Context: an optimization exercise on an open-source flow, tuned for small area and a short achievable clock period. The choices shown serve that exercise and are no tape-out recipe. In this exercise RTL edits were held to simulation tests only and were not proved equivalent to the original. Some runs may be left out. An edit can pass the tests and still lose a function that they never use. No activity file was given, so power comes from the tool's default toggle rates.

[flow/design.v]
`timescale 1ns / 1ps
module Program_Counter
    #
    (
        parameter ADDRESS_SIZE = 32
    )
    (
        input logic [ADDRESS_SIZE-1:0] in,
        output logic [ADDRESS_SIZE-1:0] out,
        input wire clk,
        input wire rst
    );
    always @(posedge clk) begin
        if(rst)
            out <= 0;
        else
            out <= in;
    end
endmodule
`timescale 1ns / 1ps
module ALU
    #
    (
    parameter WORD = 32,
    parameter FUNCTIONS_NUM = 16,
    localparam ADD = 4'h0,
    localparam SUBTRACT = 4'h8,
    localparam XOR = 4'h4,
    localparam OR = 4'h6,
    localparam AND = 4'h7,
    localparam LEFT_SHIFT = 4'h1,
    localparam RIGHT_SHIFT_LOGIC = 4'h5,
    localparam RIGHT_SHIFT_ARITH = 4'hC,
    localparam SET_LESS_THAN = 4'h2,
    localparam SET_LESS_THAN_U = 4'h3
    )
    (
    input logic [WORD-1:0]   A_in,
    input logic [WORD-1:0]   B_in,
    input logic [$clog2(FUNCTIONS_NUM)-1:0] Function_select,
    output logic [WORD-1:0]  Result,
    output logic branch
    );
    always_comb begin
        case(Function_select)
            ADD: Result = A_in + B_in;
            SUBTRACT: Result = A_in - B_in;
            XOR: Result = A_in ^ B_in;
            OR: Result = A_in | B_in;
            AND: Result = A_in & B_in;
            LEFT_SHIFT: Result = A_in << B_in;
            RIGHT_SHIFT_LOGIC: Result = A_in >> B_in;
            RIGHT_SHIFT_ARITH: Result = A_in >>> B_in;
            SET_LESS_THAN: Result = ($signed(A_in) < $signed(B_in)) ? 1 : 0;
            SET_LESS_THAN_U: Result = (A_in < B_in) ? 1 : 0;
            default: Result = 32'h0;
        endcase
        case(Function_select)
            3'h0: branch = (A_in == B_in) ? 1'b1 : 1'b0;
            3'h1: branch = (A_in != B_in) ? 1'b1 : 1'b0;
            3'h4: branch = (A_in < B_in) ? 1'b1 : 1'b0;
            3'h5: branch = (A_in >= B_in) ? 1'b1 : 1'b0;
            3'h6: branch = (A_in < B_in) ? 1'b1 : 1'b0;
            3'h7: branch = (A_in >= B_in) ? 1'b1 : 1'b0;
            default: branch = 1'b0;
        endcase
    end
endmodule
`timescale 1ns / 1ps
module Register_File
#
(
    parameter WORD = 32,
    parameter REGISTER_NUMBER = 32
)
(
    input logic [WORD-1:0] data_in,  
    input logic [$clog2(REGISTER_NUMBER)-1:0] readA_select,  
    input logic [$clog2(REGISTER_NUMBER)-1:0] readB_select,  
    input logic [$clog2(REGISTER_NUMBER)-1:0] write_select,  
    input logic write_enable,  
    input logic reset,  
    input wire clk,  
    output logic [WORD-1:0] dataA_out,  
    output logic [WORD-1:0] dataB_out  
);
logic [REGISTER_NUMBER-1:0][WORD-1:0] registers;
always_comb begin
    dataA_out = registers[readA_select];  
    dataB_out = registers[readB_select];
end
always @(posedge clk) begin
    if(reset) begin
        for(int i = 0; i < REGISTER_NUMBER; i++)
            registers[i] <= 32'h0;
    end
    else begin
        if(write_enable && (write_select != 5'h0)) begin
            registers[write_select] <= data_in;
        end
    end
end
endmodule
`timescale 1ns / 1ps
module Memory_Interface
    #
    (
        localparam WORD = 32,
        localparam ADDRESS_SIZE = 32,
        localparam HALF = 16,
        localparam BYTE = 8,
        localparam LATENCY = 2,
        localparam WORD_SELECT = 2,
        localparam HALF_SELECT = 1,
        localparam BYTE_SELECT = 0,
        localparam SIGNED_EXTEND = 1'b0,
        localparam UNSIGNED_EXTEND = 1'b1
    )
    ( 
        input logic [ADDRESS_SIZE-1:0] address,
        input logic [WORD-1:0] data_in,
        output logic [WORD-1:0] data_out,
        input wire clk,
        input logic enable,
        input logic write_en,
        input logic [1:0] size_select,
        input logic extension_mode,
        output logic exception,
        output logic bram_en,
        output logic [3:0] bram_we,
        output logic [12:0] bram_addr,
        output logic [WORD-1:0] bram_din,
        input logic [WORD-1:0] bram_dout
    );
    logic [WORD-1:0] data_read;
    logic [WORD-1:0] data_write;
    logic [$clog2((WORD/BYTE))-1:0] byte_address_0, byte_address_1, byte_address_2;
    always_comb byte_address_0 = address[$clog2((WORD/BYTE))-1:0];
   logic [1:0] read_size_0, read_size_1, read_size_2;
   always_comb read_size_0 = size_select;
    always @(posedge clk) begin
        byte_address_1 <= byte_address_0;
        byte_address_2 <= byte_address_1;
        read_size_1 <= read_size_0;
        read_size_2 <= read_size_1;
    end
    logic [(WORD/BYTE)-1:0] byte_wr_en;
    always_comb begin
    if(write_en) begin  
       case(size_select)
            WORD_SELECT: byte_wr_en = 4'b1111;
            HALF_SELECT: if(byte_address_0 == 2'b00)  
                                byte_wr_en = 4'b0011;
                         else if(byte_address_0 == 2'b10)  
                                byte_wr_en = 4'b1100;
                         else begin
                                byte_wr_en = 4'b0000;  
                         end
            BYTE_SELECT: byte_wr_en = 4'b0001 << byte_address_0;
            default: byte_wr_en = 4'b0000;
       endcase
    end
    else  
        byte_wr_en = 4'b0000;            
    end
    always_comb begin
    data_write = 0;
    data_out = 0;
    if(write_en) begin
        case(size_select)
            WORD_SELECT: data_write = data_in;
            HALF_SELECT: data_write = data_in[HALF-1:0] << BYTE*byte_address_0; 
            BYTE_SELECT: data_write = data_in[BYTE-1:0] << BYTE*byte_address_0;
        endcase
    end
    else
        case(read_size_2)
            WORD_SELECT: data_out = data_read;
            HALF_SELECT: case(byte_address_2)
                            2'b00: data_out =  extension_mode == SIGNED_EXTEND ? WORD'(signed'(data_read[HALF-1:0])) :  data_read[HALF-1:0];
                            2'b10: data_out =  extension_mode == SIGNED_EXTEND ? WORD'(signed'(data_read[WORD-1:HALF])) :  data_read[WORD-1:HALF]; 
                          endcase 
            BYTE_SELECT:  case(byte_address_2)
                            2'b00: data_out =  extension_mode == SIGNED_EXTEND ? WORD'(signed'(data_read[BYTE-1:0])) :  data_read[BYTE-1:0];
                            2'b01: data_out =  extension_mode == SIGNED_EXTEND ? WORD'(signed'(data_read[HALF-1:BYTE])) :  data_read[HALF-1:BYTE];
                            2'b10: data_out =  extension_mode == SIGNED_EXTEND ? WORD'(signed'(data_read[HALF+BYTE-1:HALF])) :  data_read[HALF+BYTE-1:HALF]; 
                            2'b11: data_out =  extension_mode == SIGNED_EXTEND ? WORD'(signed'(data_read[WORD-1:WORD-BYTE])) :  data_read[WORD-1:WORD-BYTE];    
                          endcase         
        endcase
    end
    always_comb exception = 1'b0;
    always_comb begin
        bram_en = enable;
        bram_we = byte_wr_en;
        bram_addr = address[14:2];
        bram_din = data_write;
        data_read = bram_dout;
    end
endmodule
`timescale 1ns / 1ps
module Control_Unit
    #
    (
        localparam INSTRUCTION_SIZE = 32,
        localparam WORD = 32,
        localparam ALU_FUNC_NUM = 16,
        localparam RR_ARITH_OPCODE = 7'b0110011,
        localparam RI_ARITH_OPCODE = 7'b0010011,
        localparam LOAD_OPCODE = 7'b0000011,
        localparam END_LOAD_OPCODE = 7'b0000111,
        localparam STORE_OPCODE = 7'b0100011,
        localparam BRANCH_OPCODE = 7'b1100011,
        localparam JUMP_LINK_OPCODE = 7'b1101111,
        localparam JUMP_LINK_REG_OPCODE = 7'b1100111,
        localparam LOAD_UPPER_OPCODE = 7'b0110111,
        localparam ADD_UPPER_OPCODE = 7'b0010111,
        localparam WAIT_OPCODE = 7'b0000000,
        localparam LATENCY = 2
    )
    (
        input logic [INSTRUCTION_SIZE-1:0] instruction,
        output logic [WORD-1:0] immediate,
        output logic [2:0] pc_select,
        output logic [$clog2(ALU_FUNC_NUM)-1:0] ALU_function,
        output logic ALU_select,
        output logic [2:0] reg_in_select,
        output logic reg_wr_en,
        output logic reg_reset,
        output logic mem_en,
        output logic mem_wr_en,
        output logic [1:0] mem_size_sel,
        output logic mem_extension_mode,
        input wire clk,
        input wire rst
    );
    logic wait_flag;
    logic [1:0] wait_;
    logic [6:0] opcode;
    always @(posedge clk) begin
        if(rst)
            wait_ <= 0;
        else if(wait_flag)
            wait_ <= wait_ + 1'b1;
        else
            wait_ <= 0;
    end
    always_comb begin
    wait_flag = 0;
    if(wait_ <= 0)  
        opcode = instruction[6:0];
    else if(wait_ < LATENCY)  
        opcode = WAIT_OPCODE;
    else   
        opcode = END_LOAD_OPCODE;
    case(opcode)  
        RR_ARITH_OPCODE: begin  
                                immediate = instruction[31:20];
                                pc_select = 0;
                                ALU_select = 0;
                                ALU_function[2:0] = instruction[14:12];  
                                ALU_function[3] = instruction[30];  
                                reg_in_select = 0; 
                                reg_wr_en = 1;
                                mem_en = 1;
                                mem_wr_en = 0;
                                mem_size_sel = 0;  
                                mem_extension_mode = 0;
                                wait_flag = 0;
                                reg_reset = 0;
                         end
        RI_ARITH_OPCODE: begin  
                                immediate = (instruction[14:12] == 3'h5 || instruction[14:12] == 3'h1) ? instruction[23:20] : instruction[31:20];
                                pc_select = 0;
                                ALU_select = 1;
                                ALU_function[2:0] = instruction[14:12];  
                                ALU_function[3] = (instruction[14:12] == 3'h5 || instruction[14:12] == 3'h1) ? instruction[30] : 1'b0;  
                                reg_in_select = 0; 
                                reg_wr_en = 1;
                                reg_reset = 0;
                                mem_en = 1;
                                mem_wr_en = 0;
                                mem_size_sel = 0;  
                                mem_extension_mode = 0;
                         end
        BRANCH_OPCODE:   begin  
                                immediate = (instruction[14] && instruction [13]) ? {instruction[31], instruction[7], instruction[30:25], instruction[11:6], 1'b0} : WORD'(signed'({instruction[31], instruction[7], instruction[30:25], instruction[11:8], 1'b0}));
                                pc_select = 1;
                                ALU_select = 0;
                                ALU_function[2:0] = instruction[14:12];  
                                ALU_function[3] = (instruction[14:12] == 3'h5 || instruction[14:12] == 3'h1) ? instruction[30] : 1'b0;  
                                reg_in_select = 0; 
                                reg_wr_en = 0;
                                reg_reset = 0;
                                mem_en = 1;
                                mem_wr_en = 0;
                                mem_size_sel = 0;  
                                mem_extension_mode = 0;
                         end
       JUMP_LINK_OPCODE: begin  
                                immediate = {instruction[31], instruction[19:12], instruction[20], instruction[30:21], 1'b0};
                                pc_select = 2;
                                ALU_select = 0;
                                ALU_function[2:0] = instruction[14:12];  
                                ALU_function[3] = instruction[30];  
                                reg_in_select = 3; 
                                reg_wr_en = 1;
                                reg_reset = 0;
                                mem_en = 1;
                                mem_wr_en = 0;
                                mem_size_sel = 0;  
                                mem_extension_mode = 0;
                         end
       JUMP_LINK_REG_OPCODE: begin  
                                immediate = instruction[31:20];
                                pc_select = 3;
                                ALU_select = 0;
                                ALU_function[2:0] = instruction[14:12];  
                                ALU_function[3] = instruction[30];  
                                reg_in_select = 2; 
                                reg_wr_en = 1;
                                reg_reset = 0;
                                mem_en = 1;
                                mem_wr_en = 0;
                                mem_size_sel = 0;  
                                mem_extension_mode = 0;
                         end
       LOAD_UPPER_OPCODE:  begin  
                                immediate = instruction[31:12];
                                pc_select = 0;
                                ALU_select = 0;
                                ALU_function[2:0] = instruction[14:12];  
                                ALU_function[3] = instruction[30];  
                                reg_in_select = 3; 
                                reg_wr_en = 1;
                                reg_reset = 0;
                                mem_en = 1;
                                mem_wr_en = 0;
                                mem_size_sel = 0;  
                                mem_extension_mode = 0;
                         end
       ADD_UPPER_OPCODE: begin  
                                immediate = instruction[31:20];
                                pc_select = 4;
                                ALU_select = 0;
                                ALU_function[2:0] = instruction[14:12];  
                                ALU_function[3] = instruction[30];  
                                reg_in_select = 4; 
                                reg_wr_en = 1;
                                reg_reset = 0;
                                mem_en = 1;
                                mem_wr_en = 0;
                                mem_size_sel = 0;  
                                mem_extension_mode = 0;
                         end 
       STORE_OPCODE: begin  
                                mem_en = 1;
                                mem_wr_en = 1;
                                mem_size_sel = instruction[13:12];  
                                mem_extension_mode = 0;
                                immediate = {instruction[31:25], instruction[11:7]};
                                pc_select = 0;
                                ALU_select = 0;
                                ALU_function[2:0] = instruction[14:12];  
                                ALU_function[3] = instruction[30];  
                                reg_in_select = 0; 
                                reg_wr_en = 0;
                                reg_reset = 0;
                         end
       LOAD_OPCODE: begin  
                                mem_en = 1;
                                mem_wr_en = 0;
                                mem_size_sel = instruction[13:12];  
                                mem_extension_mode = instruction[14];
                                immediate = instruction[31:20];
                                pc_select = 5;
                                ALU_select = 1;
                                ALU_function = 4'h0;  
                                reg_in_select = 1; 
                                reg_wr_en = 0;
                                reg_reset = 0;
                                wait_flag = 1;
                         end
       END_LOAD_OPCODE: begin  
                                mem_en = 1;
                                mem_wr_en = 0;
                                mem_size_sel = instruction[13:12];  
                                mem_extension_mode = instruction[14];
                                immediate = instruction[31:20];
                                pc_select = 0;
                                ALU_select = 0;
                                ALU_function[2:0] = instruction[14:12];  
                                ALU_function[3] = instruction[30];  
                                reg_in_select = 1; 
                                reg_wr_en = 1;
                                wait_flag = 0;
                                reg_reset = 0;
                         end
       WAIT_OPCODE:      begin
                                mem_en = 1;
                                mem_wr_en = 0;
                                mem_size_sel = 0;  
                                mem_extension_mode = 0;
                                immediate = instruction[31:20];
                                pc_select = 5;
                                ALU_select = 0;
                                ALU_function[2:0] = instruction[14:12];
                                ALU_function[3] = instruction[30];
                                reg_in_select = 0; 
                                reg_wr_en = 0;
                                wait_flag = 1;
                                reg_reset = 0;
                         end
       default:          begin  
                                mem_en = 1;
                                mem_wr_en = 0;
                                mem_size_sel = 0;  
                                mem_extension_mode = 0;
                                immediate = instruction[31:20];
                                pc_select = 0;
                                ALU_select = 0;
                                ALU_function[2:0] = instruction[14:12];
                                ALU_function[3] = instruction[30];
                                reg_in_select = 0; 
                                reg_wr_en = 0;
                                wait_flag = 0;
                                reg_reset = 1;
                         end      
    endcase  
    end
endmodule
`timescale 1ns / 1ps
module Microprocessor
    #
    (
        localparam WORD = 32,
        localparam ADDRESS = 32,
        localparam FUNC_SEL = $clog2(16),
        localparam REGISTER_NUMBER = 32,
        localparam REG_SEL = $clog2(REGISTER_NUMBER)
    )
    (
        input wire clk,
        input wire rst,
        output logic [WORD-1:0] imem_addr,
        input logic [WORD-1:0] imem_data,
        output logic dmem_en,
        output logic [3:0] dmem_we,
        output logic [12:0] dmem_addr,
        output logic [WORD-1:0] dmem_wdata,
        input logic [WORD-1:0] dmem_rdata,
        output logic [WORD-1:0] register_in,
        output logic [WORD-1:0] pc,
        output logic reg_wr,
        output logic [REG_SEL-1:0] reg_wr_sel
    );
   logic [WORD-1:0] PC_in;
   logic [WORD-1:0] PC_out;
   logic [WORD-1:0] PC_inc;
   Program_Counter PC(.in(PC_in),
                      .out(PC_out),
                      .clk(clk),
                      .rst(rst));
   logic [WORD-1:0] Instruction;
   always_comb begin
        imem_addr = PC_out;
        Instruction = imem_data;
   end
    logic [WORD-1:0] ALU_A;
    logic [WORD-1:0] ALU_B;
    logic [WORD-1:0] ALU_out;
    logic ALU_branch;
    logic [FUNC_SEL-1:0] ALU_sel;
    ALU ALU(.A_in(ALU_A),
            .B_in(ALU_B),
            .Result(ALU_out),
            .branch(ALU_branch),
            .Function_select(ALU_sel));
    logic [WORD-1:0] Reg_A;
    logic [WORD-1:0] Reg_B;
    logic [WORD-1:0] Reg_in;
    logic Reg_wr_en;
    logic Reg_reset;
    Register_File Reg_file(.dataA_out(Reg_A),
                           .readA_select(Instruction[19:15]),
                           .dataB_out(Reg_B),
                           .readB_select(Instruction[24:20]),
                           .data_in(Reg_in),
                           .write_select(Instruction[11:7]),
                           .write_enable(Reg_wr_en),
                           .reset(Reg_reset),
                           .clk(clk));
   logic [WORD-1:0] RAM_out;
   logic RAM_en;
   logic RAM_wr_en;
   logic [1:0] RAM_size_sel;
   logic RAM_extension;
   Memory_Interface RAM(.address(ALU_out),
                        .data_in(Reg_B),
                        .data_out(RAM_out),
                        .enable(RAM_en),
                        .write_en(RAM_wr_en),
                        .size_select(RAM_size_sel),
                        .extension_mode(RAM_extension),
                        .exception(),
                        .bram_en(dmem_en),
                        .bram_we(dmem_we),
                        .bram_addr(dmem_addr),
                        .bram_din(dmem_wdata),
                        .bram_dout(dmem_rdata),
                        .clk(clk));
   logic [WORD-1:0] imm;
   logic [2:0] PC_ctrl;
   logic [2:0] Reg_in_ctrl;
   logic ALU_in_ctrl;
   Control_Unit Control(.instruction(Instruction),
                         .immediate(imm),
                         .pc_select(PC_ctrl),
                         .ALU_function(ALU_sel),
                         .ALU_select(ALU_in_ctrl),
                         .reg_in_select(Reg_in_ctrl),
                         .reg_wr_en(Reg_wr_en),
                         .reg_reset(Reg_reset),
                         .mem_en(RAM_en),
                         .mem_wr_en(RAM_wr_en),
                         .mem_size_sel(RAM_size_sel),
                         .mem_extension_mode(RAM_extension),
                         .clk(clk),
                         .rst(rst));
   always_comb begin
        PC_inc = PC_out + 32'h4;
        case(PC_ctrl)
            default:  PC_in = PC_inc;  
            1: begin
                    if(ALU_branch)
                      PC_in = PC_out + imm;
                    else
                      PC_in = PC_inc; 
               end
            2:  PC_in = PC_out + imm;  
            3:  PC_in = Reg_A + imm;  
            4:  PC_in = PC_out + (imm << 12);  
            5:  PC_in = PC_out;  
        endcase
   end
   always_comb begin
        ALU_A = Reg_A;  
        case(ALU_in_ctrl)
            0:       ALU_B = Reg_B;  
            default: ALU_B = imm;  
        endcase
   end
   always_comb begin
        case(Reg_in_ctrl)
            default: Reg_in = ALU_out;  
            1:       Reg_in = RAM_out;  
            2:       Reg_in = PC_inc;   
            3:       Reg_in = imm << 12;  
            4:       Reg_in = PC_out + (imm << 12);  
        endcase
   end
   always @(posedge clk) begin
        register_in <= Reg_in;
        pc <= PC_out;
        reg_wr <= Reg_wr_en && !Reg_reset && (Instruction[11:7] != 5'h0);
        reg_wr_sel <= Instruction[11:7];
   end
endmodule
[flow/run.sh]
#!/bin/bash
# synth_recipe.tcl (not shown) runs the flow's synth.tcl, then flattens the netlist and writes it again
# the make line also repeats each setting of config.mk as NAME=value (left out here)
make -C /OpenROAD-flow-scripts/flow DESIGN_CONFIG=/design/flow/config.mk WORK_HOME=/design/flow/orfs CLKGATE_MAP_FILE= SYNTH_SCRIPT=/design/flow/synth_recipe.tcl finish
[flow/config.mk]
export PLATFORM = sky130hd
export DESIGN_NAME = Microprocessor
export DESIGN_NICKNAME = Microprocessor
export VERILOG_FILES = /design/flow/design.v
export SDC_FILE = /design/flow/constraint.sdc
export NUM_CORES = 4
export LEC_CHECK = 0
export CAP_MARGIN = 20
export CORE_MARGIN = 2
export CORE_UTILIZATION = 40
export SETUP_SLACK_MARGIN = 0.2
export SLEW_MARGIN = 30
[flow/constraint.sdc]
create_clock -name core_clock -period 15.0 [get_ports {clk}]
set_input_delay 3.0000 -clock core_clock [delete_from_list [all_inputs] [get_ports {clk}]]
set_output_delay 3.0000 -clock core_clock [all_outputs]
set_load 0.01 [all_outputs]
==> summary.txt, run 1 <==
Route
  – Avg WL per Cell: about 33 µm
  – Antenna-violating nets left: 0
  – Average vias per placed instance: 6.74
  – Final wirelength: 364000 µm
  – Total number of vias: about 73000
  – Post-detailed-route DRC marker count: 0
  – Drt initial violations: between 10000 and 15000
  – Number of search-and-repair iterations in the first detailed-routing pass: 7

Cells and area
  – Clock buffers and inverters, area share: around 5.6%
  – Register containing the most flip-flops in the final layout: Reg_file.registers
  – Share of cell area taken by flip-flops and latches: roughly 28%
  – Multi-input combinational gate total: 6479
  – Proportion of cell area occupied by multi-input gates: a little under three fifths
  – Net count reported at finish: roughly 8700
  – Final core utilization: roughly 45%
  – N_diodes: 12
  – Cell group occupying the most layout area: multi-input combinational cells
  – Ratio of cells with drive above 1 in the final layout: 12.4%
  – Highest-count cells in the layout ignoring fill and taps: dfxtp_1 (1136), nand2_1 (924), a21oi_1 (816)
  – FF+latch area: 22700 µm²
  – Inverters, non-clock: about 150
  – Non-clock buffer total of the final layout: 527

Clock tree
  – # clock sinks: between 1000 and 1500
  – Count of cells resized by post-cts repair: 0
  – CTS tree: yes
  – TritonCTS buffer count: 133
  – Post-CTS Repair Setup Buffers: 0
  – Depth of the CTS H-tree: 4
  – Clock input transition at the sequential cells of the worst setup and hold paths: about 0.060 ns
  – Buffer depth of the longest clock path: 3

Timing
  – Unrepaired setup endpoints after global routing: false
  – Achievable frequency: just under 70 MHz
  – Number of endpoints with negative hold slack in the final report: 0
  – Final Max Slew Viols: 0
  – Final worst-path cycle share: between 90% and 100%

Power
  – Net switching share of the total power: 30.9%
  – Clock power frac: 43.6%
  – Fraction of power consumed by sequential logic: approximately two fifths
  – Biggest consumer: clock
  – Int Pwr: approximately 5.4 mW
  – Portion of total power attributed to combinational logic: approximately 18%
  – Comb group: approximately 1.4 mW

Outcome
  – Run status: no timing/DRC/antenna violations

Floorplan
  – Well tap count: roughly 2400
  – Placeable core region: approximately 180000 µm²
  – Width of the die: 428 µm
  – Number of placement rows: roughly 160

Worst setup path
  – Most prevalent standard cell on the critical path: buf_4
  – CP Data Required Time: between 10 and 15 ns
  – Worst setup path endpoint: dmem_wdata[19]
  – FF-to-FF Start: Control.wait_[1]$_SDFF_PP0_
  – Slowest CP cell: nor4_1
  – Critical path cell sequence: buf_8 > buf_4 > buf_6 > mux2i_1 > a22oi_1 > a21oi_1 > nor4_1 > buf_4 > nand2_1 > ha_1 > inv_1 > nor2_1 > nand4_1 > buf_4 > o31ai_1 > nor3b_1 > a211oi_2 > nand2b_1 > or3_1 > o32ai_1 > clkdlybuf4s50_1
  – Crit Reg-Reg Endpoint: Reg_file.registers[214]$_SDFFE_PP0P_
  – Timing startpoint of the critical path: imem_data[20]

Logic synthesis
  – Number of synthesized register bits: between 1000 and 1500
  – Part of the Yosys area used for sequential elements: a little under a third
  – Proportion of synthesized area in mux cells: a little under a fifth
  – Xor/xnor cell area share of the yosys netlist: ~1.4%
  – Adder and majority cell fraction of the synthesized area: under 10%
  – Synthesized area divided by synthesized cell count: around 8.3 µm²
  – Top_reg_cell synth: dfxtp_1
  – Post-Synth Simple-Gate Area: 16.0%
  – Synthesis Warnings: 6
  – Async set or reset register ratio after synthesis: 0%
  – Dominant combinational cell family by area after synthesis: compound AO/OA/AOI/OAI gates

Global route
  – Vias in the first global route: around 68000
  – Congestion Overflow GR: 0
  – Number of antenna violations at the first check in global routing: 28
  – Pin count of the biggest net entering global routing: a little under 200

Place
  – Half-perimeter wire length after placement: 244000 µm
  – Placer Congestion: about 1.1

Hold path
  – Worst hold path endpoint: RAM.read_size_2[0]$_DFF_P_
## run 1: logic make-up after synthesis
group,after synthesis
compound gates,2661
xor+xnor,112
buf+inv,996
other cells,1
simple gates,2540
mux,980
fa+ha+maj,185
flops,1136
## run 1: per-stage QoR
stage,hold WS [ns],cells,worst slack [ns]
3_3_place_gp,0.312,10600,0.340
5_1_grt,0.339,10900,0.425
2_1_floorplan,0.310,8611,3.11
3_5_place_dp,0.314,10600,0.681
4_1_cts,0.328,10900,0.658
6_report,0.326,10900,0.617
## run 1: critical path: cells and delay by family
family | cells | cell delay, ns
AOI/OAI and AO/OA | 5 | 1.65
and+or+nand+nor | 7 | 2.62
muxes | 1 | 0.18
adders and majority gates | 1 | 0.48
buffers and inverters | 7 | 3.22
## run 1: metal layers
layer	vias up	share of wire, %	GRT usage, %
met2	5263	42	55.9
met3	1347	13	11.1
met4	18	8.5	26.8
met5	-	0.035	0
met1	35500	37	47.7
li1	31300	-	-
## run 1: synthesized netlist by cell type, types with 16 or more instances
cell | count | area share (%)
and2_1 | 62 | 0.54
ha_1 | 180 | 3.1
nand2_1 | 935 | 4.9
a311oi_1 | 38 | 0.46
and3_1 | 34 | 0.30
xnor2_1 | 74 | 0.90
dfxtp_1 | 1136 | 32
or2_2 | 19 | 0.17
a2111oi_0 | 17 | 0.21
a211oi_1 | 163 | 1.7
buf_4 | 77 | 0.80
a31oi_1 | 53 | 0.46
a22oi_1 | 292 | 3.0
o21bai_1 | 22 | 0.23
a21oi_1 | 824 | 5.7
nor2b_1 | 38 | 0.33
o21a_1 | 30 | 0.31
o221ai_1 | 22 | 0.27
mux4_2 | 253 | 7.9
a21oi_2 | 31 | 0.38
o22ai_1 | 40 | 0.35
and4_1 | 42 | 0.51
a221oi_1 | 72 | 0.88
clkbuf_1 | 544 | 2.8
nand4_1 | 43 | 0.37
nand2b_1 | 39 | 0.34
mux2_2 | 39 | 0.61
buf_2 | 180 | 1.3
nand2_2 | 30 | 0.26
buf_6 | 16 | 0.25
nor3_1 | 123 | 0.86
o21ai_0 | 751 | 5.2
a21o_1 | 57 | 0.60
mux2i_1 | 668 | 9.3
inv_1 | 148 | 0.77
xor2_1 | 38 | 0.46
o31ai_1 | 32 | 0.33
nor2_1 | 674 | 3.5
o211ai_1 | 25 | 0.26
nor4_1 | 68 | 0.59
nand3_1 | 342 | 2.4
or3_1 | 31 | 0.27
==> run_1/clock_nets.png <==
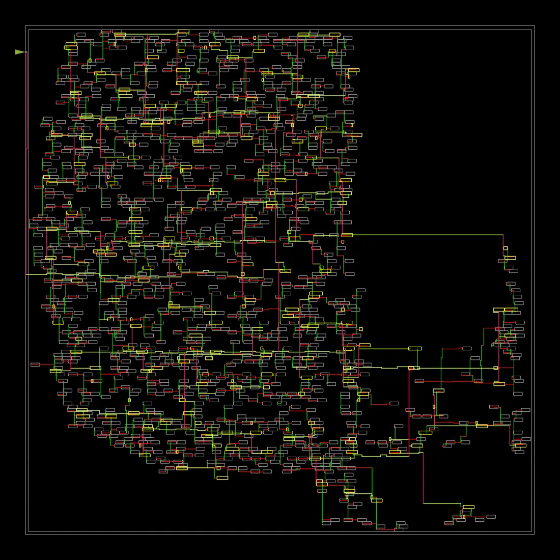
worst skew pair latency: 0.83 ns
final worst clock skew: 0.0443 ns

==> run_1/port_trees.png <==
Drawn at 1.5 px/µm.
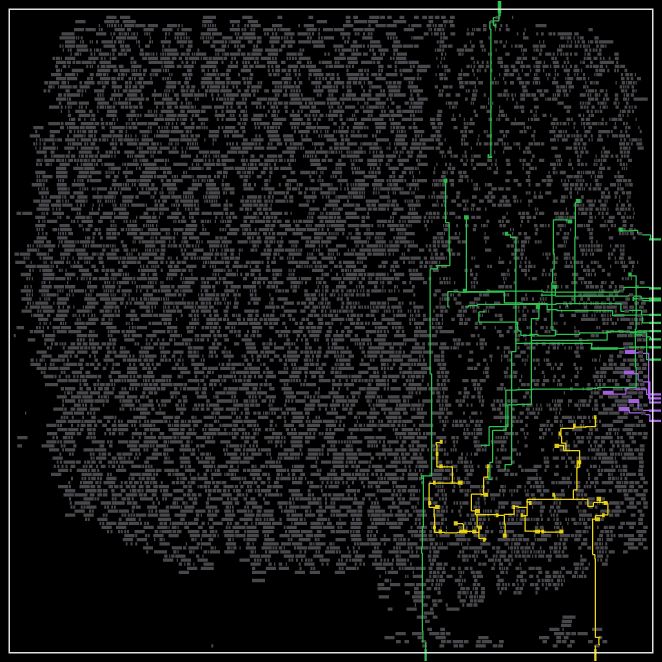
- purple: `reg_wr_sel` (direction output; end cells 5; buffers 5; wire 121 µm)
- yellow: `rst` (direction input; end cells 37; buffers 2; wire 610 µm)
- green: `dmem_addr` (direction output; end cells 13; buffers 14; wire 2080 µm)
port bufs: 216
number of placed I/O pins: 218

==> run_1/ir_map.png <==
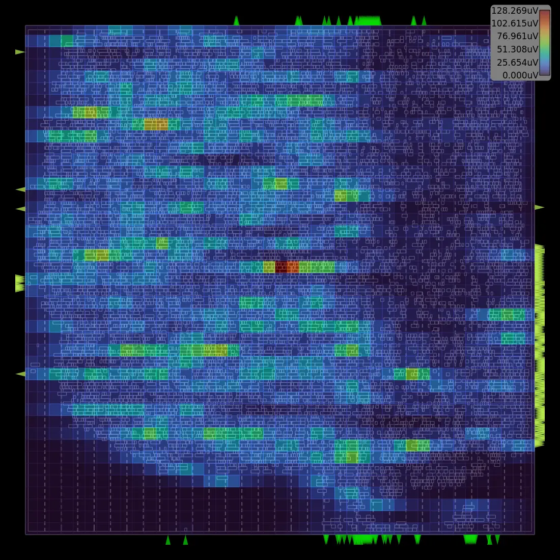
switching component of the power: 2.43 mW
total power consumption of the routed design: 7.85 mW
areal power density over the cells: 96.7 nW/µm²

--- run 2 (changed files replaced; the others as in run 1) ---
==> flow/design.v <==
`timescale 1ns / 1ps
module RF_Write_Cell (input logic k, input logic q, input logic e, input logic d, output logic y);
    assign y = (k & q) | (e & d);
endmodule
module RF_AOI222 (input logic a1, input logic a2, input logic b1, input logic b2,
                  input logic c1, input logic c2, output logic y);
    assign y = ~((a1 & a2) | (b1 & b2) | (c1 & c2));
endmodule
module RF_Read_Port (input logic [31:1][31:0] rf, input logic [4:0] sel, output logic [31:0] q);
    logic [31:1] oh;
    always_comb
        for (int i = 1; i < 32; i++) oh[i] = (sel == i);
    genvar b, k;
    generate for (b = 0; b < 32; b++) begin : bit_
        logic [10:0] n;
        for (k = 0; k < 10; k++) begin : grp
            RF_AOI222 u (.a1(rf[3*k+1][b]), .a2(oh[3*k+1]),
                         .b1(rf[3*k+2][b]), .b2(oh[3*k+2]),
                         .c1(rf[3*k+3][b]), .c2(oh[3*k+3]), .y(n[k]));
        end
        assign n[10] = ~(rf[31][b] & oh[31]);
        assign q[b] = ~(&n[3:0]) | ~(&n[7:4]) | ~(&n[10:8]);
    end endgenerate
endmodule
`timescale 1ns / 1ps
module Microprocessor
    (
        input wire clk,
        input wire rst,
        output logic [31:0] imem_addr,
        input logic [31:0] imem_data,
        output logic dmem_en,
        output logic [3:0] dmem_we,
        output logic [12:0] dmem_addr,
        output logic [31:0] dmem_wdata,
        input logic [31:0] dmem_rdata,
        output logic [31:0] register_in,
        output logic [31:0] pc,
        output logic reg_wr,
        output logic [4:0] reg_wr_sel
    );
    logic [31:0] PC;
    logic [1:0] wait_;
    logic [31:1][31:0] rf;
    logic [1:0] ba1, ba2, rsz1, rsz2;
    wire [31:0] I = imem_data;
    wire [6:0] op = I[6:0];
    wire [2:0] f3 = I[14:12];
    wire [4:0] rd = I[11:7];
    wire [4:0] ra = I[19:15];
    wire [4:0] rb = I[24:20];
    wire w0 = (wait_ == 2'd0);
    wire w1 = (wait_ == 2'd1);
    wire w2 = wait_[1];
    wire d_rr    = (op == 7'b0110011);
    wire d_ri    = (op == 7'b0010011);
    wire d_ld    = (op == 7'b0000011);
    wire d_end   = (op == 7'b0000111);
    wire d_st    = (op == 7'b0100011);
    wire d_br    = (op == 7'b1100011);
    wire d_jal   = (op == 7'b1101111);
    wire d_jalr  = (op == 7'b1100111);
    wire d_lui   = (op == 7'b0110111);
    wire d_auipc = (op == 7'b0010111);
    wire d_wait  = (op == 7'b0000000);
    wire o_rr    = w0 & d_rr;
    wire o_ri    = w0 & d_ri;
    wire o_ld    = w0 & d_ld;
    wire o_st    = w0 & d_st;
    wire o_br    = w0 & d_br;
    wire o_jal   = w0 & d_jal;
    wire o_jalr  = w0 & d_jalr;
    wire o_lui   = w0 & d_lui;
    wire o_auipc = w0 & d_auipc;
    wire o_end   = w2 | (w0 & d_end);
    wire o_wait  = w1 | (w0 & d_wait);
    wire o_clr   = w0 & ~(d_rr | d_ri | d_ld | d_end | d_st | d_br | d_jal |
                          d_jalr | d_lui | d_auipc | d_wait);
    logic [31:0] A, RB;
    RF_Read_Port rpa (.rf(rf), .sel(ra), .q(A));
    RF_Read_Port rpb (.rf(rf), .sel(rb), .q(RB));
    wire sh = (f3[1:0] == 2'b01);
    wire [31:0] immB = (o_ri & sh) ? {28'h0, I[23:20]} : {20'h0, I[31:20]};
    wire [31:0] B = (o_ri | o_ld) ? immB : RB;
    wire [3:0] code;
    assign code[2:0] = o_ld ? 3'b000 : f3;
    assign code[3] = ~o_ld & ~((o_ri | o_br) & ~sh) & I[30];
    wire sub = (code != 4'd0);
    wire [31:0] Bx = B ^ {32{sub}};
    wire [31:0] p = A ^ Bx;
    wire [32:0] sum = {1'b0, A} + {1'b0, Bx} + {32'h0, sub};
    wire ltu = ~sum[32];
    wire lts = (A[31] ^ B[31]) ? A[31] : ltu;
    wire eq = sub ? (&p) : ~(|p);
    wire big = |B[31:5];
    wire left = (code[2:0] == 3'b001);
    logic [31:0] Ash, srl, sll;
    always_comb
        for (int i = 0; i < 32; i++) Ash[i] = left ? A[31-i] : A[i];
    assign srl = big ? 32'h0 : (Ash >> B[4:0]);
    always_comb
        for (int i = 0; i < 32; i++) sll[i] = srl[31-i];
    logic [31:0] res;
    always_comb begin
        case (code)
            4'h0, 4'h8: res = sum[31:0];
            4'h4: res = A ^ B;
            4'h6: res = A | B;
            4'h7: res = A & B;
            4'h1: res = sll;
            4'h5, 4'hC: res = srl;
            4'h2: res = {31'h0, lts};
            4'h3: res = {31'h0, ltu};
            default: res = 32'h0;
        endcase
    end
    logic flag;
    always_comb begin
        case (code)
            4'h0: flag = eq;
            4'h1: flag = ~eq;
            4'h4, 4'h6: flag = ltu;
            4'h5, 4'h7: flag = ~ltu;
            default: flag = 1'b0;
        endcase
    end
    wire [31:0] bimm = (f3[2:1] == 2'b11) ?
        {17'h0, I[31], I[7], I[30:25], I[11:6], 1'b0} :
        {{20{I[31]}}, I[7], I[30:25], I[11:8], 1'b0};
    wire [31:0] jimm = {11'h0, I[31], I[19:12], I[20], I[30:21], 1'b0};
    wire [31:0] uimm = {8'h0, I[31:20], 12'h0};
    wire [31:0] off = o_br ? bimm : (o_jal ? jimm : (o_jalr ? {20'h0, I[31:20]} : uimm));
    wire [31:0] pcbase = o_jalr ? A : PC;
    wire [31:0] pcoff = pcbase + off;
    wire [31:0] pc4 = PC + 32'd4;
    wire taken = o_br & flag;
    logic [31:0] PC_next;
    always_comb begin
        if (o_ld | o_wait) PC_next = PC;
        else if (taken | o_jal | o_auipc | o_jalr) PC_next = pcoff;
        else PC_next = pc4;
    end
    always @(posedge clk) begin
        if (rst) PC <= 32'h0;
        else PC <= PC_next;
    end
    wire [31:0] rdat = dmem_rdata;
    wire uext = I[14];
    logic [31:0] ldata;
    always_comb begin
        ldata = 32'h0;
        case (rsz2)
            2'd2: ldata = rdat;
            2'd1: case (ba2)
                      2'd0: ldata = {{16{~uext & rdat[15]}}, rdat[15:0]};
                      2'd2: ldata = {{16{~uext & rdat[31]}}, rdat[31:16]};
                      default: ldata = 32'h0;
                  endcase
            2'd0: case (ba2)
                      2'd0: ldata = {{24{~uext & rdat[7]}}, rdat[7:0]};
                      2'd1: ldata = {{24{~uext & rdat[15]}}, rdat[15:8]};
                      2'd2: ldata = {{24{~uext & rdat[23]}}, rdat[23:16]};
                      default: ldata = {{24{~uext & rdat[31]}}, rdat[31:24]};
                  endcase
            default: ldata = 32'h0;
        endcase
    end
    logic [31:0] Reg_in;
    always_comb begin
        if (o_end) Reg_in = ldata;
        else if (o_jalr) Reg_in = pc4;
        else if (o_jal) Reg_in = {I[19:12], I[20], I[30:21], 1'b0, 12'h0};
        else if (o_lui) Reg_in = {I[31:12], 12'h0};
        else if (o_auipc) Reg_in = pcoff;
        else Reg_in = res;
    end
    wire wr_en = o_rr | o_ri | o_jal | o_jalr | o_lui | o_auipc | o_end;
    logic [31:1] rf_e, rf_k;
    logic [31:1][31:0] rf_d;
    wire [31:0] dc = o_clr ? 32'h0 : Reg_in;
    always_comb
        for (int i = 1; i < 32; i++) begin
            rf_e[i] = o_clr | (wr_en & (rd == i));
            rf_k[i] = ~rf_e[i];
        end
    genvar gi, gb;
    generate for (gi = 1; gi < 32; gi++) begin : wreg
        for (gb = 0; gb < 32; gb++) begin : wbit
            RF_Write_Cell u (.k(rf_k[gi]), .q(rf[gi][gb]), .e(rf_e[gi]), .d(dc[gb]), .y(rf_d[gi][gb]));
        end
    end endgenerate
    always @(posedge clk) rf <= rf_d;
    always @(posedge clk) begin
        if (rst) wait_ <= 2'd0;
        else if (o_ld | o_wait) wait_ <= wait_ + 2'd1;
        else wait_ <= 2'd0;
    end
    wire [1:0] ba0 = res[1:0];
    wire [1:0] size = (o_st | o_ld | o_end) ? f3[1:0] : 2'd0;
    always_comb begin
        dmem_en = 1'b1;
        dmem_addr = res[14:2];
        dmem_we = 4'b0000;
        if (o_st) begin
            case (f3[1:0])
                2'd2: dmem_we = 4'b1111;
                2'd1: dmem_we = (ba0 == 2'd0) ? 4'b0011 : (ba0 == 2'd2) ? 4'b1100 : 4'b0000;
                2'd0: dmem_we = 4'b0001 << ba0;
                default: dmem_we = 4'b0000;
            endcase
        end
        case (f3[1:0])
            2'd2: dmem_wdata = RB;
            2'd1: dmem_wdata = ba0[1] ? {RB[15:0], 16'h0} : {16'h0, RB[15:0]};
            default: dmem_wdata = {24'h0, RB[7:0]} << {ba0, 3'b000};
        endcase
        imem_addr = PC;
    end
    always @(posedge clk) begin
        ba1 <= ba0;
        ba2 <= ba1;
        rsz1 <= size;
        rsz2 <= rsz1;
        register_in <= Reg_in;
        pc <= PC;
        reg_wr <= wr_en & (rd != 5'd0);
        reg_wr_sel <= rd;
    end
endmodule
==> flow/config.mk <==
export PLATFORM = sky130hd
export DESIGN_NAME = Microprocessor
export DESIGN_NICKNAME = Microprocessor
export VERILOG_FILES = /design/flow/design.v
export SDC_FILE = /design/flow/constraint.sdc
export NUM_CORES = 4
export LEC_CHECK = 0
export CAP_MARGIN = 20
export CORE_MARGIN = 2
export CORE_UTILIZATION = 42
export SETUP_SLACK_MARGIN = 5
export SLEW_MARGIN = 30
export SYNTH_HIERARCHICAL = 1
export SYNTH_MINIMUM_KEEP_SIZE = 0
==> run_2/m4.png <==
Drawn at 1 px/µm. Supply wires on this layer in grey.
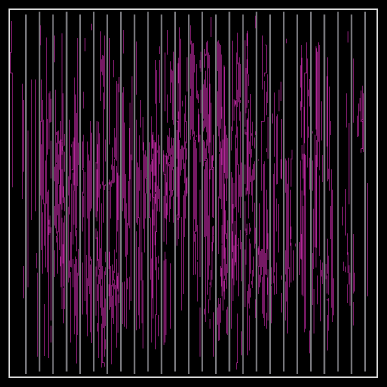
- share of all routed wire: 8.9%
- longest straight run: 210 µm
- main direction: vertical
- wire length on this layer: 30.1 mm
total number of vias: 64100
final wirelength: 337000 µm

==> run_2/clock_wires.png <==
Drawn at 1.5 px/µm.
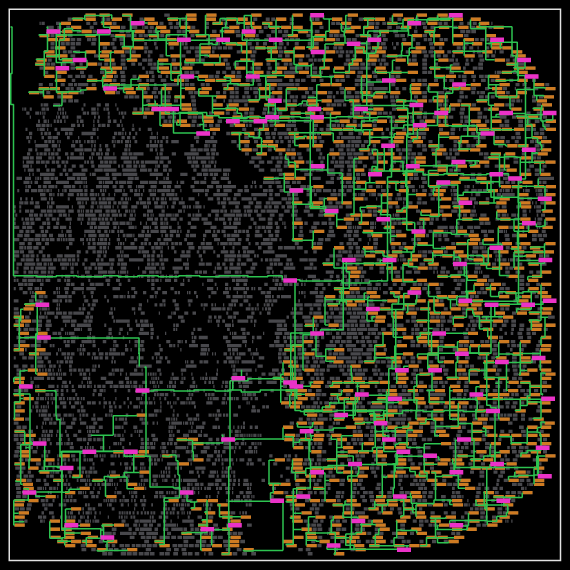
- magenta: clock-net drivers (count 118)
- orange: flip-flops (count 1104)
- green: clock wires (length 14200 µm)
- flops lie: widely spread
Clock power frac: 42.3%
clock group total power: 3.03 mW

==> summary.txt, run 2 <==
Route
  – Number of search-and-repair iterations in the first detailed-routing pass: 17 (was 7)
  – Antenna-violating nets left: 0 (unchanged)
  – Post-detailed-route DRC marker count: 0 (unchanged)
  – Drt initial violations: 17100 (was 11300)
  – Average vias per placed instance: 7.83 (was 6.74)

Worst setup path
  – CP Data Required Time: 12.00 ns (about the same)
  – Cell class contributing the biggest share of worst-path delay: compound AO/OA/AOI/OAI gates (was buffers and inverters)
  – Largest stage delay, worst path: 0.88 ns (was 0.92 ns)
  – CP Class: input port to output pin (unchanged)
  – Critical path launch point type: input port (unchanged)
  – Sort of element at the end of the critical path: output pin (unchanged)
  – Flop2flop setup slack: 7.88 ns (was 5.91 ns)
  – Slowest CP cell: a222oi_1 (was nor4_1)
  – Crit. path cell count: 24 (was 21)
  – FF-to-FF Start: rf[691]$_DFF_P_ (was Control.wait_[1]$_SDFF_PP0_)
  – Crit Reg-Reg Endpoint: rf[255]$_DFF_P_ (was Reg_file.registers[214]$_SDFFE_PP0P_)
  – CP max FO: 31 (was 59)
  – FF-to-FF path depth: 13 (was 24)
  – Critical path cell sequence: bufbuf_16 > nand3b_1 > buf_12 > buf_12 > nor2_4 > buf_12 > a222oi_1 > nand2_1 > a2111o_1 > nand2_2 > xnor2_1 > ha_4 > and3_4 > and3_4 > and2_4 > a22o_4 > a21oi_4 > o2111ai_4 > o31a_4 > a211oi_4 > buf_4 > buf_6 > a21o_1 > buf_6 (was buf_8 > buf_4 > buf_6 > mux2i_1 > a22oi_1 > a21oi_1 > nor4_1 > buf_4 > nand2_1 > ha_1 > inv_1 > nor2_1 > nand4_1 > buf_4 > o31ai_1 > nor3b_1 > a211oi_2 > nand2b_1 > or3_1 > o32ai_1 > clkdlybuf4s50_1)
  – Critical path data arrival time: 8.42 ns (was 11.38 ns)
  – Critical path buffer and inverter count: 7 (unchanged)
  – Most prevalent standard cell on the critical path: buf_12 (was buf_4)

Hold path
  – Worst hold path endpoint: rsz2[1]$_DFF_P_ (was RAM.read_size_2[0]$_DFF_P_)
  – Tightest Hold Check Type: flop to flop (unchanged)
  – Hold path cells: 0 (unchanged)
  – Critical hold path startpoint: rsz1[1]$_SDFF_PN0_ (was RAM.read_size_1[0]$_DFF_P_)

Floorplan
  – Die H: 367 µm (was 428 µm)
  – Number of placement rows: 133 (was 155)
  – Starting Density: 42.2% (was 40.3%)
  – Width of the die: 367 µm (was 428 µm)
  – Placeable core region: 131000 µm² (was 178000 µm²)
  – Die Footprint: 134000 µm² (was 183000 µm²)
  – Number of placed I/O pins: 218 (unchanged)

Cells and area
  – FF+latch area: 22100 µm² (was 22700 µm²)
  – Fill cell instance count of the final layout: 11600 (was 17400)
  – Net count reported at finish: 6519 (was 8682)
  – Most common cell after layout, fill and taps aside: dfxtp_1 (unchanged)
  – Flip-flop count of the largest register, all copies and words added: 992 (was 1024)
  – Register containing the most flip-flops in the final layout: rf (was Reg_file.registers)
  – Ratio of cells with drive above 1 in the final layout: 21.8% (was 12.4%)
  – Cell area after layout: 71700 µm² (was 81200 µm²)
  – Area overhead of the layout relative to synthesis: 29.9% (was 12.9%)
  – Final cell count without fillers: 8184 (was 10900)
  – Final core utilization: 54.8% (was 45.5%)
  – Highest-count cells in the layout ignoring fill and taps: dfxtp_1 (1104), a22o_1 (1028), a222oi_1 (642) (was dfxtp_1 (1136), nand2_1 (924), a21oi_1 (816))
  – Area taken by multi-input logic gates: 34800 µm² (was 45500 µm²)

Timing
  – Final worst-path cycle share: 76.2% (was 95.9%)
  – Number of failing setup endpoints in the final timing report: 0 (unchanged)
  – Worst hold-check slack: 0.327 ns (was 0.326 ns)
  – Final worst clock skew: 0.0671 ns (was 0.0443 ns)
  – Accumulated negative setup slack: 0 ns (unchanged)
  – Slew at the pin closest to its max-slew limit: 1.15 ns (was 1.16 ns)
  – Final Max Slew Viols: 0 (unchanged)
  – Achievable frequency: 87.5 MHz (was 69.5 MHz)
  – Number of endpoints with negative hold slack in the final report: 0 (unchanged)
  – Crit path time final: 11.42 ns (was 14.38 ns)
  – Unrepaired setup endpoints after global routing: true (was false)
  – Max transition margin: 22.9% (was 22.3%)

Clock tree
  – Post-CTS Hold Buffers: 0 (unchanged)
  – TritonCTS buffer count: 118 (was 133)
  – Clock input transition at the sequential cells of the worst setup and hold paths: 0.06 ns (about the same)
  – CTS tree: yes (unchanged)
  – Depth of the CTS H-tree: 3 (was 4)
  – Buffer depth of the longest clock path: 3 (unchanged)
  – Root buffer selected by CTS: clkbuf_16 (unchanged)

Logic synthesis
  – Top_reg_cell synth: dfxtp_1 (unchanged)
  – Part of the Yosys area used for sequential elements: 40.0% (was 31.6%)
  – Synthesized area divided by synthesized cell count: 9.97 µm² (was 8.35 µm²)
  – Most used standard cell by instance count after synthesis: dfxtp_1 (unchanged)
  – Ranking of synthesized cells by area: dfxtp_1 (40%), a22o_1 (16%), a222oi_1 (12%) (was dfxtp_1 (32%), mux2i_1 (9.3%), mux4_2 (7.9%))
  – List of most frequent post-synthesis cells: dfxtp_1 (1104), a22o_1 (1029), a222oi_1 (642), nand2_1 (344), nor2_1 (260) (was dfxtp_1 (1136), nand2_1 (935), a21oi_1 (824), o21ai_0 (751), nor2_1 (674))
  – Number of synthesized register bits: 1104 (was 1136)
  – Syn Nets: 5741 (was 8862)
  – Number of different library cells in the post-synthesis netlist: 118 (was 114)
  – Area fraction of the dominant cell type after synthesis: 40.0% (was 31.6%)
  – Async set or reset register ratio after synthesis: 0% (unchanged)
  – Synthesis Warnings: 8 (was 6)
  – Number of enable flip-flop cells after synthesis: 0 (unchanged)
  – Cells after Synth: 5539 (was 8611)
  – Top cell type by total area after synthesis: dfxtp_1 (unchanged)
  – Mapped cell area: 55200 µm² (was 71900 µm²)

Power
  – Maximum ir drop on the vdd rail: 107 µV (was 79.5 µV)
  – Areal power density over the cells: 99.8 nW/µm² (was 96.7 nW/µm²)
  – Static Leakage: 27.9 nW (was 30.8 nW)

Place
  – Half-perimeter wire length after placement: 218000 µm (was 244000 µm)
  – Placer Congestion: 1.12 (was 1.06)
  – Placed Instance Area: 61500 µm² (was 76500 µm²)
  – Number of placed instances, taps included: 7543 (was 10600)
  – Port bufs: 216 (unchanged)

Run
  – Max Cap Violations: 0 (unchanged)

Global route
  – Pin count of the biggest net entering global routing: 73 (was 195)
  – Congestion Overflow GR: 0 (unchanged)
  – Vias in the first global route: 58100 (was 68200)
  – First-pass GRT wire length: 461000 µm (was 510000 µm)
  – Number of antenna violations at the first check in global routing: 18 (was 28)

Outcome
  – Run status: no timing/DRC/antenna violations (unchanged)
==> run_2/layers.png <==
Drawn at 1 px/µm. Two of the layers only.
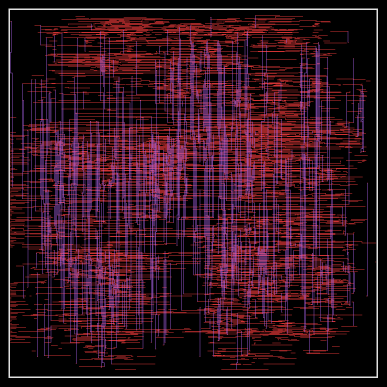
- red: M3 (wire length 55.3 mm)
- purple: M4 (wire length 30.1 mm)
Avg WL per Cell: 41.2 µm
GR Util All Layers: 47.4%

==> run_2/clock_nets.png <==
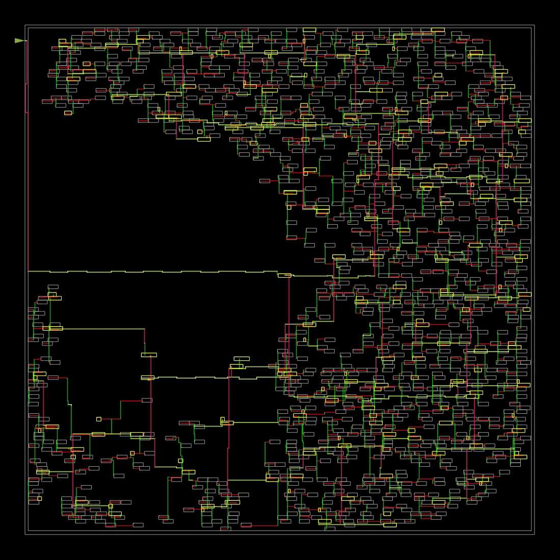
clock tree buffer count of the final layout: 181
worst skew pair latency: 0.80 ns
# clock sinks: 1104
layout sequential cell count: 1104

## run 2: worst reg2reg max path: cells and delay by family, from the launching register on
family	cells	cell delay, ns
adder cells (fa/ha/maj)	1	0.53
AO/OA/AOI/OAI	8	4.84
AND/OR/NAND/NOR	2	0.76
buffers and inverters	2	0.57
flip-flops	1	0.33
## run 2: stage by stage
step	total power, mW	worst slack [ns]
after floorplan	3.51	4.51
after global placement	3.93	1.47
after detailed placement	3.93	1.34
after CTS	7.06	3.98
after global routing	7.28	3.63
final	7.16	3.58
## run 2: layout make-up
type | instances | area share (%)
multi-input combinational | 4121 | 48.5
timing repair buffer | 836 | 11.1
tap | 1755 | 3.06
sequential | 1104 | 30.8
clock buffer | 181 | 5.04
clock inverter | 35 | 0.548
timing repair inverter | 2 | 0.0279
inverter | 134 | 0.802
antenna | 16 | 0.0558
## run 2: what timing repair did
| action | in CTS | in global routing |
|---|---|---|
| gates resized for setup | 711 | 109 |
| pin swaps | 290 | 146 |
| cloned | 32 | 6 |
| endpoints found under the setup margin | 776 | 49 |
| setup buffers | 306 | 65 |
## run 2: per-module statistics from Yosys, one instance, submodules excluded
module,cells inside,cell area (µm²)
RF_AOI222,1,10.0
RF_Read_Port,178,1140
Microprocessor,3551,37800
RF_Write_Cell,1,8.76
## run 2: kinds of logic after synthesis
| family | share of synthesized area (%) |
|---|---|
| other cells | 0.00679 |
| flops | 40.0 |
| buf+inv | 2.59 |
| fa+ha+maj | 3.11 |
| compound gates | 40.3 |
| mux | 2.16 |
| simple gates | 10.2 |
| xor+xnor | 1.62 |
## run 2: metal layers
layer	GRT usage, %	vias to the layer above	share of wire (%)	routed length [µm]
li1	-	25300	-	-
met1	60.6	31400	36	123000
met2	64.2	6026	38	129000
met3	19.9	1327	16	55300
met4	31.7	10	8.9	30100
met5	1.25	-	0.13	433
## run 2: worst max path at each step
stage / start / to / slack (ns)
final: imem_data[23] / dmem_wdata[25] / 3.58
after global routing: imem_data[15] / dmem_wdata[25] / 3.63
after floorplan: imem_data[21] / dmem_wdata[0] / 4.51
after global placement: imem_data[22] / dmem_wdata[1] / 1.47
after detailed placement: imem_data[22] / dmem_wdata[0] / 1.34
after CTS: imem_data[23] / dmem_wdata[29] / 3.98
## run 2: where the power goes
group	internal [mW]	switching, mW
logic	0.360	0.728
clock network	1.71	1.32
registers	2.99	0.0491
==> run 3: changes to the inputs <==
--- a/flow/design.v
+++ b/flow/design.v
@@ -6,4 +6,16 @@
                   input logic c1, input logic c2, output logic y);
     assign y = ~((a1 & a2) | (b1 & b2) | (c1 & c2));
+endmodule
+module RF_NAND4 (input logic a, input logic b, input logic c, input logic d, output logic y);
+    assign y = ~(a & b & c & d);
+endmodule
+module RF_AND3 (input logic a, input logic b, input logic c, output logic y);
+    assign y = a & b & c;
+endmodule
+module RF_NOR2 (input logic a, input logic b, output logic y);
+    assign y = ~(a | b);
+endmodule
+module RF_NAND2 (input logic a, input logic b, output logic y);
+    assign y = ~(a & b);
 endmodule
 module RF_Read_Port (input logic [31:1][31:0] rf, input logic [4:0] sel, output logic [31:0] q);
@@ -14,4 +26,5 @@
     generate for (b = 0; b < 32; b++) begin : bit_
         logic [10:0] n;
+        logic h0, h1, g2, m;
         for (k = 0; k < 10; k++) begin : grp
             RF_AOI222 u (.a1(rf[3*k+1][b]), .a2(oh[3*k+1]),
@@ -19,6 +32,10 @@
                          .c1(rf[3*k+3][b]), .c2(oh[3*k+3]), .y(n[k]));
         end
-        assign n[10] = ~(rf[31][b] & oh[31]);
-        assign q[b] = ~(&n[3:0]) | ~(&n[7:4]) | ~(&n[10:8]);
+        RF_NAND2 u31 (.a(rf[31][b]), .b(oh[31]), .y(n[10]));
+        RF_NAND4 u_h0 (.a(n[0]), .b(n[1]), .c(n[2]), .d(n[3]), .y(h0));
+        RF_NAND4 u_h1 (.a(n[4]), .b(n[5]), .c(n[6]), .d(n[7]), .y(h1));
+        RF_AND3 u_g2 (.a(n[8]), .b(n[9]), .c(n[10]), .y(g2));
+        RF_NOR2 u_m (.a(h0), .b(h1), .y(m));
+        RF_NAND2 u_q (.a(m), .b(g2), .y(q[b]));
     end endgenerate
 endmodule
--- a/flow/config.mk
+++ b/flow/config.mk
@@ -7,6 +7,9 @@
 export LEC_CHECK = 0
 export CAP_MARGIN = 20
+export CELL_PAD_IN_SITES_DETAIL_PLACEMENT = 1
+export CELL_PAD_IN_SITES_GLOBAL_PLACEMENT = 1
 export CORE_MARGIN = 2
 export CORE_UTILIZATION = 42
+export PLACE_DENSITY = 0.5
 export SETUP_SLACK_MARGIN = 5
 export SLEW_MARGIN = 30
==> run_3/m4.png <==
Drawn at 1 px/µm. Supply wires on this layer in grey.
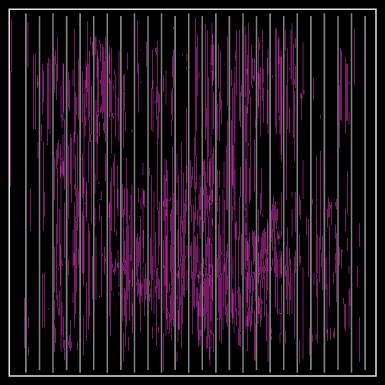
- longest straight run: 193 µm
- share of all routed wire: 7.4%
final wirelength: 351000 µm
total number of vias: 65700

==> run_3/ir_map.png <==
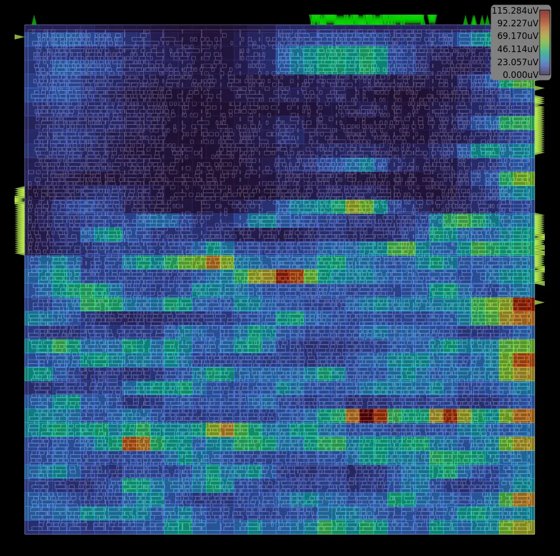
areal power density over the cells: 101 nW/µm²
switching component of the power: 2.10 mW
total power consumption of the routed design: 7.28 mW
Int Pwr: 5.18 mW

==> summary.txt, run 3 <==
Outcome
  – Run status: no timing/DRC/antenna violations (unchanged)

Logic synthesis
  – Part of the Yosys area used for sequential elements: 40.3% (was 40.0%)
  – Mapped cell area: 54800 µm² (was 55200 µm²)
  – Ranking of synthesized cells by area: dfxtp_1 (40%), a22o_1 (16%), a222oi_1 (12%) (unchanged)
  – Cells after Synth: 5607 (was 5539)
  – Number of synthesized register bits: 1104 (unchanged)
  – Number of enable flip-flop cells after synthesis: 0 (unchanged)
  – Top cell type by total area after synthesis: dfxtp_1 (unchanged)
  – Syn Nets: 5809 (was 5741)
  – Area fraction of the dominant cell type after synthesis: 40.3% (was 40.0%)
  – List of most frequent post-synthesis cells: dfxtp_1 (1104), a22o_1 (1018), a222oi_1 (642), nand2_1 (424), nor2_1 (300) (was dfxtp_1 (1104), a22o_1 (1029), a222oi_1 (642), nand2_1 (344), nor2_1 (260))
  – Synthesis Warnings: 8 (unchanged)
  – Async set or reset register ratio after synthesis: 0% (unchanged)
  – Number of different library cells in the post-synthesis netlist: 102 (was 118)
  – Most used standard cell by instance count after synthesis: dfxtp_1 (unchanged)
  – Synthesized area divided by synthesized cell count: 9.78 µm² (was 9.97 µm²)
  – Top_reg_cell synth: dfxtp_1 (unchanged)

Timing
  – Final worst-path cycle share: 77.7% (was 76.2%)
  – Achievable frequency: 85.8 MHz (was 87.5 MHz)
  – Max transition margin: 20.2% (was 22.9%)
  – Unrepaired setup endpoints after global routing: true (unchanged)
  – Crit path setup slack, layout: 3.35 ns (was 3.58 ns)
  – Number of failing setup endpoints in the final timing report: 0 (unchanged)
  – Number of endpoints with negative hold slack in the final report: 0 (unchanged)
  – Worst hold-check slack: 0.332 ns (was 0.327 ns)
  – Crit path time final: 11.65 ns (was 11.42 ns)
  – Slew at the pin closest to its max-slew limit: 1.19 ns (was 1.15 ns)
  – Accumulated negative setup slack: 0 ns (unchanged)
  – Final Max Slew Viols: 0 (unchanged)

Clock tree
  – Worst skew pair latency: 0.80 ns (about the same)
  – CTS tree: yes (unchanged)
  – Count of cells resized by post-cts repair: 800 (was 711)
  – TritonCTS buffer count: 115 (was 118)
  – Depth of the CTS H-tree: 3 (unchanged)
  – Post-CTS Hold Buffers: 0 (unchanged)
  – Post-CTS Repair Setup Buffers: 268 (was 306)
  – Clock input transition at the sequential cells of the worst setup and hold paths: 0.06 ns (about the same)
  – Buffer depth of the longest clock path: 3 (unchanged)
  – Root buffer selected by CTS: clkbuf_16 (unchanged)
  – # clock sinks: 1104 (unchanged)

Route
  – Average vias per placed instance: 7.99 (was 7.83)
  – Post-detailed-route DRC marker count: 0 (unchanged)
  – Drt initial violations: 14900 (was 17100)
  – Number of search-and-repair iterations in the first detailed-routing pass: 30 (was 17)
  – Antenna-violating nets left: 0 (unchanged)
  – Avg WL per Cell: 42.8 µm (was 41.2 µm)

Worst setup path
  – CP Class: input port to output pin (unchanged)
  – FF-to-FF Start: rf[480]$_DFF_P_ (was rf[691]$_DFF_P_)
  – Timing startpoint of the critical path: imem_data[21] (was imem_data[23])
  – FF-to-FF path depth: 22 (was 13)
  – Sort of element at the end of the critical path: output pin (unchanged)
  – CP Data Required Time: 12.00 ns (about the same)
  – Flop2flop setup slack: 7.41 ns (was 7.88 ns)
  – Worst setup path endpoint: dmem_we[2] (was dmem_wdata[25])
  – Critical path launch point type: input port (unchanged)
  – Critical path data arrival time: 8.65 ns (was 8.42 ns)
  – Crit Reg-Reg Endpoint: rf[850]$_DFF_P_ (was rf[255]$_DFF_P_)
  – CP max FO: 8 (was 31)

Floorplan
  – Starting Density: 42.3% (was 42.2%)
  – Number of placed I/O pins: 218 (unchanged)
  – Die H: 365 µm (was 367 µm)
  – Number of placement rows: 132 (was 133)
  – Placeable core region: 129000 µm² (was 131000 µm²)
  – Die Footprint: 133000 µm² (was 134000 µm²)
  – Width of the die: 365 µm (was 367 µm)

Cells and area
  – Area overhead of the layout relative to synthesis: 31.3% (was 29.9%)
  – Highest-count cells in the layout ignoring fill and taps: dfxtp_1 (1104), a22o_1 (1017), a222oi_1 (642) (was dfxtp_1 (1104), a22o_1 (1028), a222oi_1 (642))
  – Final cell count without fillers: 8219 (was 8184)
  – Most common cell after layout, fill and taps aside: dfxtp_1 (unchanged)
  – Flip-flop count of the largest register, all copies and words added: 992 (unchanged)
  – Register containing the most flip-flops in the final layout: rf (unchanged)
  – Net count reported at finish: 6568 (was 6519)
  – Ratio of cells with drive above 1 in the final layout: 22.6% (was 21.8%)
  – Final core utilization: 55.6% (was 54.8%)

Run
  – Max Cap Violations: 0 (unchanged)

Hold path
  – Tightest Hold Check Type: flop to flop (unchanged)
  – Hold path cells: 0 (unchanged)
  – Critical hold path startpoint: rsz1[0]$_SDFF_PN0_ (was rsz1[1]$_SDFF_PN0_)
  – Worst hold path endpoint: rsz2[0]$_DFF_P_ (was rsz2[1]$_DFF_P_)

Global route
  – GR Util All Layers: 50.1% (was 47.4%)
  – Vias in the first global route: 61500 (was 58100)
  – Pin count of the biggest net entering global routing: 47 (was 73)
  – Congestion Overflow GR: 0 (unchanged)
  – First-pass GRT wire length: 482000 µm (was 461000 µm)
  – Number of antenna violations at the first check in global routing: 35 (was 18)

Place
  – Placer Congestion: 1.05 (was 1.12)
  – Half-perimeter wire length after placement: 223000 µm (was 218000 µm)
  – Port bufs: 216 (unchanged)
  – DP Worst Slack: 0.772 ns (was 1.34 ns)
  – Number of placed instances, taps included: 7654 (was 7543)

Power
  – Maximum ir drop on the vdd rail: 92.8 µV (was 107 µV)
  – Static Leakage: 26.8 nW (was 27.9 nW)
==> run_3/clock_wires.png <==
Drawn at 1.5 px/µm.
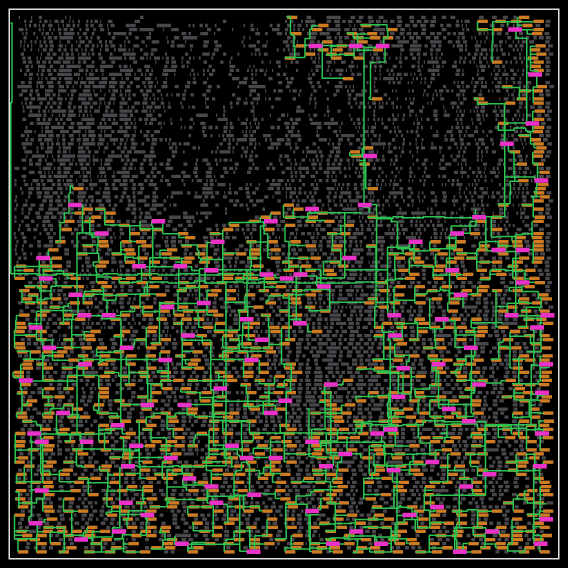
- orange: flip-flops (count 1104)
- green: clock wires (length 14400 µm)
- magenta: clock-net drivers (count 115)
- routed clock nets: 116
Clock power frac: 44.4%
final worst clock skew: 0.0774 ns
clock group total power: 3.24 mW

==> run_3/port_trees.png <==
Drawn at 1.5 px/µm.
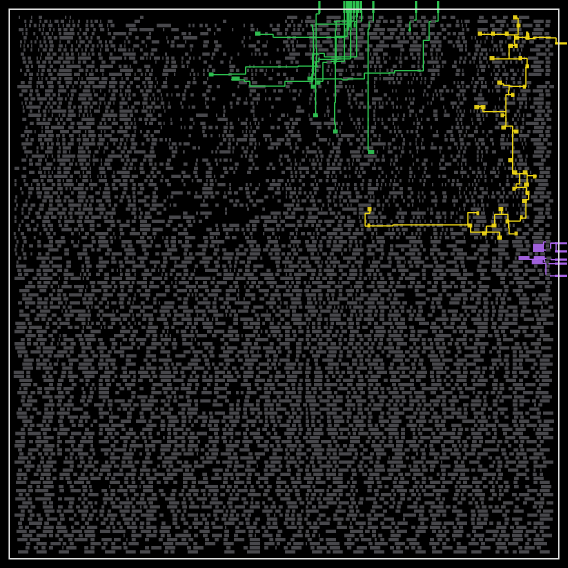
- purple: `reg_wr_sel` (direction output; end cells 5; buffers 5; wire 60.8 µm)
- green: `dmem_addr` (direction output; end cells 13; buffers 13; wire 973 µm)
- yellow: `rst` (direction input; end cells 40; buffers 2; wire 526 µm)

==> run 3: cell types whose count changed after synthesis, moves of 25 or more <==
cell	before	now
nand2_1	344	424
a2111o_1	66	0
and3_1	36	97
nand3_1	68	117
nor2_1	260	300
a211oi_1	63	27
xor2_1	29	56
a22oi_1	44	19
==> run 3: logic make-up after synthesis <==
| kind of cell | synth area share (%) |
|---|---|
| buffers and inverters | 2.35 |
| other | 0.00684 |
| XOR/XNOR | 1.87 |
| AND/OR/NAND/NOR | 11.9 |
| multiplexers | 1.75 |
| adder cells (fa/ha/maj) | 3.13 |
| AO/OA/AOI/OAI | 38.7 |
| flip-flops | 40.3 |
==> run 3: power by group <==
part           internal, mW  switching [mW]
clock                  1.89            1.35
combinational         0.316           0.715
sequential             2.98          0.0398
==> run 3: metrics by stage <==
step / power (mW) / cell area [µm²]
after detailed placement: 3.88 / 61900
after global routing: 7.38 / 72000
after CTS: 7.16 / 71000
final: 7.28 / 72000
after floorplan: 3.45 / 55400
after global placement: 3.87 / 61800
==> run 3: layer usage <==
| layer | vias up | part of all wire, % | routed length [µm] | global-route usage (%) |
|---|---|---|---|---|
| li1 | 25400 | - | - | - |
| met1 | 32700 | 37 | 130000 | 63.6 |
| met2 | 6052 | 39 | 136000 | 68.0 |
| met3 | 1495 | 17 | 58500 | 24.3 |
| met4 | 42 | 7.4 | 26000 | 28.9 |
| met5 | - | 0.12 | 423 | 1.05 |
==> run 3: layout make-up <==
| class | count | area [µm²] |
|---|---|---|
| clock inverters | 62 | 931 |
| inverters | 127 | 537 |
| multi-input cells | 4207 | 35400 |
| repair buffers | 810 | 7520 |
| well taps | 1742 | 2180 |
| flip-flops and latches | 1104 | 22100 |
| diodes | 12 | 30.0 |
| repair inverters | 1 | 8.76 |
| clock buffers | 154 | 3320 |
| fillers | 14000 | 57500 |
==> run 3: worst max-delay path, cell delays in order <==
cell and delay (ns):
buf_16 0.12, buf_8 0.11, or3_4 0.23, buf_12 0.15, nor2_4 0.08, buf_12 0.15
a222oi_1 0.46, nand4_1 0.65, nor2_4 0.38, nand2_4 0.16, a21oi_4 0.24, xor2_2 0.12
ha_4 0.33, o211ai_1 0.17, a21oi_2 0.29, nand2_2 0.10, a21oi_4 0.17, a22o_4 0.16
nor3_2 0.05, a41o_1 0.26, or2_4 0.34, buf_6 0.15, buf_6 0.11, or3_1 0.32
a21oi_2 0.13, buf_2 0.16
## Run 4: large edit since run 3, in outline
flow/design.v: 246 -> 1184 lines; modules unchanged: 7
  G_XOR2: new, 3 lines
  G_AND2: new, 3 lines
  G_AO21: new, 3 lines
  G_MUX2I: new, 3 lines
  G_ZERO_T: new, 3 lines
  G_ZERO_I: new, 3 lines
  ALU_Logic_Bit: new, 4 lines
  ALU_Result_Bit: new, 5 lines
  ALU: new, 901 lines
  Store_Offset: new, 23 lines
  Microprocessor: edited, 204 -> 190 lines
==> module ALU_Logic_Bit as of run 4 <==
module ALU_Logic_Bit (input logic a, input logic b, input logic s_and, input logic s_or,
                      input logic s_xor, output logic y);
    assign y = (s_and & a & b) | (s_or & (a | b)) | (s_xor & (a ^ b));
endmodule
==> module G_MUX2I as of run 4 <==
module G_MUX2I (input logic s, input logic a, input logic b, output logic y);
    assign y = ~(s ? b : a);
endmodule
==> module G_XOR2 as of run 4 <==
module G_XOR2 (input logic a, input logic b, output logic y);
    assign y = a ^ b;
endmodule
==> module Microprocessor as of run 4 <==
module Microprocessor
    (
        input wire clk,
        input wire rst,
        output logic [31:0] imem_addr,
        input logic [31:0] imem_data,
        output logic dmem_en,
        output logic [3:0] dmem_we,
        output logic [12:0] dmem_addr,
        output logic [31:0] dmem_wdata,
        input logic [31:0] dmem_rdata,
        output logic [31:0] register_in,
        output logic [31:0] pc,
        output logic reg_wr,
        output logic [4:0] reg_wr_sel
    );
    logic [31:0] PC;
    logic [1:0] wait_;
    logic [31:1][31:0] rf;
    logic [1:0] ba1, ba2, rsz1, rsz2;
    wire [31:0] I = imem_data;
    wire [6:0] op = I[6:0];
    wire [2:0] f3 = I[14:12];
    wire [4:0] rd = I[11:7];
    wire [4:0] ra = I[19:15];
    wire [4:0] rb = I[24:20];
    wire w0 = (wait_ == 2'd0);
    wire w1 = (wait_ == 2'd1);
    wire w2 = wait_[1];
    wire d_rr    = (op == 7'b0110011);
    wire d_ri    = (op == 7'b0010011);
    wire d_ld    = (op == 7'b0000011);
    wire d_end   = (op == 7'b0000111);
    wire d_st    = (op == 7'b0100011);
    wire d_br    = (op == 7'b1100011);
    wire d_jal   = (op == 7'b1101111);
    wire d_jalr  = (op == 7'b1100111);
    wire d_lui   = (op == 7'b0110111);
    wire d_auipc = (op == 7'b0010111);
    wire d_wait  = (op == 7'b0000000);
    wire o_rr    = w0 & d_rr;
    wire o_ri    = w0 & d_ri;
    wire o_ld    = w0 & d_ld;
    wire o_st    = w0 & d_st;
    wire o_br    = w0 & d_br;
    wire o_jal   = w0 & d_jal;
    wire o_jalr  = w0 & d_jalr;
    wire o_lui   = w0 & d_lui;
    wire o_auipc = w0 & d_auipc;
    wire o_end   = w2 | (w0 & d_end);
    wire o_wait  = w1 | (w0 & d_wait);
    wire o_clr   = w0 & ~(d_rr | d_ri | d_ld | d_end | d_st | d_br | d_jal |
                          d_jalr | d_lui | d_auipc | d_wait);
    logic [31:0] A, RB;
    RF_Read_Port rpa (.rf(rf), .sel(ra), .q(A));
    RF_Read_Port rpb (.rf(rf), .sel(rb), .q(RB));
    wire sh = (f3[1:0] == 2'b01);
    wire [31:0] immB = (o_ri & sh) ? {28'h0, I[23:20]} : {20'h0, I[31:20]};
    wire [31:0] B = (o_ri | o_ld) ? immB : RB;
    wire [3:0] code;
    assign code[2:0] = o_ld ? 3'b000 : f3;
    assign code[3] = ~o_ld & ~((o_ri | o_br) & ~sh) & I[30];
    wire sub = (code == 4'h8) | (code == 4'h2) | (code == 4'h3) | (o_br & code[2]);
    logic [31:0] res;
    logic eq, ltu;
    ALU alu (.A_in(A), .B_in(B), .sub(sub), .left(code[2:0] == 3'b001),
             .s_sum(code == 4'h0 || code == 4'h8), .s_xor(code == 4'h4), .s_or(code == 4'h6),
             .s_and(code == 4'h7), .s_sr(code == 4'h5 || code == 4'hC), .s_sl(code == 4'h1),
             .s_slt(code == 4'h2), .s_sltu(code == 4'h3),
             .Result(res), .eq(eq), .ltu(ltu), .lts());
    logic flag;
    always_comb begin
        case (code)
            4'h0: flag = eq;
            4'h1: flag = ~eq;
            4'h4, 4'h6: flag = ltu;
            4'h5, 4'h7: flag = ~ltu;
            default: flag = 1'b0;
        endcase
    end
    wire [31:0] bimm = (f3[2:1] == 2'b11) ?
        {17'h0, I[31], I[7], I[30:25], I[11:6], 1'b0} :
        {{20{I[31]}}, I[7], I[30:25], I[11:8], 1'b0};
    wire [31:0] jimm = {11'h0, I[31], I[19:12], I[20], I[30:21], 1'b0};
    wire [31:0] uimm = {8'h0, I[31:20], 12'h0};
    wire [31:0] off = o_br ? bimm : (o_jal ? jimm : (o_jalr ? {20'h0, I[31:20]} : uimm));
    wire [31:0] pcbase = o_jalr ? A : PC;
    wire [31:0] pcoff = pcbase + off;
    wire [31:0] pc4 = PC + 32'd4;
    wire taken = o_br & flag;
    logic [31:0] PC_next;
    always_comb begin
        if (o_ld | o_wait) PC_next = PC;
        else if (taken | o_jal | o_auipc | o_jalr) PC_next = pcoff;
        else PC_next = pc4;
    end
    always @(posedge clk) begin
        if (rst) PC <= 32'h0;
        else PC <= PC_next;
    end
    wire [31:0] rdat = dmem_rdata;
    wire uext = I[14];
    logic [31:0] ldata;
    always_comb begin
        ldata = 32'h0;
        case (rsz2)
            2'd2: ldata = rdat;
            2'd1: case (ba2)
                      2'd0: ldata = {{16{~uext & rdat[15]}}, rdat[15:0]};
                      2'd2: ldata = {{16{~uext & rdat[31]}}, rdat[31:16]};
                      default: ldata = 32'h0;
                  endcase
            2'd0: case (ba2)
                      2'd0: ldata = {{24{~uext & rdat[7]}}, rdat[7:0]};
                      2'd1: ldata = {{24{~uext & rdat[15]}}, rdat[15:8]};
                      2'd2: ldata = {{24{~uext & rdat[23]}}, rdat[23:16]};
                      default: ldata = {{24{~uext & rdat[31]}}, rdat[31:24]};
                  endcase
            default: ldata = 32'h0;
        endcase
    end
    logic [31:0] Reg_in;
    always_comb begin
        if (o_end) Reg_in = ldata;
        else if (o_jalr) Reg_in = pc4;
        else if (o_jal) Reg_in = {I[19:12], I[20], I[30:21], 1'b0, 12'h0};
        else if (o_lui) Reg_in = {I[31:12], 12'h0};
        else if (o_auipc) Reg_in = pcoff;
        else Reg_in = res;
    end
    wire wr_en = o_rr | o_ri | o_jal | o_jalr | o_lui | o_auipc | o_end;
    logic [31:1] rf_e, rf_k;
    logic [31:1][31:0] rf_d;
    wire [31:0] dc = o_clr ? 32'h0 : Reg_in;
    always_comb
        for (int i = 1; i < 32; i++) begin
            rf_e[i] = o_clr | (wr_en & (rd == i));
            rf_k[i] = ~rf_e[i];
        end
    genvar gi, gb;
    generate for (gi = 1; gi < 32; gi++) begin : wreg
        for (gb = 0; gb < 32; gb++) begin : wbit
            RF_Write_Cell u (.k(rf_k[gi]), .q(rf[gi][gb]), .e(rf_e[gi]), .d(dc[gb]), .y(rf_d[gi][gb]));
        end
    end endgenerate
    always @(posedge clk) rf <= rf_d;
    always @(posedge clk) begin
        if (rst) wait_ <= 2'd0;
        else if (o_ld | o_wait) wait_ <= wait_ + 2'd1;
        else wait_ <= 2'd0;
    end
    wire [1:0] ba0 = res[1:0];
    wire [1:0] size = (o_st | o_ld | o_end) ? f3[1:0] : 2'd0;
    logic [1:0] bst;
    Store_Offset sto (.A(A), .RB(RB), .f3(f3), .b30(I[30]), .ba(bst));
    wire sz_b = (f3[1:0] == 2'd0);
    wire sz_h = (f3[1:0] == 2'd1);
    wire sz_w = (f3[1:0] == 2'd2);
    wire [3:0] bl = 4'b0001 << bst;
    wire lo_h = sz_w | (sz_h & ~bst[1]);
    always_comb begin
        dmem_en = 1'b1;
        dmem_addr = res[14:2];
        dmem_we = 4'b0000;
        if (o_st) begin
            case (f3[1:0])
                2'd2: dmem_we = 4'b1111;
                2'd1: dmem_we = (bst == 2'd0) ? 4'b0011 : (bst == 2'd2) ? 4'b1100 : 4'b0000;
                2'd0: dmem_we = bl;
                default: dmem_we = 4'b0000;
            endcase
        end
        dmem_wdata[7:0]   = RB[7:0] & {8{lo_h | (sz_b & bl[0])}};
        dmem_wdata[15:8]  = (RB[15:8] & {8{lo_h}}) | (RB[7:0] & {8{sz_b & bl[1]}});
        dmem_wdata[23:16] = (RB[23:16] & {8{sz_w}}) | (RB[7:0] & {8{(sz_h & bst[1]) | (sz_b & bl[2])}});
        dmem_wdata[31:24] = (RB[31:24] & {8{sz_w}}) | (RB[15:8] & {8{sz_h & bst[1]}}) |
                            (RB[7:0] & {8{sz_b & bl[3]}});
        imem_addr = PC;
    end
    always @(posedge clk) begin
        ba1 <= ba0;
        ba2 <= ba1;
        rsz1 <= size;
        rsz2 <= rsz1;
        register_in <= Reg_in;
        pc <= PC;
        reg_wr <= wr_en & (rd != 5'd0);
        reg_wr_sel <= rd;
    end
endmodule
==> module Store_Offset as of run 4 <==
module Store_Offset (input logic [31:0] A, input logic [31:0] RB, input logic [2:0] f3,
                     input logic b30, output logic [1:0] ba);
    logic [31:0] oh;
    always_comb
        for (int i = 0; i < 32; i++) oh[i] = (RB[4:0] == i);
    wire big = |RB[31:5];
    wire z1 = ~(|RB[31:1]);
    wire sr0 = |(A & oh);
    wire sr1 = |({1'b0, A[31:1]} & oh);
    wire [1:0] srl2 = big ? 2'b00 : {sr1, sr0};
    wire [1:0] sll2 = z1 ? (RB[0] ? {A[0], 1'b0} : A[1:0]) : 2'b00;
    wire c1 = b30 ? (A[0] | ~RB[0]) : (A[0] & RB[0]);
    wire [1:0] add2 = {A[1] ^ RB[1] ^ b30 ^ c1, A[0] ^ RB[0]};
    always_comb begin
        case ({b30, f3})
            4'h0, 4'h8: ba = add2;
            4'h1: ba = sll2;
            4'h4: ba = A[1:0] ^ RB[1:0];
            4'h5, 4'hC: ba = srl2;
            default: ba = 2'b00;
        endcase
    end
endmodule
==> module G_AND2 as of run 4 <==
module G_AND2 (input logic a, input logic b, output logic y);
    assign y = a & b;
endmodule
==> module G_ZERO_T as of run 4 <==
module G_ZERO_T (input logic s, input logic a, output logic y);
    assign y = ~(a & ~s);
endmodule
==> module G_AO21 as of run 4 <==
module G_AO21 (input logic a, input logic b, input logic c, output logic y);
    assign y = a | (b & c);
endmodule
==> module ALU_Result_Bit as of run 4 <==
module ALU_Result_Bit (input logic sum, input logic s_sum, input logic lg,
                       input logic sr, input logic s_sr, input logic sl, input logic s_sl,
                       output logic y);
    assign y = (sum & s_sum) | lg | (sr & s_sr) | (sl & s_sl);
endmodule
==> module G_ZERO_I as of run 4 <==
module G_ZERO_I (input logic s, input logic an, output logic y);
    assign y = ~(an | s);
endmodule
--- a/flow/config.mk
+++ b/flow/config.mk
@@ -7,9 +7,6 @@
 export LEC_CHECK = 0
 export CAP_MARGIN = 20
-export CELL_PAD_IN_SITES_DETAIL_PLACEMENT = 1
-export CELL_PAD_IN_SITES_GLOBAL_PLACEMENT = 1
 export CORE_MARGIN = 2
 export CORE_UTILIZATION = 42
-export PLACE_DENSITY = 0.5
 export SETUP_SLACK_MARGIN = 5
 export SLEW_MARGIN = 30
==> run_4/m4.png <==
Drawn at 1 px/µm. Supply wires on this layer in grey.
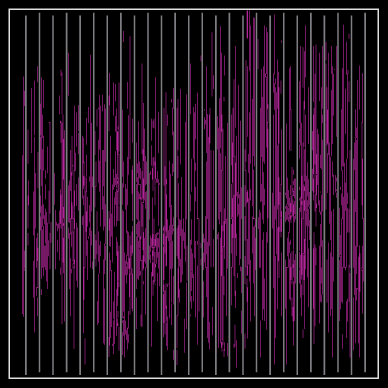
- main direction: vertical
- wire length on this layer: 33.0 mm
- share of all routed wire: 10%
final wirelength: 318000 µm
total number of vias: 63200

==> run_4/clock_nets.png <==
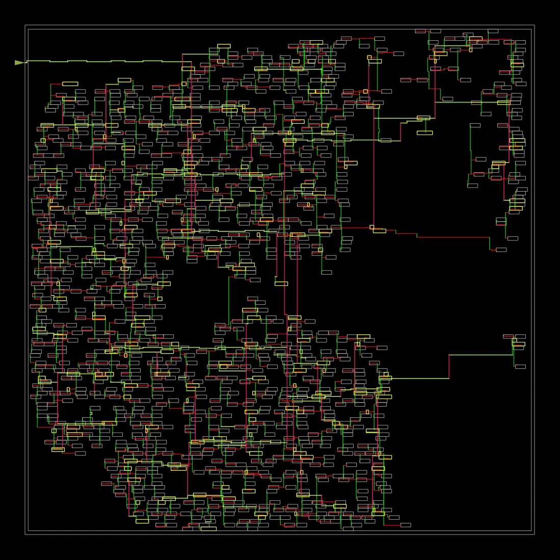
TritonCTS buffer count: 117
clock tree buffer count of the final layout: 163

==> summary.txt, run 4 <==
Worst setup path
  – Critical path launch point type: input port (unchanged)
  – CP Class: input port to output pin (unchanged)
  – Slowest CP cell: nand4_1 (unchanged)
  – CP max FO: 8 (unchanged)
  – Largest stage delay, worst path: 0.67 ns (was 0.65 ns)
  – Sort of element at the end of the critical path: output pin (unchanged)
  – CP Data Required Time: 12.00 ns (about the same)
  – Critical path data arrival time: 7.73 ns (was 8.65 ns)
  – FF-to-FF path depth: 28 (was 22)
  – Critical path cell sequence: buf_12 > or3b_4 > buf_6 > buf_6 > nor2_4 > buf_8 > a222oi_1 > nand4_1 > nor2_2 > nand2_4 > buf_6 > and2_4 > xor2_4 > xor2_4 > a21o_1 > a21o_1 > a21o_1 > a21o_1 > xor2_2 > a22oi_2 > nand2_2 > buf_6

Floorplan
  – Well tap count: 1755 (was 1742)
  – Number of placed I/O pins: 218 (unchanged)
  – Width of the die: 368 µm (was 365 µm)
  – Number of placement rows: 133 (was 132)
  – Starting Density: 42.3% (about the same)
  – Placeable core region: 131000 µm² (was 129000 µm²)
  – Die Footprint: 135000 µm² (was 133000 µm²)
  – Die H: 368 µm (was 365 µm)

Timing
  – Number of endpoints with negative hold slack in the final report: 0 (unchanged)
  – Achievable frequency: 93.2 MHz (was 85.8 MHz)
  – Unrepaired setup endpoints after global routing: true (unchanged)
  – Crit path time final: 10.73 ns (was 11.65 ns)
  – Final Max Slew Viols: 0 (unchanged)
  – Slew at the pin closest to its max-slew limit: 1.15 ns (was 1.19 ns)
  – Number of failing setup endpoints in the final timing report: 0 (unchanged)
  – Crit path setup slack, layout: 4.27 ns (was 3.35 ns)
  – Accumulated negative setup slack: 0 ns (unchanged)
  – Worst hold-check slack: 0.328 ns (was 0.332 ns)
  – Max transition margin: 22.8% (was 20.2%)
  – Final worst clock skew: 0.0870 ns (was 0.0774 ns)
  – Final worst-path cycle share: 71.5% (was 77.7%)

Place
  – Number of placed instances, taps included: 7740 (was 7654)
  – Port bufs: 216 (unchanged)
  – Placed Instance Area: 62000 µm² (was 61900 µm²)
  – Placer Congestion: 1.08 (was 1.05)
  – DP Worst Slack: 1.75 ns (was 0.772 ns)
  – Half-perimeter wire length after placement: 198000 µm (was 223000 µm)

Cells and area
  – FF+latch area: 22100 µm² (unchanged)
  – Ratio of cells with drive above 1 in the final layout: 21.3% (was 22.6%)
  – Proportion of cell area occupied by multi-input gates: 48.3% (was 49.1%)
  – Inverters, non-clock: 108 (was 128)
  – Area taken by multi-input logic gates: 35100 µm² (was 35400 µm²)
  – Fill cell instance count of the final layout: 11600 (was 14000)
  – Layout sequential cell count: 1104 (unchanged)
  – Clock buffers and inverters, area share: 5.69% (was 5.90%)
  – Non-clock buffer total of the final layout: 895 (was 810)
  – Register containing the most flip-flops in the final layout: rf (unchanged)
  – Flip-flop count of the largest register, all copies and words added: 992 (unchanged)
  – Area overhead of the layout relative to synthesis: 30.8% (was 31.3%)
  – Cell area after layout: 72600 µm² (was 72000 µm²)
  – Cell group occupying the most layout area: multi-input combinational cells (unchanged)
  – N_diodes: 3 (was 12)
  – Highest-count cells in the layout ignoring fill and taps: dfxtp_1 (1104), a22o_1 (1008), a222oi_1 (648) (was dfxtp_1 (1104), a22o_1 (1017), a222oi_1 (642))
  – Non-clock buffer share: 12.0% (was 10.4%)
  – Multi-input combinational gate total: 4359 (was 4207)
  – Most common cell after layout, fill and taps aside: dfxtp_1 (unchanged)
  – Share of cell area taken by flip-flops and latches: 30.4% (was 30.7%)
  – Net count reported at finish: 6719 (was 6568)
  – Final core utilization: 55.3% (was 55.6%)
  – Final cell count without fillers: 8442 (was 8219)

Route
  – Total met3 wirelength after detailed routing: 45900 µm (was 58500 µm)
  – Number of search-and-repair iterations in the first detailed-routing pass: 22 (was 30)
  – Post-detailed-route DRC marker count: 0 (unchanged)
  – Top Metal Used: met5 (unchanged)
  – Met1 Routed Length: 110000 µm (was 130000 µm)
  – Antenna-violating nets left: 0 (unchanged)
  – Met2 WL: 129000 µm (was 136000 µm)
  – Average vias per placed instance: 7.49 (was 7.99)
  – Drt initial violations: 15100 (was 14900)

Global route
  – Most crowded layer after global routing: met2 (unchanged)
  – Congestion Overflow GR: 0 (unchanged)
  – Met1 routing resource usage after global routing: 52.1% (was 63.6%)
  – First-pass GRT wire length: 436000 µm (was 482000 µm)
  – Number of antenna violations at the first check in global routing: 13 (was 35)
  – Pin count of the biggest net entering global routing: 49 (was 47)
  – Vias in the first global route: 57500 (was 61500)
  – GRT met2 Usage: 64.5% (was 68.0%)
  – Met3 track demand over resource: 16.5% (was 24.3%)

Logic synthesis
  – Top cell type by total area after synthesis: dfxtp_1 (unchanged)
  – Part of the Yosys area used for sequential elements: 39.8% (was 40.3%)
  – Area fraction of the dominant cell type after synthesis: 39.8% (was 40.3%)
  – Most used standard cell by instance count after synthesis: dfxtp_1 (unchanged)
  – Synthesized area divided by synthesized cell count: 9.71 µm² (was 9.78 µm²)
  – Number of synthesized register bits: 1104 (unchanged)
  – Cells after Synth: 5714 (was 5607)
  – Number of different library cells in the post-synthesis netlist: 95 (was 102)
  – Syn Nets: 5848 (was 5809)
  – Number of enable flip-flop cells after synthesis: 0 (unchanged)
  – Top_reg_cell synth: dfxtp_1 (unchanged)
  – Synthesis Warnings: 9 (was 8)
  – List of most frequent post-synthesis cells: dfxtp_1 (1104), a22o_1 (1009), a222oi_1 (648), nand2_1 (483), nor2_1 (272) (was dfxtp_1 (1104), a22o_1 (1018), a222oi_1 (642), nand2_1 (424), nor2_1 (300))
  – Mapped cell area: 55500 µm² (was 54800 µm²)
  – Ranking of synthesized cells by area: dfxtp_1 (40%), a22o_1 (16%), a222oi_1 (12%) (unchanged)
  – Async set or reset register ratio after synthesis: 0% (unchanged)

Clock tree
  – # clock sinks: 1104 (unchanged)
  – Post-CTS Hold Buffers: 0 (unchanged)
  – Clock input transition at the sequential cells of the worst setup and hold paths: 0.06 ns (about the same)
  – Worst skew pair latency: 0.80 ns (about the same)
  – CTS tree: yes (unchanged)
  – Buffer depth of the longest clock path: 3 (unchanged)
  – Depth of the CTS H-tree: 3 (unchanged)
  – Root buffer selected by CTS: clkbuf_16 (unchanged)

Hold path
  – Tightest Hold Check Type: flop to flop (unchanged)
  – Hold path cells: 0 (unchanged)

Outcome
  – Run status: no timing/DRC/antenna violations (unchanged)

Power
  – Static Leakage: 28.3 nW (was 26.8 nW)
  – Maximum ir drop on the vdd rail: 104 µV (was 92.8 µV)

Run
  – Max Cap Violations: 0 (unchanged)
==> run_4/ir_map.png <==
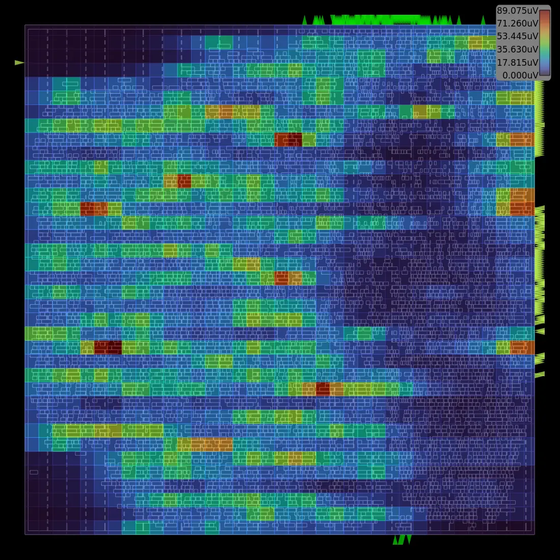
total power consumption of the routed design: 6.89 mW
Int Pwr: 5.01 mW
areal power density over the cells: 94.8 nW/µm²

==> run_4/layers.png <==
Drawn at 1 px/µm. Two of the layers only.
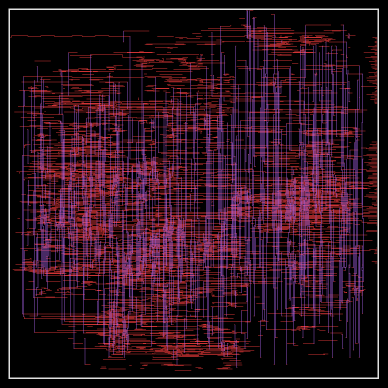
- purple: M4 (wire length 33.0 mm)
- red: M3 (wire length 45.9 mm)
GR Util All Layers: 44.1%
Avg WL per Cell: 37.7 µm

-- run 4: cell types whose count changed in the layout (fill, tap and decap cells not counted), sizes merged, moves of 67 or more --
| cell | change |
|---|---|
| mux2i | +143 |
| buf | +81 |
| a21o | +109 |
| xor2 | +70 |
| and2 | +162 |
| ha | -67 |
-- run 4: Yosys stat by module, one instance, submodules excluded, excerpt --
module | flip-flops and latches | area, µm² | times used | cells
G_AND2 | 0 | 6.26 | 130 | 1
G_ZERO_I | 0 | 3.75 | 21 | 1
Store_Offset | 0 | 996 | 1 | 149
RF_AND3 | 0 | 6.26 | 64 | 1
G_AO21 | 0 | 7.51 | 130 | 1
RF_NAND4 | 0 | 6.26 | 128 | 1
G_MUX2I | 0 | 10.0 | 161 | 1
RF_Write_Cell | 0 | 8.76 | 992 | 1
ALU | 0 | 404 | 1 | 59
RF_AOI222 | 0 | 10.0 | 640 | 1
G_XOR2 | 0 | 8.76 | 96 | 1
G_ZERO_T | 0 | 6.26 | 10 | 1
RF_Read_Port | 0 | 218 | 2 | 46
ALU_Result_Bit | 0 | 16.3 | 32 | 3
RF_NAND2 | 0 | 3.75 | 128 | 1
-- run 4: cells by family after synthesis --
kind of cell    after synthesis  synth area share, %
compound gates             2372                 36.1
simple gates               1530                 13.8
flops                      1104                 39.8
buf+inv                     275                 2.23
mux                         208                 3.96
xor+xnor                    155                 2.45
fa+ha+maj                    69                 1.57
other cells                   1              0.00676
-- run 4: timing repair --
item	in CTS	in global routing
setup endpoints to repair	855	49
setup buffers	334	110
cloned	31	5
gates resized for setup	711	137
pin swaps	271	141
-- run 4: critical path: cells and delay by family --
kind	cells	cell delay, ns
buf+inv	6	0.90
xor+xnor	3	0.55
compound gates	6	1.36
simple gates	7	1.86
-- run 4: power breakdown --
group	internal, mW	switching, mW
clock	1.80	1.32
sequential	2.97	0.0330
combinational	0.239	0.522
-- run 4: path summary, 6_finish.rpt --
check	startpoint	endpoint	slack, ns
max	imem_data[20]	dmem_addr[12]	4.27
min	rsz1[0]$_SDFF_PN0_	rsz2[0]$_DFF_P_	0.33
max reg2reg	wait_[1]$_SDFF_PP0_	rf[509]$_DFF_P_	7.60
min reg2reg	rsz1[0]$_SDFF_PN0_	rsz2[0]$_DFF_P_	0.33
==> run 5: changes to the inputs <==
--- a/flow/config.mk
+++ b/flow/config.mk
@@ -9,4 +9,7 @@
 export CORE_MARGIN = 2
 export CORE_UTILIZATION = 42
+export CTS_BUF_LIST = sky130_fd_sc_hd__clkbuf_8
+export CTS_CLUSTER_DIAMETER = 50
+export CTS_CLUSTER_SIZE = 16
 export SETUP_SLACK_MARGIN = 5
 export SLEW_MARGIN = 30
==> run_5/m4.png <==
Drawn at 1 px/µm. Supply wires on this layer in grey.
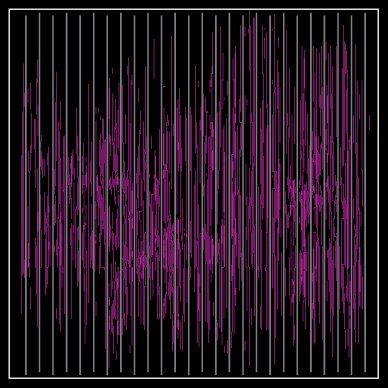
- longest straight run: 236 µm
- wire length on this layer: 32.2 mm
- share of all routed wire: 10%
total number of vias: 63100
final wirelength: 316000 µm

==> run_5/layers.png <==
Drawn at 1 px/µm. Two of the layers only.
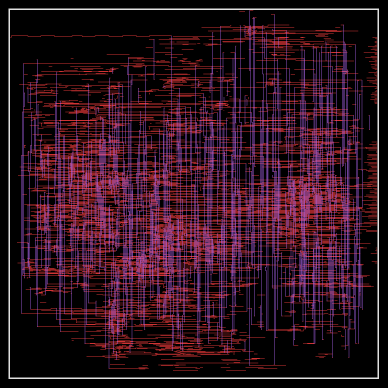
- red: M3 (wire length 46.4 mm)
- purple: M4 (wire length 32.2 mm)
GR Util All Layers: 44.2%
Avg WL per Cell: 37.5 µm

==> summary.txt, run 5 <==
Outcome
  – Run status: no timing/DRC/antenna violations (unchanged)

Cells and area
  – Flip-flop count of the largest register, all copies and words added: 992 (unchanged)
  – Net count reported at finish: 6697 (was 6719)
  – FF+latch area: 22100 µm² (unchanged)
  – Register containing the most flip-flops in the final layout: rf (unchanged)
  – Most common cell after layout, fill and taps aside: dfxtp_1 (unchanged)
  – Area taken by multi-input logic gates: 35100 µm² (about the same)
  – Ratio of cells with drive above 1 in the final layout: 21.0% (was 21.3%)
  – Final cell count without fillers: 8416 (was 8442)
  – Area overhead of the layout relative to synthesis: 27.7% (was 30.8%)
  – Fill cell instance count of the final layout: 11800 (was 11600)
  – Highest-count cells in the layout ignoring fill and taps: dfxtp_1 (1104), a22o_1 (1008), a222oi_1 (648) (unchanged)

Worst setup path
  – Cell class contributing the biggest share of worst-path delay: simple AND/OR/NAND/NOR gates (unchanged)
  – CP Class: input port to output pin (unchanged)
  – CP max FO: 32 (was 8)
  – Most prevalent standard cell on the critical path: buf_6
  – Critical path launch point type: input port (unchanged)
  – Critical path cell sequence: buf_16 > buf_4 > nand3_4 > nor2_4 > buf_6 > a222oi_1 > nand4_1 > nor2_2 > nand2_4 > buf_6 > nor4_4 > nand4_1 > nor2_2 > nand4_1 > o221ai_2 > inv_2 > nor2_4 > buf_6 > nand2_2 > nor2_1 > a21oi_1 > o21ai_2 > buf_4 > buf_6 (was buf_12 > or3b_4 > buf_6 > buf_6 > nor2_4 > buf_8 > a222oi_1 > nand4_1 > nor2_2 > nand2_4 > buf_6 > and2_4 > xor2_4 > xor2_4 > a21o_1 > a21o_1 > a21o_1 > a21o_1 > xor2_2 > a22oi_2 > nand2_2 > buf_6)
  – Critical path buffer and inverter count: 8 (was 6)
  – Timing startpoint of the critical path: imem_data[22] (was imem_data[20])
  – CP Data Required Time: 12.00 ns (about the same)
  – Sort of element at the end of the critical path: output pin (unchanged)
  – Largest stage delay, worst path: 0.88 ns (was 0.67 ns)
  – FF-to-FF Start: wait_[1]$_SDFF_PP0_ (unchanged)
  – FF-to-FF path depth: 24 (was 28)
  – Crit. path cell count: 24 (was 22)
  – Critical path data arrival time: 7.84 ns (was 7.73 ns)
  – Slowest CP cell: nand4_1 (unchanged)

Logic synthesis
  – Synthesis Warnings: 9 (unchanged)
  – Cells after Synth: 5714 (unchanged)
  – Number of synthesized register bits: 1104 (unchanged)
  – Number of different library cells in the post-synthesis netlist: 95 (unchanged)
  – Top_reg_cell synth: dfxtp_1 (unchanged)
  – Synthesized area divided by synthesized cell count: 9.71 µm² (unchanged)
  – Top cell type by total area after synthesis: dfxtp_1 (unchanged)
  – Most used standard cell by instance count after synthesis: dfxtp_1 (unchanged)
  – Area fraction of the dominant cell type after synthesis: 39.8% (unchanged)
  – Mapped cell area: 55500 µm² (unchanged)
  – Async set or reset register ratio after synthesis: 0% (unchanged)
  – Syn Nets: 5848 (unchanged)
  – Number of enable flip-flop cells after synthesis: 0 (unchanged)
  – List of most frequent post-synthesis cells: dfxtp_1 (1104), a22o_1 (1009), a222oi_1 (648), nand2_1 (483), nor2_1 (272) (unchanged)
  – Part of the Yosys area used for sequential elements: 39.8% (unchanged)
  – Ranking of synthesized cells by area: dfxtp_1 (40%), a22o_1 (16%), a222oi_1 (12%) (unchanged)

Timing
  – Crit path time final: 10.84 ns (was 10.73 ns)
  – Final Max Slew Viols: 0 (unchanged)
  – Number of failing setup endpoints in the final timing report: 0 (unchanged)
  – Accumulated negative setup slack: 0 ns (unchanged)
  – Slew at the pin closest to its max-slew limit: 1.07 ns (was 1.15 ns)
  – Achievable frequency: 92.2 MHz (was 93.2 MHz)
  – Number of endpoints with negative hold slack in the final report: 0 (unchanged)
  – Unrepaired setup endpoints after global routing: true (unchanged)
  – Final worst-path cycle share: 72.3% (was 71.5%)
  – Max transition margin: 28.6% (was 22.8%)

Floorplan
  – Number of placed I/O pins: 218 (unchanged)
  – Placeable core region: 131000 µm² (unchanged)
  – Die H: 368 µm (unchanged)
  – Width of the die: 368 µm (unchanged)
  – Number of placement rows: 133 (unchanged)
  – Starting Density: 42.3% (unchanged)
  – Die Footprint: 135000 µm² (unchanged)

Run
  – Max Cap Violations: 0 (unchanged)

Power
  – Static Leakage: 27.5 nW (was 28.3 nW)
  – Areal power density over the cells: 84.5 nW/µm² (was 94.8 nW/µm²)
  – Maximum ir drop on the vdd rail: 72.0 µV (was 104 µV)

Route
  – Met1 Routed Length: 108000 µm (was 110000 µm)
  – Total met3 wirelength after detailed routing: 46400 µm (was 45900 µm)
  – Drt initial violations: 14600 (was 15100)
  – Met2 WL: 129000 µm (about the same)
  – Number of search-and-repair iterations in the first detailed-routing pass: 17 (was 22)
  – Average vias per placed instance: 7.50 (was 7.49)
  – Antenna-violating nets left: 0 (unchanged)
  – Post-detailed-route DRC marker count: 0 (unchanged)
  – Top Metal Used: met5 (unchanged)

Global route
  – GRT met2 Usage: 64.4% (was 64.5%)
  – Met3 track demand over resource: 17.0% (was 16.5%)
  – Number of antenna violations at the first check in global routing: 20 (was 13)
  – First-pass GRT wire length: 436000 µm (about the same)
  – Pin count of the biggest net entering global routing: 49 (unchanged)
  – Congestion Overflow GR: 0 (unchanged)
  – Met1 routing resource usage after global routing: 51.9% (was 52.1%)
  – Vias in the first global route: 57600 (was 57500)
  – Most crowded layer after global routing: met2 (unchanged)

Place
  – Number of placed instances, taps included: 7740 (unchanged)
  – Port bufs: 216 (unchanged)
  – Placer Congestion: 1.08 (unchanged)
  – Half-perimeter wire length after placement: 198000 µm (unchanged)

Clock tree
  – Post-CTS Hold Buffers: 0 (unchanged)
  – Worst skew pair latency: 0.92 ns (was 0.80 ns)
  – Buffer depth of the longest clock path: 3 (unchanged)
  – Depth of the CTS H-tree: 3 (unchanged)
  – CTS tree: yes (unchanged)
  – Root buffer selected by CTS: clkbuf_8 (was clkbuf_16)
  – # clock sinks: 1104 (unchanged)
  – Clock input transition at the sequential cells of the worst setup and hold paths: 0.08 ns (was 0.06 ns)

Hold path
  – Hold path cells: 0 (unchanged)
  – Critical hold path startpoint: rsz1[0]$_SDFF_PN0_ (unchanged)
  – Tightest Hold Check Type: flop to flop (unchanged)
==> run_5/clock_nets.png <==
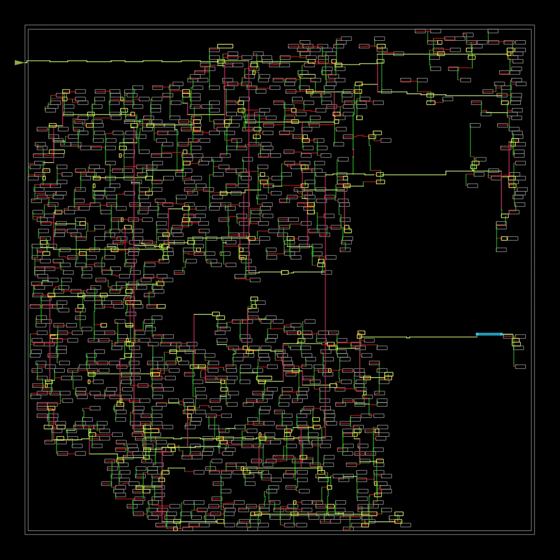
final worst clock skew: 0.0661 ns
TritonCTS buffer count: 112
clock group total power: 2.24 mW
clock tree buffer count of the final layout: 126

==> run_5/port_trees.png <==
Drawn at 1.5 px/µm.
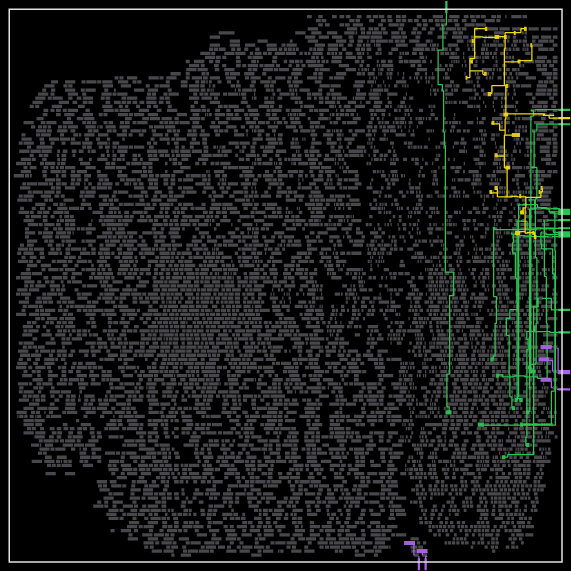
- yellow: `rst` (direction input; end cells 27; buffers 2; wire 415 µm)
- green: `dmem_addr` (direction output; end cells 13; buffers 13; wire 2240 µm)
- purple: `reg_wr_sel` (direction output; end cells 5; buffers 5; wire 58.1 µm)

==> run 5: cell count changes in the layout (fill, tap and decap cells not counted), moves of 8 or more <==
cell / change
clkbuf_16: -122
clkbuf_8: +100
clkbuf_1: -19
buf_4: -18
clkinv_2: -15
inv_8: +13
inv_6: +11
inv_1: +10
clkinv_8: +8
nor2_2: -8
==> run 5: logic make-up after synthesis <==
logic type	synth area share, %
AOI/OAI and AO/OA	36.1
and+or+nand+nor	13.8
DFF	39.8
buffers and inverters	2.23
muxes	3.96
xor gates and xnor gates	2.45
adders and majority gates	1.57
other	0.00676
==> run 5: layout make-up <==
cell class / count / area share (%)
Clock inverter: 82 / 1.26
Multi-Input combinational cell: 4362 / 49.5
Sequential cell: 1104 / 31.2
Antenna cell: 4 / 0.0141
Clock buffer: 126 / 2.45
Tap cell: 1755 / 3.10
Timing Repair Buffer: 875 / 11.9
Inverter: 108 / 0.572
==> run 5: power by group <==
group | total [mW] | internal [mW] | switching (mW)
registers | 3.00 | 2.96 | 0.0329
clock network | 2.24 | 0.961 | 1.28
logic | 0.757 | 0.235 | 0.522
==> run 5: worst paths after layout <==
kind                      to  slack, ns
max            dmem_wdata[9]       4.16
min          rsz2[0]$_DFF_P_       0.34
max reg2reg  rf[219]$_DFF_P_       7.78
min reg2reg  rsz2[0]$_DFF_P_       0.34
==> run 5: what timing repair did <==
action                                  CTS  global route
gates cloned                             33             2
endpoints found under the setup margin  610            49
gates resized for setup                 719           125
setup buffers                           340            89
pin swaps                               292           130
==> run 5: per-stage QoR <==
stage / utilization [%] / instance area (µm²) / hold slack (ns) / setup WS, ns / total power [mW]
2_1_floorplan: - / 55800 / 0.310 / 4.99 / 3.34
3_3_place_gp: 47.1 / 61800 / 0.313 / 1.64 / 3.65
3_5_place_dp: 47.2 / 62000 / 0.316 / 1.75 / 3.66
4_1_cts: 53.1 / 69700 / 0.341 / 4.67 / 5.93
5_1_grt: 54.0 / 70900 / 0.348 / 4.22 / 6.12
6_report: 54.0 / 70900 / 0.338 / 4.16 / 5.99
==> run 5: per-module statistics from Yosys, one instance, submodules excluded, excerpt <==
module,area (µm²),flops+latches,cells
G_ZERO_I,3.75,0,1
RF_Write_Cell,8.76,0,1
RF_NAND2,3.75,0,1
G_ZERO_T,6.26,0,1
ALU,404,0,59
RF_NAND4,6.26,0,1
RF_Read_Port,218,0,46
G_XOR2,8.76,0,1
G_AO21,7.51,0,1
==> run 6: changes to the inputs <==
==> flow/flow/run.sh (new file) <==
#!/bin/bash
# Layout flow: the standard ORFS layout (standard.sh) with one change: the
# input and output ports are buffered with buf_2 cells instead of the
# clkdlybuf4s50 delay cells that buffer_ports picks on its own. Every port
# still gets its buffer; everything else is the standard flow. ORFS keeps each
# step's full log under orfs/logs/; make's own output goes to orfs_flow.log.
set -euo pipefail
cd "$(dirname "$0")/.."
bash ./standard.sh "BUFFER_PORTS_ARGS=-buffer_cell sky130_fd_sc_hd__buf_2" finish > orfs_flow.log 2>&1
==> flow/standard.sh (new file) <==
#!/bin/bash
# synth_recipe.tcl (not shown) runs the flow's synth.tcl, then flattens the netlist and writes it again
# the make line also repeats each setting of config.mk as NAME=value (left out here)
make -C /OpenROAD-flow-scripts/flow DESIGN_CONFIG=/design/flow/config.mk WORK_HOME=/design/flow/orfs CLKGATE_MAP_FILE= SYNTH_SCRIPT=/design/flow/synth_recipe.tcl "${@:-finish}"
removed: flow/run.sh
==> run_6/layers.png <==
Drawn at 1 px/µm. Two of the layers only.
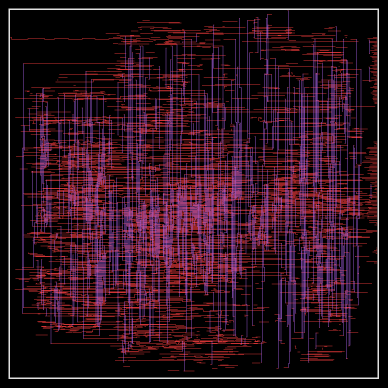
- purple: M4 (wire length 31.3 mm)
- red: M3 (wire length 45.9 mm)
Avg WL per Cell: 38.9 µm
final wirelength: 323000 µm
total number of vias: 63000
GR Util All Layers: 44.1%

==> run_6/ir_map.png <==
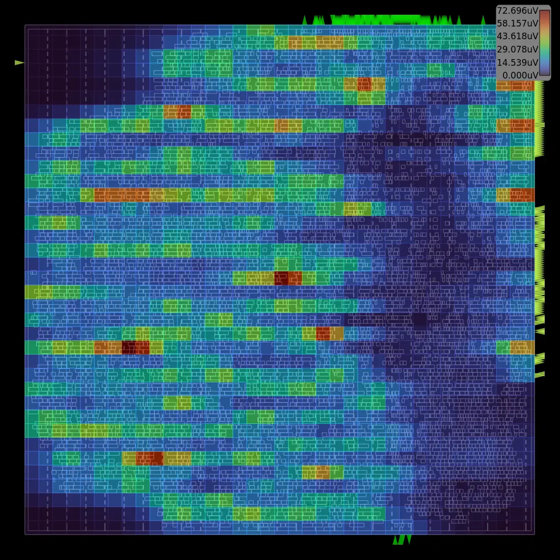
total power consumption of the routed design: 6.00 mW
Int Pwr: 4.19 mW
switching component of the power: 1.81 mW
areal power density over the cells: 85.8 nW/µm²

==> summary.txt, run 6 <==
Outcome
  – Run status: no timing/DRC/antenna violations (unchanged)

Cells and area
  – Area overhead of the layout relative to synthesis: 26.0% (was 27.7%)
  – Register containing the most flip-flops in the final layout: rf (unchanged)
  – FF+latch area: 22100 µm² (unchanged)
  – Net count reported at finish: 6583 (was 6697)
  – Most common cell after layout, fill and taps aside: dfxtp_1 (unchanged)
  – Fill cell instance count of the final layout: 11900 (was 11800)
  – Area taken by multi-input logic gates: 34800 µm² (was 35100 µm²)
  – Ratio of cells with drive above 1 in the final layout: 21.8% (was 21.0%)
  – Flip-flop count of the largest register, all copies and words added: 992 (unchanged)
  – Final cell count without fillers: 8303 (was 8416)
  – Highest-count cells in the layout ignoring fill and taps: dfxtp_1 (1104), a22o_1 (1009), a222oi_1 (648) (was dfxtp_1 (1104), a22o_1 (1008), a222oi_1 (648))
  – Final core utilization: 53.2% (was 54.0%)

Clock tree
  – CTS tree: yes (unchanged)
  – Post-CTS Repair Setup Buffers: 239 (was 340)
  – Buffer depth of the longest clock path: 3 (unchanged)
  – Clock input transition at the sequential cells of the worst setup and hold paths: 0.09 ns (was 0.08 ns)
  – # clock sinks: 1104 (unchanged)
  – Post-CTS Hold Buffers: 0 (unchanged)
  – Depth of the CTS H-tree: 3 (unchanged)
  – Root buffer selected by CTS: clkbuf_8 (unchanged)
  – Count of cells resized by post-cts repair: 477 (was 719)

Route
  – Average vias per placed instance: 7.59 (was 7.50)
  – Drt initial violations: 15300 (was 14600)
  – Number of search-and-repair iterations in the first detailed-routing pass: 17 (unchanged)
  – Antenna-violating nets left: 0 (unchanged)
  – Post-detailed-route DRC marker count: 0 (unchanged)

Worst setup path
  – Critical path data arrival time: 7.86 ns (was 7.84 ns)
  – Critical path cell sequence: buf_12 > nand3b_1 > buf_12 > buf_12 > nor2_4 > buf_12 > a222oi_1 > nand4_1 > nor2_1 > nand2_2 > nand3_1 > a21oi_1 > o221ai_1 > o21ai_1 > nor4_2 > o221ai_2 > inv_2 > buf_6 > nor2_4 > nor3b_4 > buf_12 > a22o_1 > buf_2 (was buf_16 > buf_4 > nand3_4 > nor2_4 > buf_6 > a222oi_1 > nand4_1 > nor2_2 > nand2_4 > buf_6 > nor4_4 > nand4_1 > nor2_2 > nand4_1 > o221ai_2 > inv_2 > nor2_4 > buf_6 > nand2_2 > nor2_1 > a21oi_1 > o21ai_2 > buf_4 > buf_6)
  – Most prevalent standard cell on the critical path: buf_12 (was buf_6)
  – CP Class: input port to output pin (unchanged)
  – Cell class contributing the biggest share of worst-path delay: simple AND/OR/NAND/NOR gates (unchanged)
  – Critical path buffer and inverter count: 8 (unchanged)
  – Critical path launch point type: input port (unchanged)
  – Largest stage delay, worst path: 0.65 ns (was 0.88 ns)
  – CP Data Required Time: 12.00 ns (about the same)
  – Sort of element at the end of the critical path: output pin (unchanged)
  – CP max FO: 32 (unchanged)
  – Slowest CP cell: a222oi_1 (was nand4_1)

Logic synthesis
  – List of most frequent post-synthesis cells: dfxtp_1 (1104), a22o_1 (1009), a222oi_1 (648), nand2_1 (483), nor2_1 (272) (unchanged)
  – Cells after Synth: 5714 (unchanged)
  – Mapped cell area: 55500 µm² (unchanged)
  – Top cell type by total area after synthesis: dfxtp_1 (unchanged)
  – Part of the Yosys area used for sequential elements: 39.8% (unchanged)
  – Synthesis Warnings: 9 (unchanged)
  – Area fraction of the dominant cell type after synthesis: 39.8% (unchanged)
  – Top_reg_cell synth: dfxtp_1 (unchanged)
  – Async set or reset register ratio after synthesis: 0% (unchanged)
  – Ranking of synthesized cells by area: dfxtp_1 (40%), a22o_1 (16%), a222oi_1 (12%) (unchanged)
  – Synthesized area divided by synthesized cell count: 9.71 µm² (unchanged)
  – Number of different library cells in the post-synthesis netlist: 95 (unchanged)
  – Most used standard cell by instance count after synthesis: dfxtp_1 (unchanged)
  – Syn Nets: 5848 (unchanged)
  – Number of synthesized register bits: 1104 (unchanged)
  – Number of enable flip-flop cells after synthesis: 0 (unchanged)

Power
  – Fraction of power consumed by sequential logic: 50.0% (about the same)
  – Static Leakage: 27.4 nW (was 27.5 nW)
  – Maximum ir drop on the vdd rail: 76.6 µV (was 72.0 µV)
  – Portion of total power attributed to combinational logic: 12.2% (was 12.6%)
  – Net switching share of the total power: 30.2% (was 30.6%)

Timing
  – Final worst-path cycle share: 72.4% (was 72.3%)
  – Worst hold-check slack: 0.346 ns (was 0.338 ns)
  – Number of failing setup endpoints in the final timing report: 0 (unchanged)
  – Max transition margin: 27.7% (was 28.6%)
  – Accumulated negative setup slack: 0 ns (unchanged)
  – Number of endpoints with negative hold slack in the final report: 0 (unchanged)
  – Slew at the pin closest to its max-slew limit: 1.09 ns (was 1.07 ns)
  – Final Max Slew Viols: 0 (unchanged)
  – Achievable frequency: 92.1 MHz (was 92.2 MHz)
  – Crit path time final: 10.86 ns (was 10.84 ns)
  – Unrepaired setup endpoints after global routing: true (unchanged)

Floorplan
  – Die Footprint: 135000 µm² (unchanged)
  – Die H: 368 µm (unchanged)
  – Width of the die: 368 µm (unchanged)
  – Starting Density: 42.3% (unchanged)
  – Placeable core region: 131000 µm² (unchanged)
  – Number of placed I/O pins: 218 (unchanged)
  – Number of placement rows: 133 (unchanged)

Place
  – Number of placed instances, taps included: 7725 (was 7740)
  – Half-perimeter wire length after placement: 198000 µm (about the same)
  – Port bufs: 216 (unchanged)
  – Placer Congestion: 1.06 (was 1.08)

Global route
  – Congestion Overflow GR: 0 (unchanged)
  – Vias in the first global route: 56000 (was 57600)
  – Number of antenna violations at the first check in global routing: 15 (was 20)
  – First-pass GRT wire length: 434000 µm (was 436000 µm)
  – Pin count of the biggest net entering global routing: 49 (unchanged)

Hold path
  – Tightest Hold Check Type: flop to flop (unchanged)

Run
  – Max Cap Violations: 0 (unchanged)
==> run_6/clock_nets.png <==
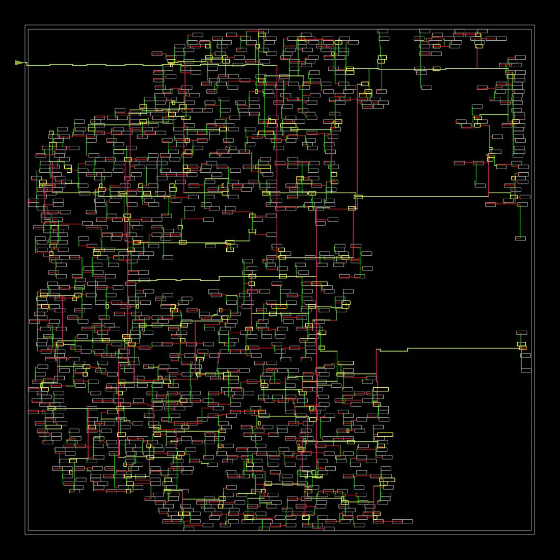
clock group total power: 2.27 mW
clock tree buffer count of the final layout: 119
final worst clock skew: 0.0957 ns
TritonCTS buffer count: 110
worst skew pair latency: 0.94 ns

==> run_6/clock_wires.png <==
Drawn at 1.5 px/µm.
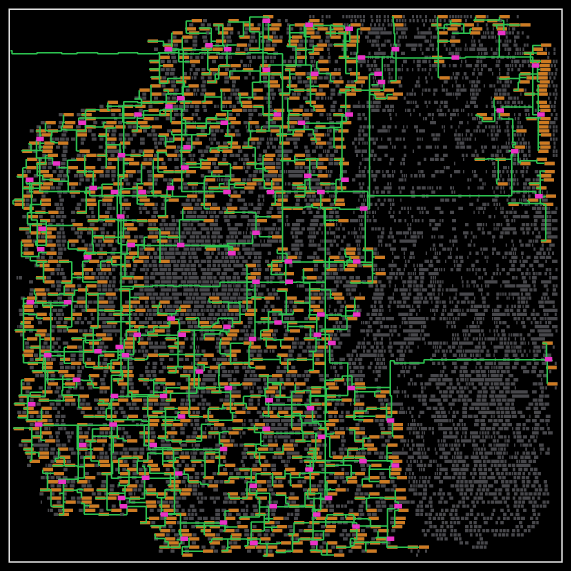
- orange: flip-flops (count 1104)
- green: clock wires (length 13700 µm)
- magenta: clock-net drivers (count 110)
- routed clock nets: 111
Clock power frac: 37.8%

[run 6: cell counts after synthesis]
No cell type changed its count.
[run 6: per-layer routing]
layer | wire length (µm) | vias up | share of wire [%] | track usage, %
met5 | 167 | - | 0.052 | 0.677
met4 | 31300 | 10 | 9.7 | 32.4
met3 | 45900 | 1409 | 14 | 14.8
met2 | 132000 | 5721 | 41 | 64.6
met1 | 113000 | 30600 | 35 | 53.5
li1 | - | 25300 | - | -
[run 6: final cells by class]
cell class	count	area share, %
inverter	108	0.580
clock inverter	84	1.41
antenna	8	0.0286
clock buffer	119	2.34
multi-input combinational	4346	49.8
timing repair buffer	779	11.1
sequential	1104	31.6
tap	1755	3.14
[run 6: cells by family after synthesis]
family / Yosys count / share of synthesized area, %
AO/OA/AOI/OAI: 2372 / 36.1
buffers and inverters: 275 / 2.23
multiplexers: 208 / 3.96
XOR/XNOR: 155 / 2.45
other: 1 / 0.00676
adder cells (fa/ha/maj): 69 / 1.57
flip-flops: 1104 / 39.8
AND/OR/NAND/NOR: 1530 / 13.8
[run 6: stage by stage]
step           worst slack (ns)  cell area, µm²
2_1_floorplan              4.99           55800
3_3_place_gp               2.86           60600
3_5_place_dp               2.88           60800
4_1_cts                    4.76           68300
5_1_grt                    4.29           69900
6_report                   4.14           69900
[run 6: modules after synthesis (local to each module, per instance), excerpt]
module	times used	flops+latches
G_XOR2	96	0
RF_AND3	64	0
RF_NAND4	128	0
RF_Write_Cell	992	0
Microprocessor	1	1104
RF_NAND2	128	0
ALU	1	0
G_ZERO_I	21	0
RF_NOR2	64	0
ALU_Result_Bit	32	0
G_AO21	130	0
RF_Read_Port	2	0
RF_AOI222	640	0
[run 6: power groups by stage]
stage          registers (mW)  clock network (mW)  logic, mW
2_1_floorplan            3.06                   0      0.284
3_3_place_gp             3.06                   0      0.569
3_5_place_dp             3.06                   0      0.576
4_1_cts                  3.00                2.26      0.661
5_1_grt                  3.00                2.37      0.728
6_report                 3.00                2.27      0.731
[run 6: final timing paths]
path,startpoint,cells after the start,to,slack [ns]
worst min register to register,rsz1[1]$_SDFF_PN0_,0,rsz2[1]$_DFF_P_,0.35
worst max register to register,wait_[1]$_SDFF_PP0_,25,rf[721]$_DFF_P_,7.71
worst max-delay path,imem_data[16],23,dmem_wdata[20],4.14
worst min-delay path,rsz1[1]$_SDFF_PN0_,0,rsz2[1]$_DFF_P_,0.35

==> gallery <==
Clock distribution.
Drawn at 1.5 px/µm.
image #1
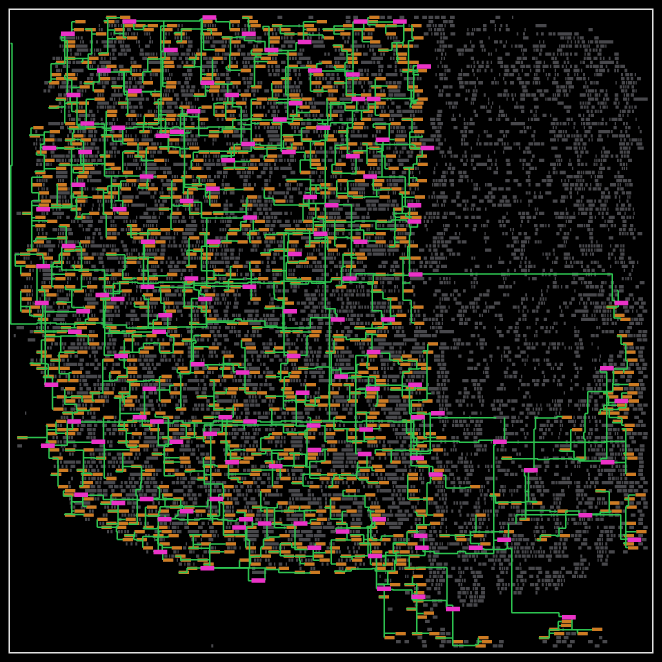
image #2
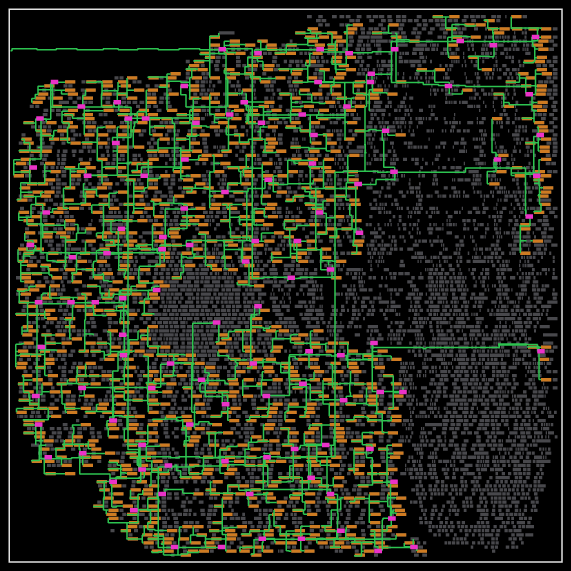
run 1: image #1
run 5: image #2
Of these, largest die: image #1

Key to image #2:
- orange: flip-flops (count 1104)
- green: clock wires (length 13600 µm)
- magenta: clock-net drivers (count 112)
- routed clock nets: 113

static timing again, ports no longer ideal:
No port has a modelled driver above. Below, the same layouts with a new extraction and two added sets of constraints.
Step 1: set_driving_cell puts a clkbuf_16 on clk and a buf_2 on each other input, an assumption about the parent block.
Step 2 moves the port delays by t, midway between the first and last clock arrival at a register: inputs arrive t later, outputs are due t later. That takes back most of the time a late clock gives input paths.
Three values: ideal, step 1, step 2; two values: the first two.
run | t (ns) | slack for setup (ns) | worst setup path at the end | latest minus earliest clock arrival (ns) | slew at the worst register clock pin (ns)
run 1 | 0.897 | 0.617 / 0.565 / 0.565 | input to output | 0.044 / 0.044 | 0.07 / 0.07
run 2 | 0.851 | 3.577 / 3.401 / 3.401 | input to output | 0.067 / 0.067 | 0.07 / 0.07
run 3 | 0.843 | 3.345 / 3.256 / 3.256 | input to output | 0.077 / 0.077 | 0.07 / 0.07
run 4 | 0.839 | 4.274 / 4.080 / 4.080 | input to output | 0.087 / 0.087 | 0.08 / 0.08
run 5 | 0.957 | 4.158 / 3.906 / 3.906 | input to output | 0.075 / 0.075 | 0.11 / 0.11
run 6 | 0.968 | 4.138 / 3.972 / 3.972 | input to output | 0.096 / 0.096 | 0.11 / 0.11
After both steps every run listed still meets setup and hold. For run 5, which loses most, drivers alone change the setup slack by -0.252 ns; drivers and shift together by -0.252 ns.
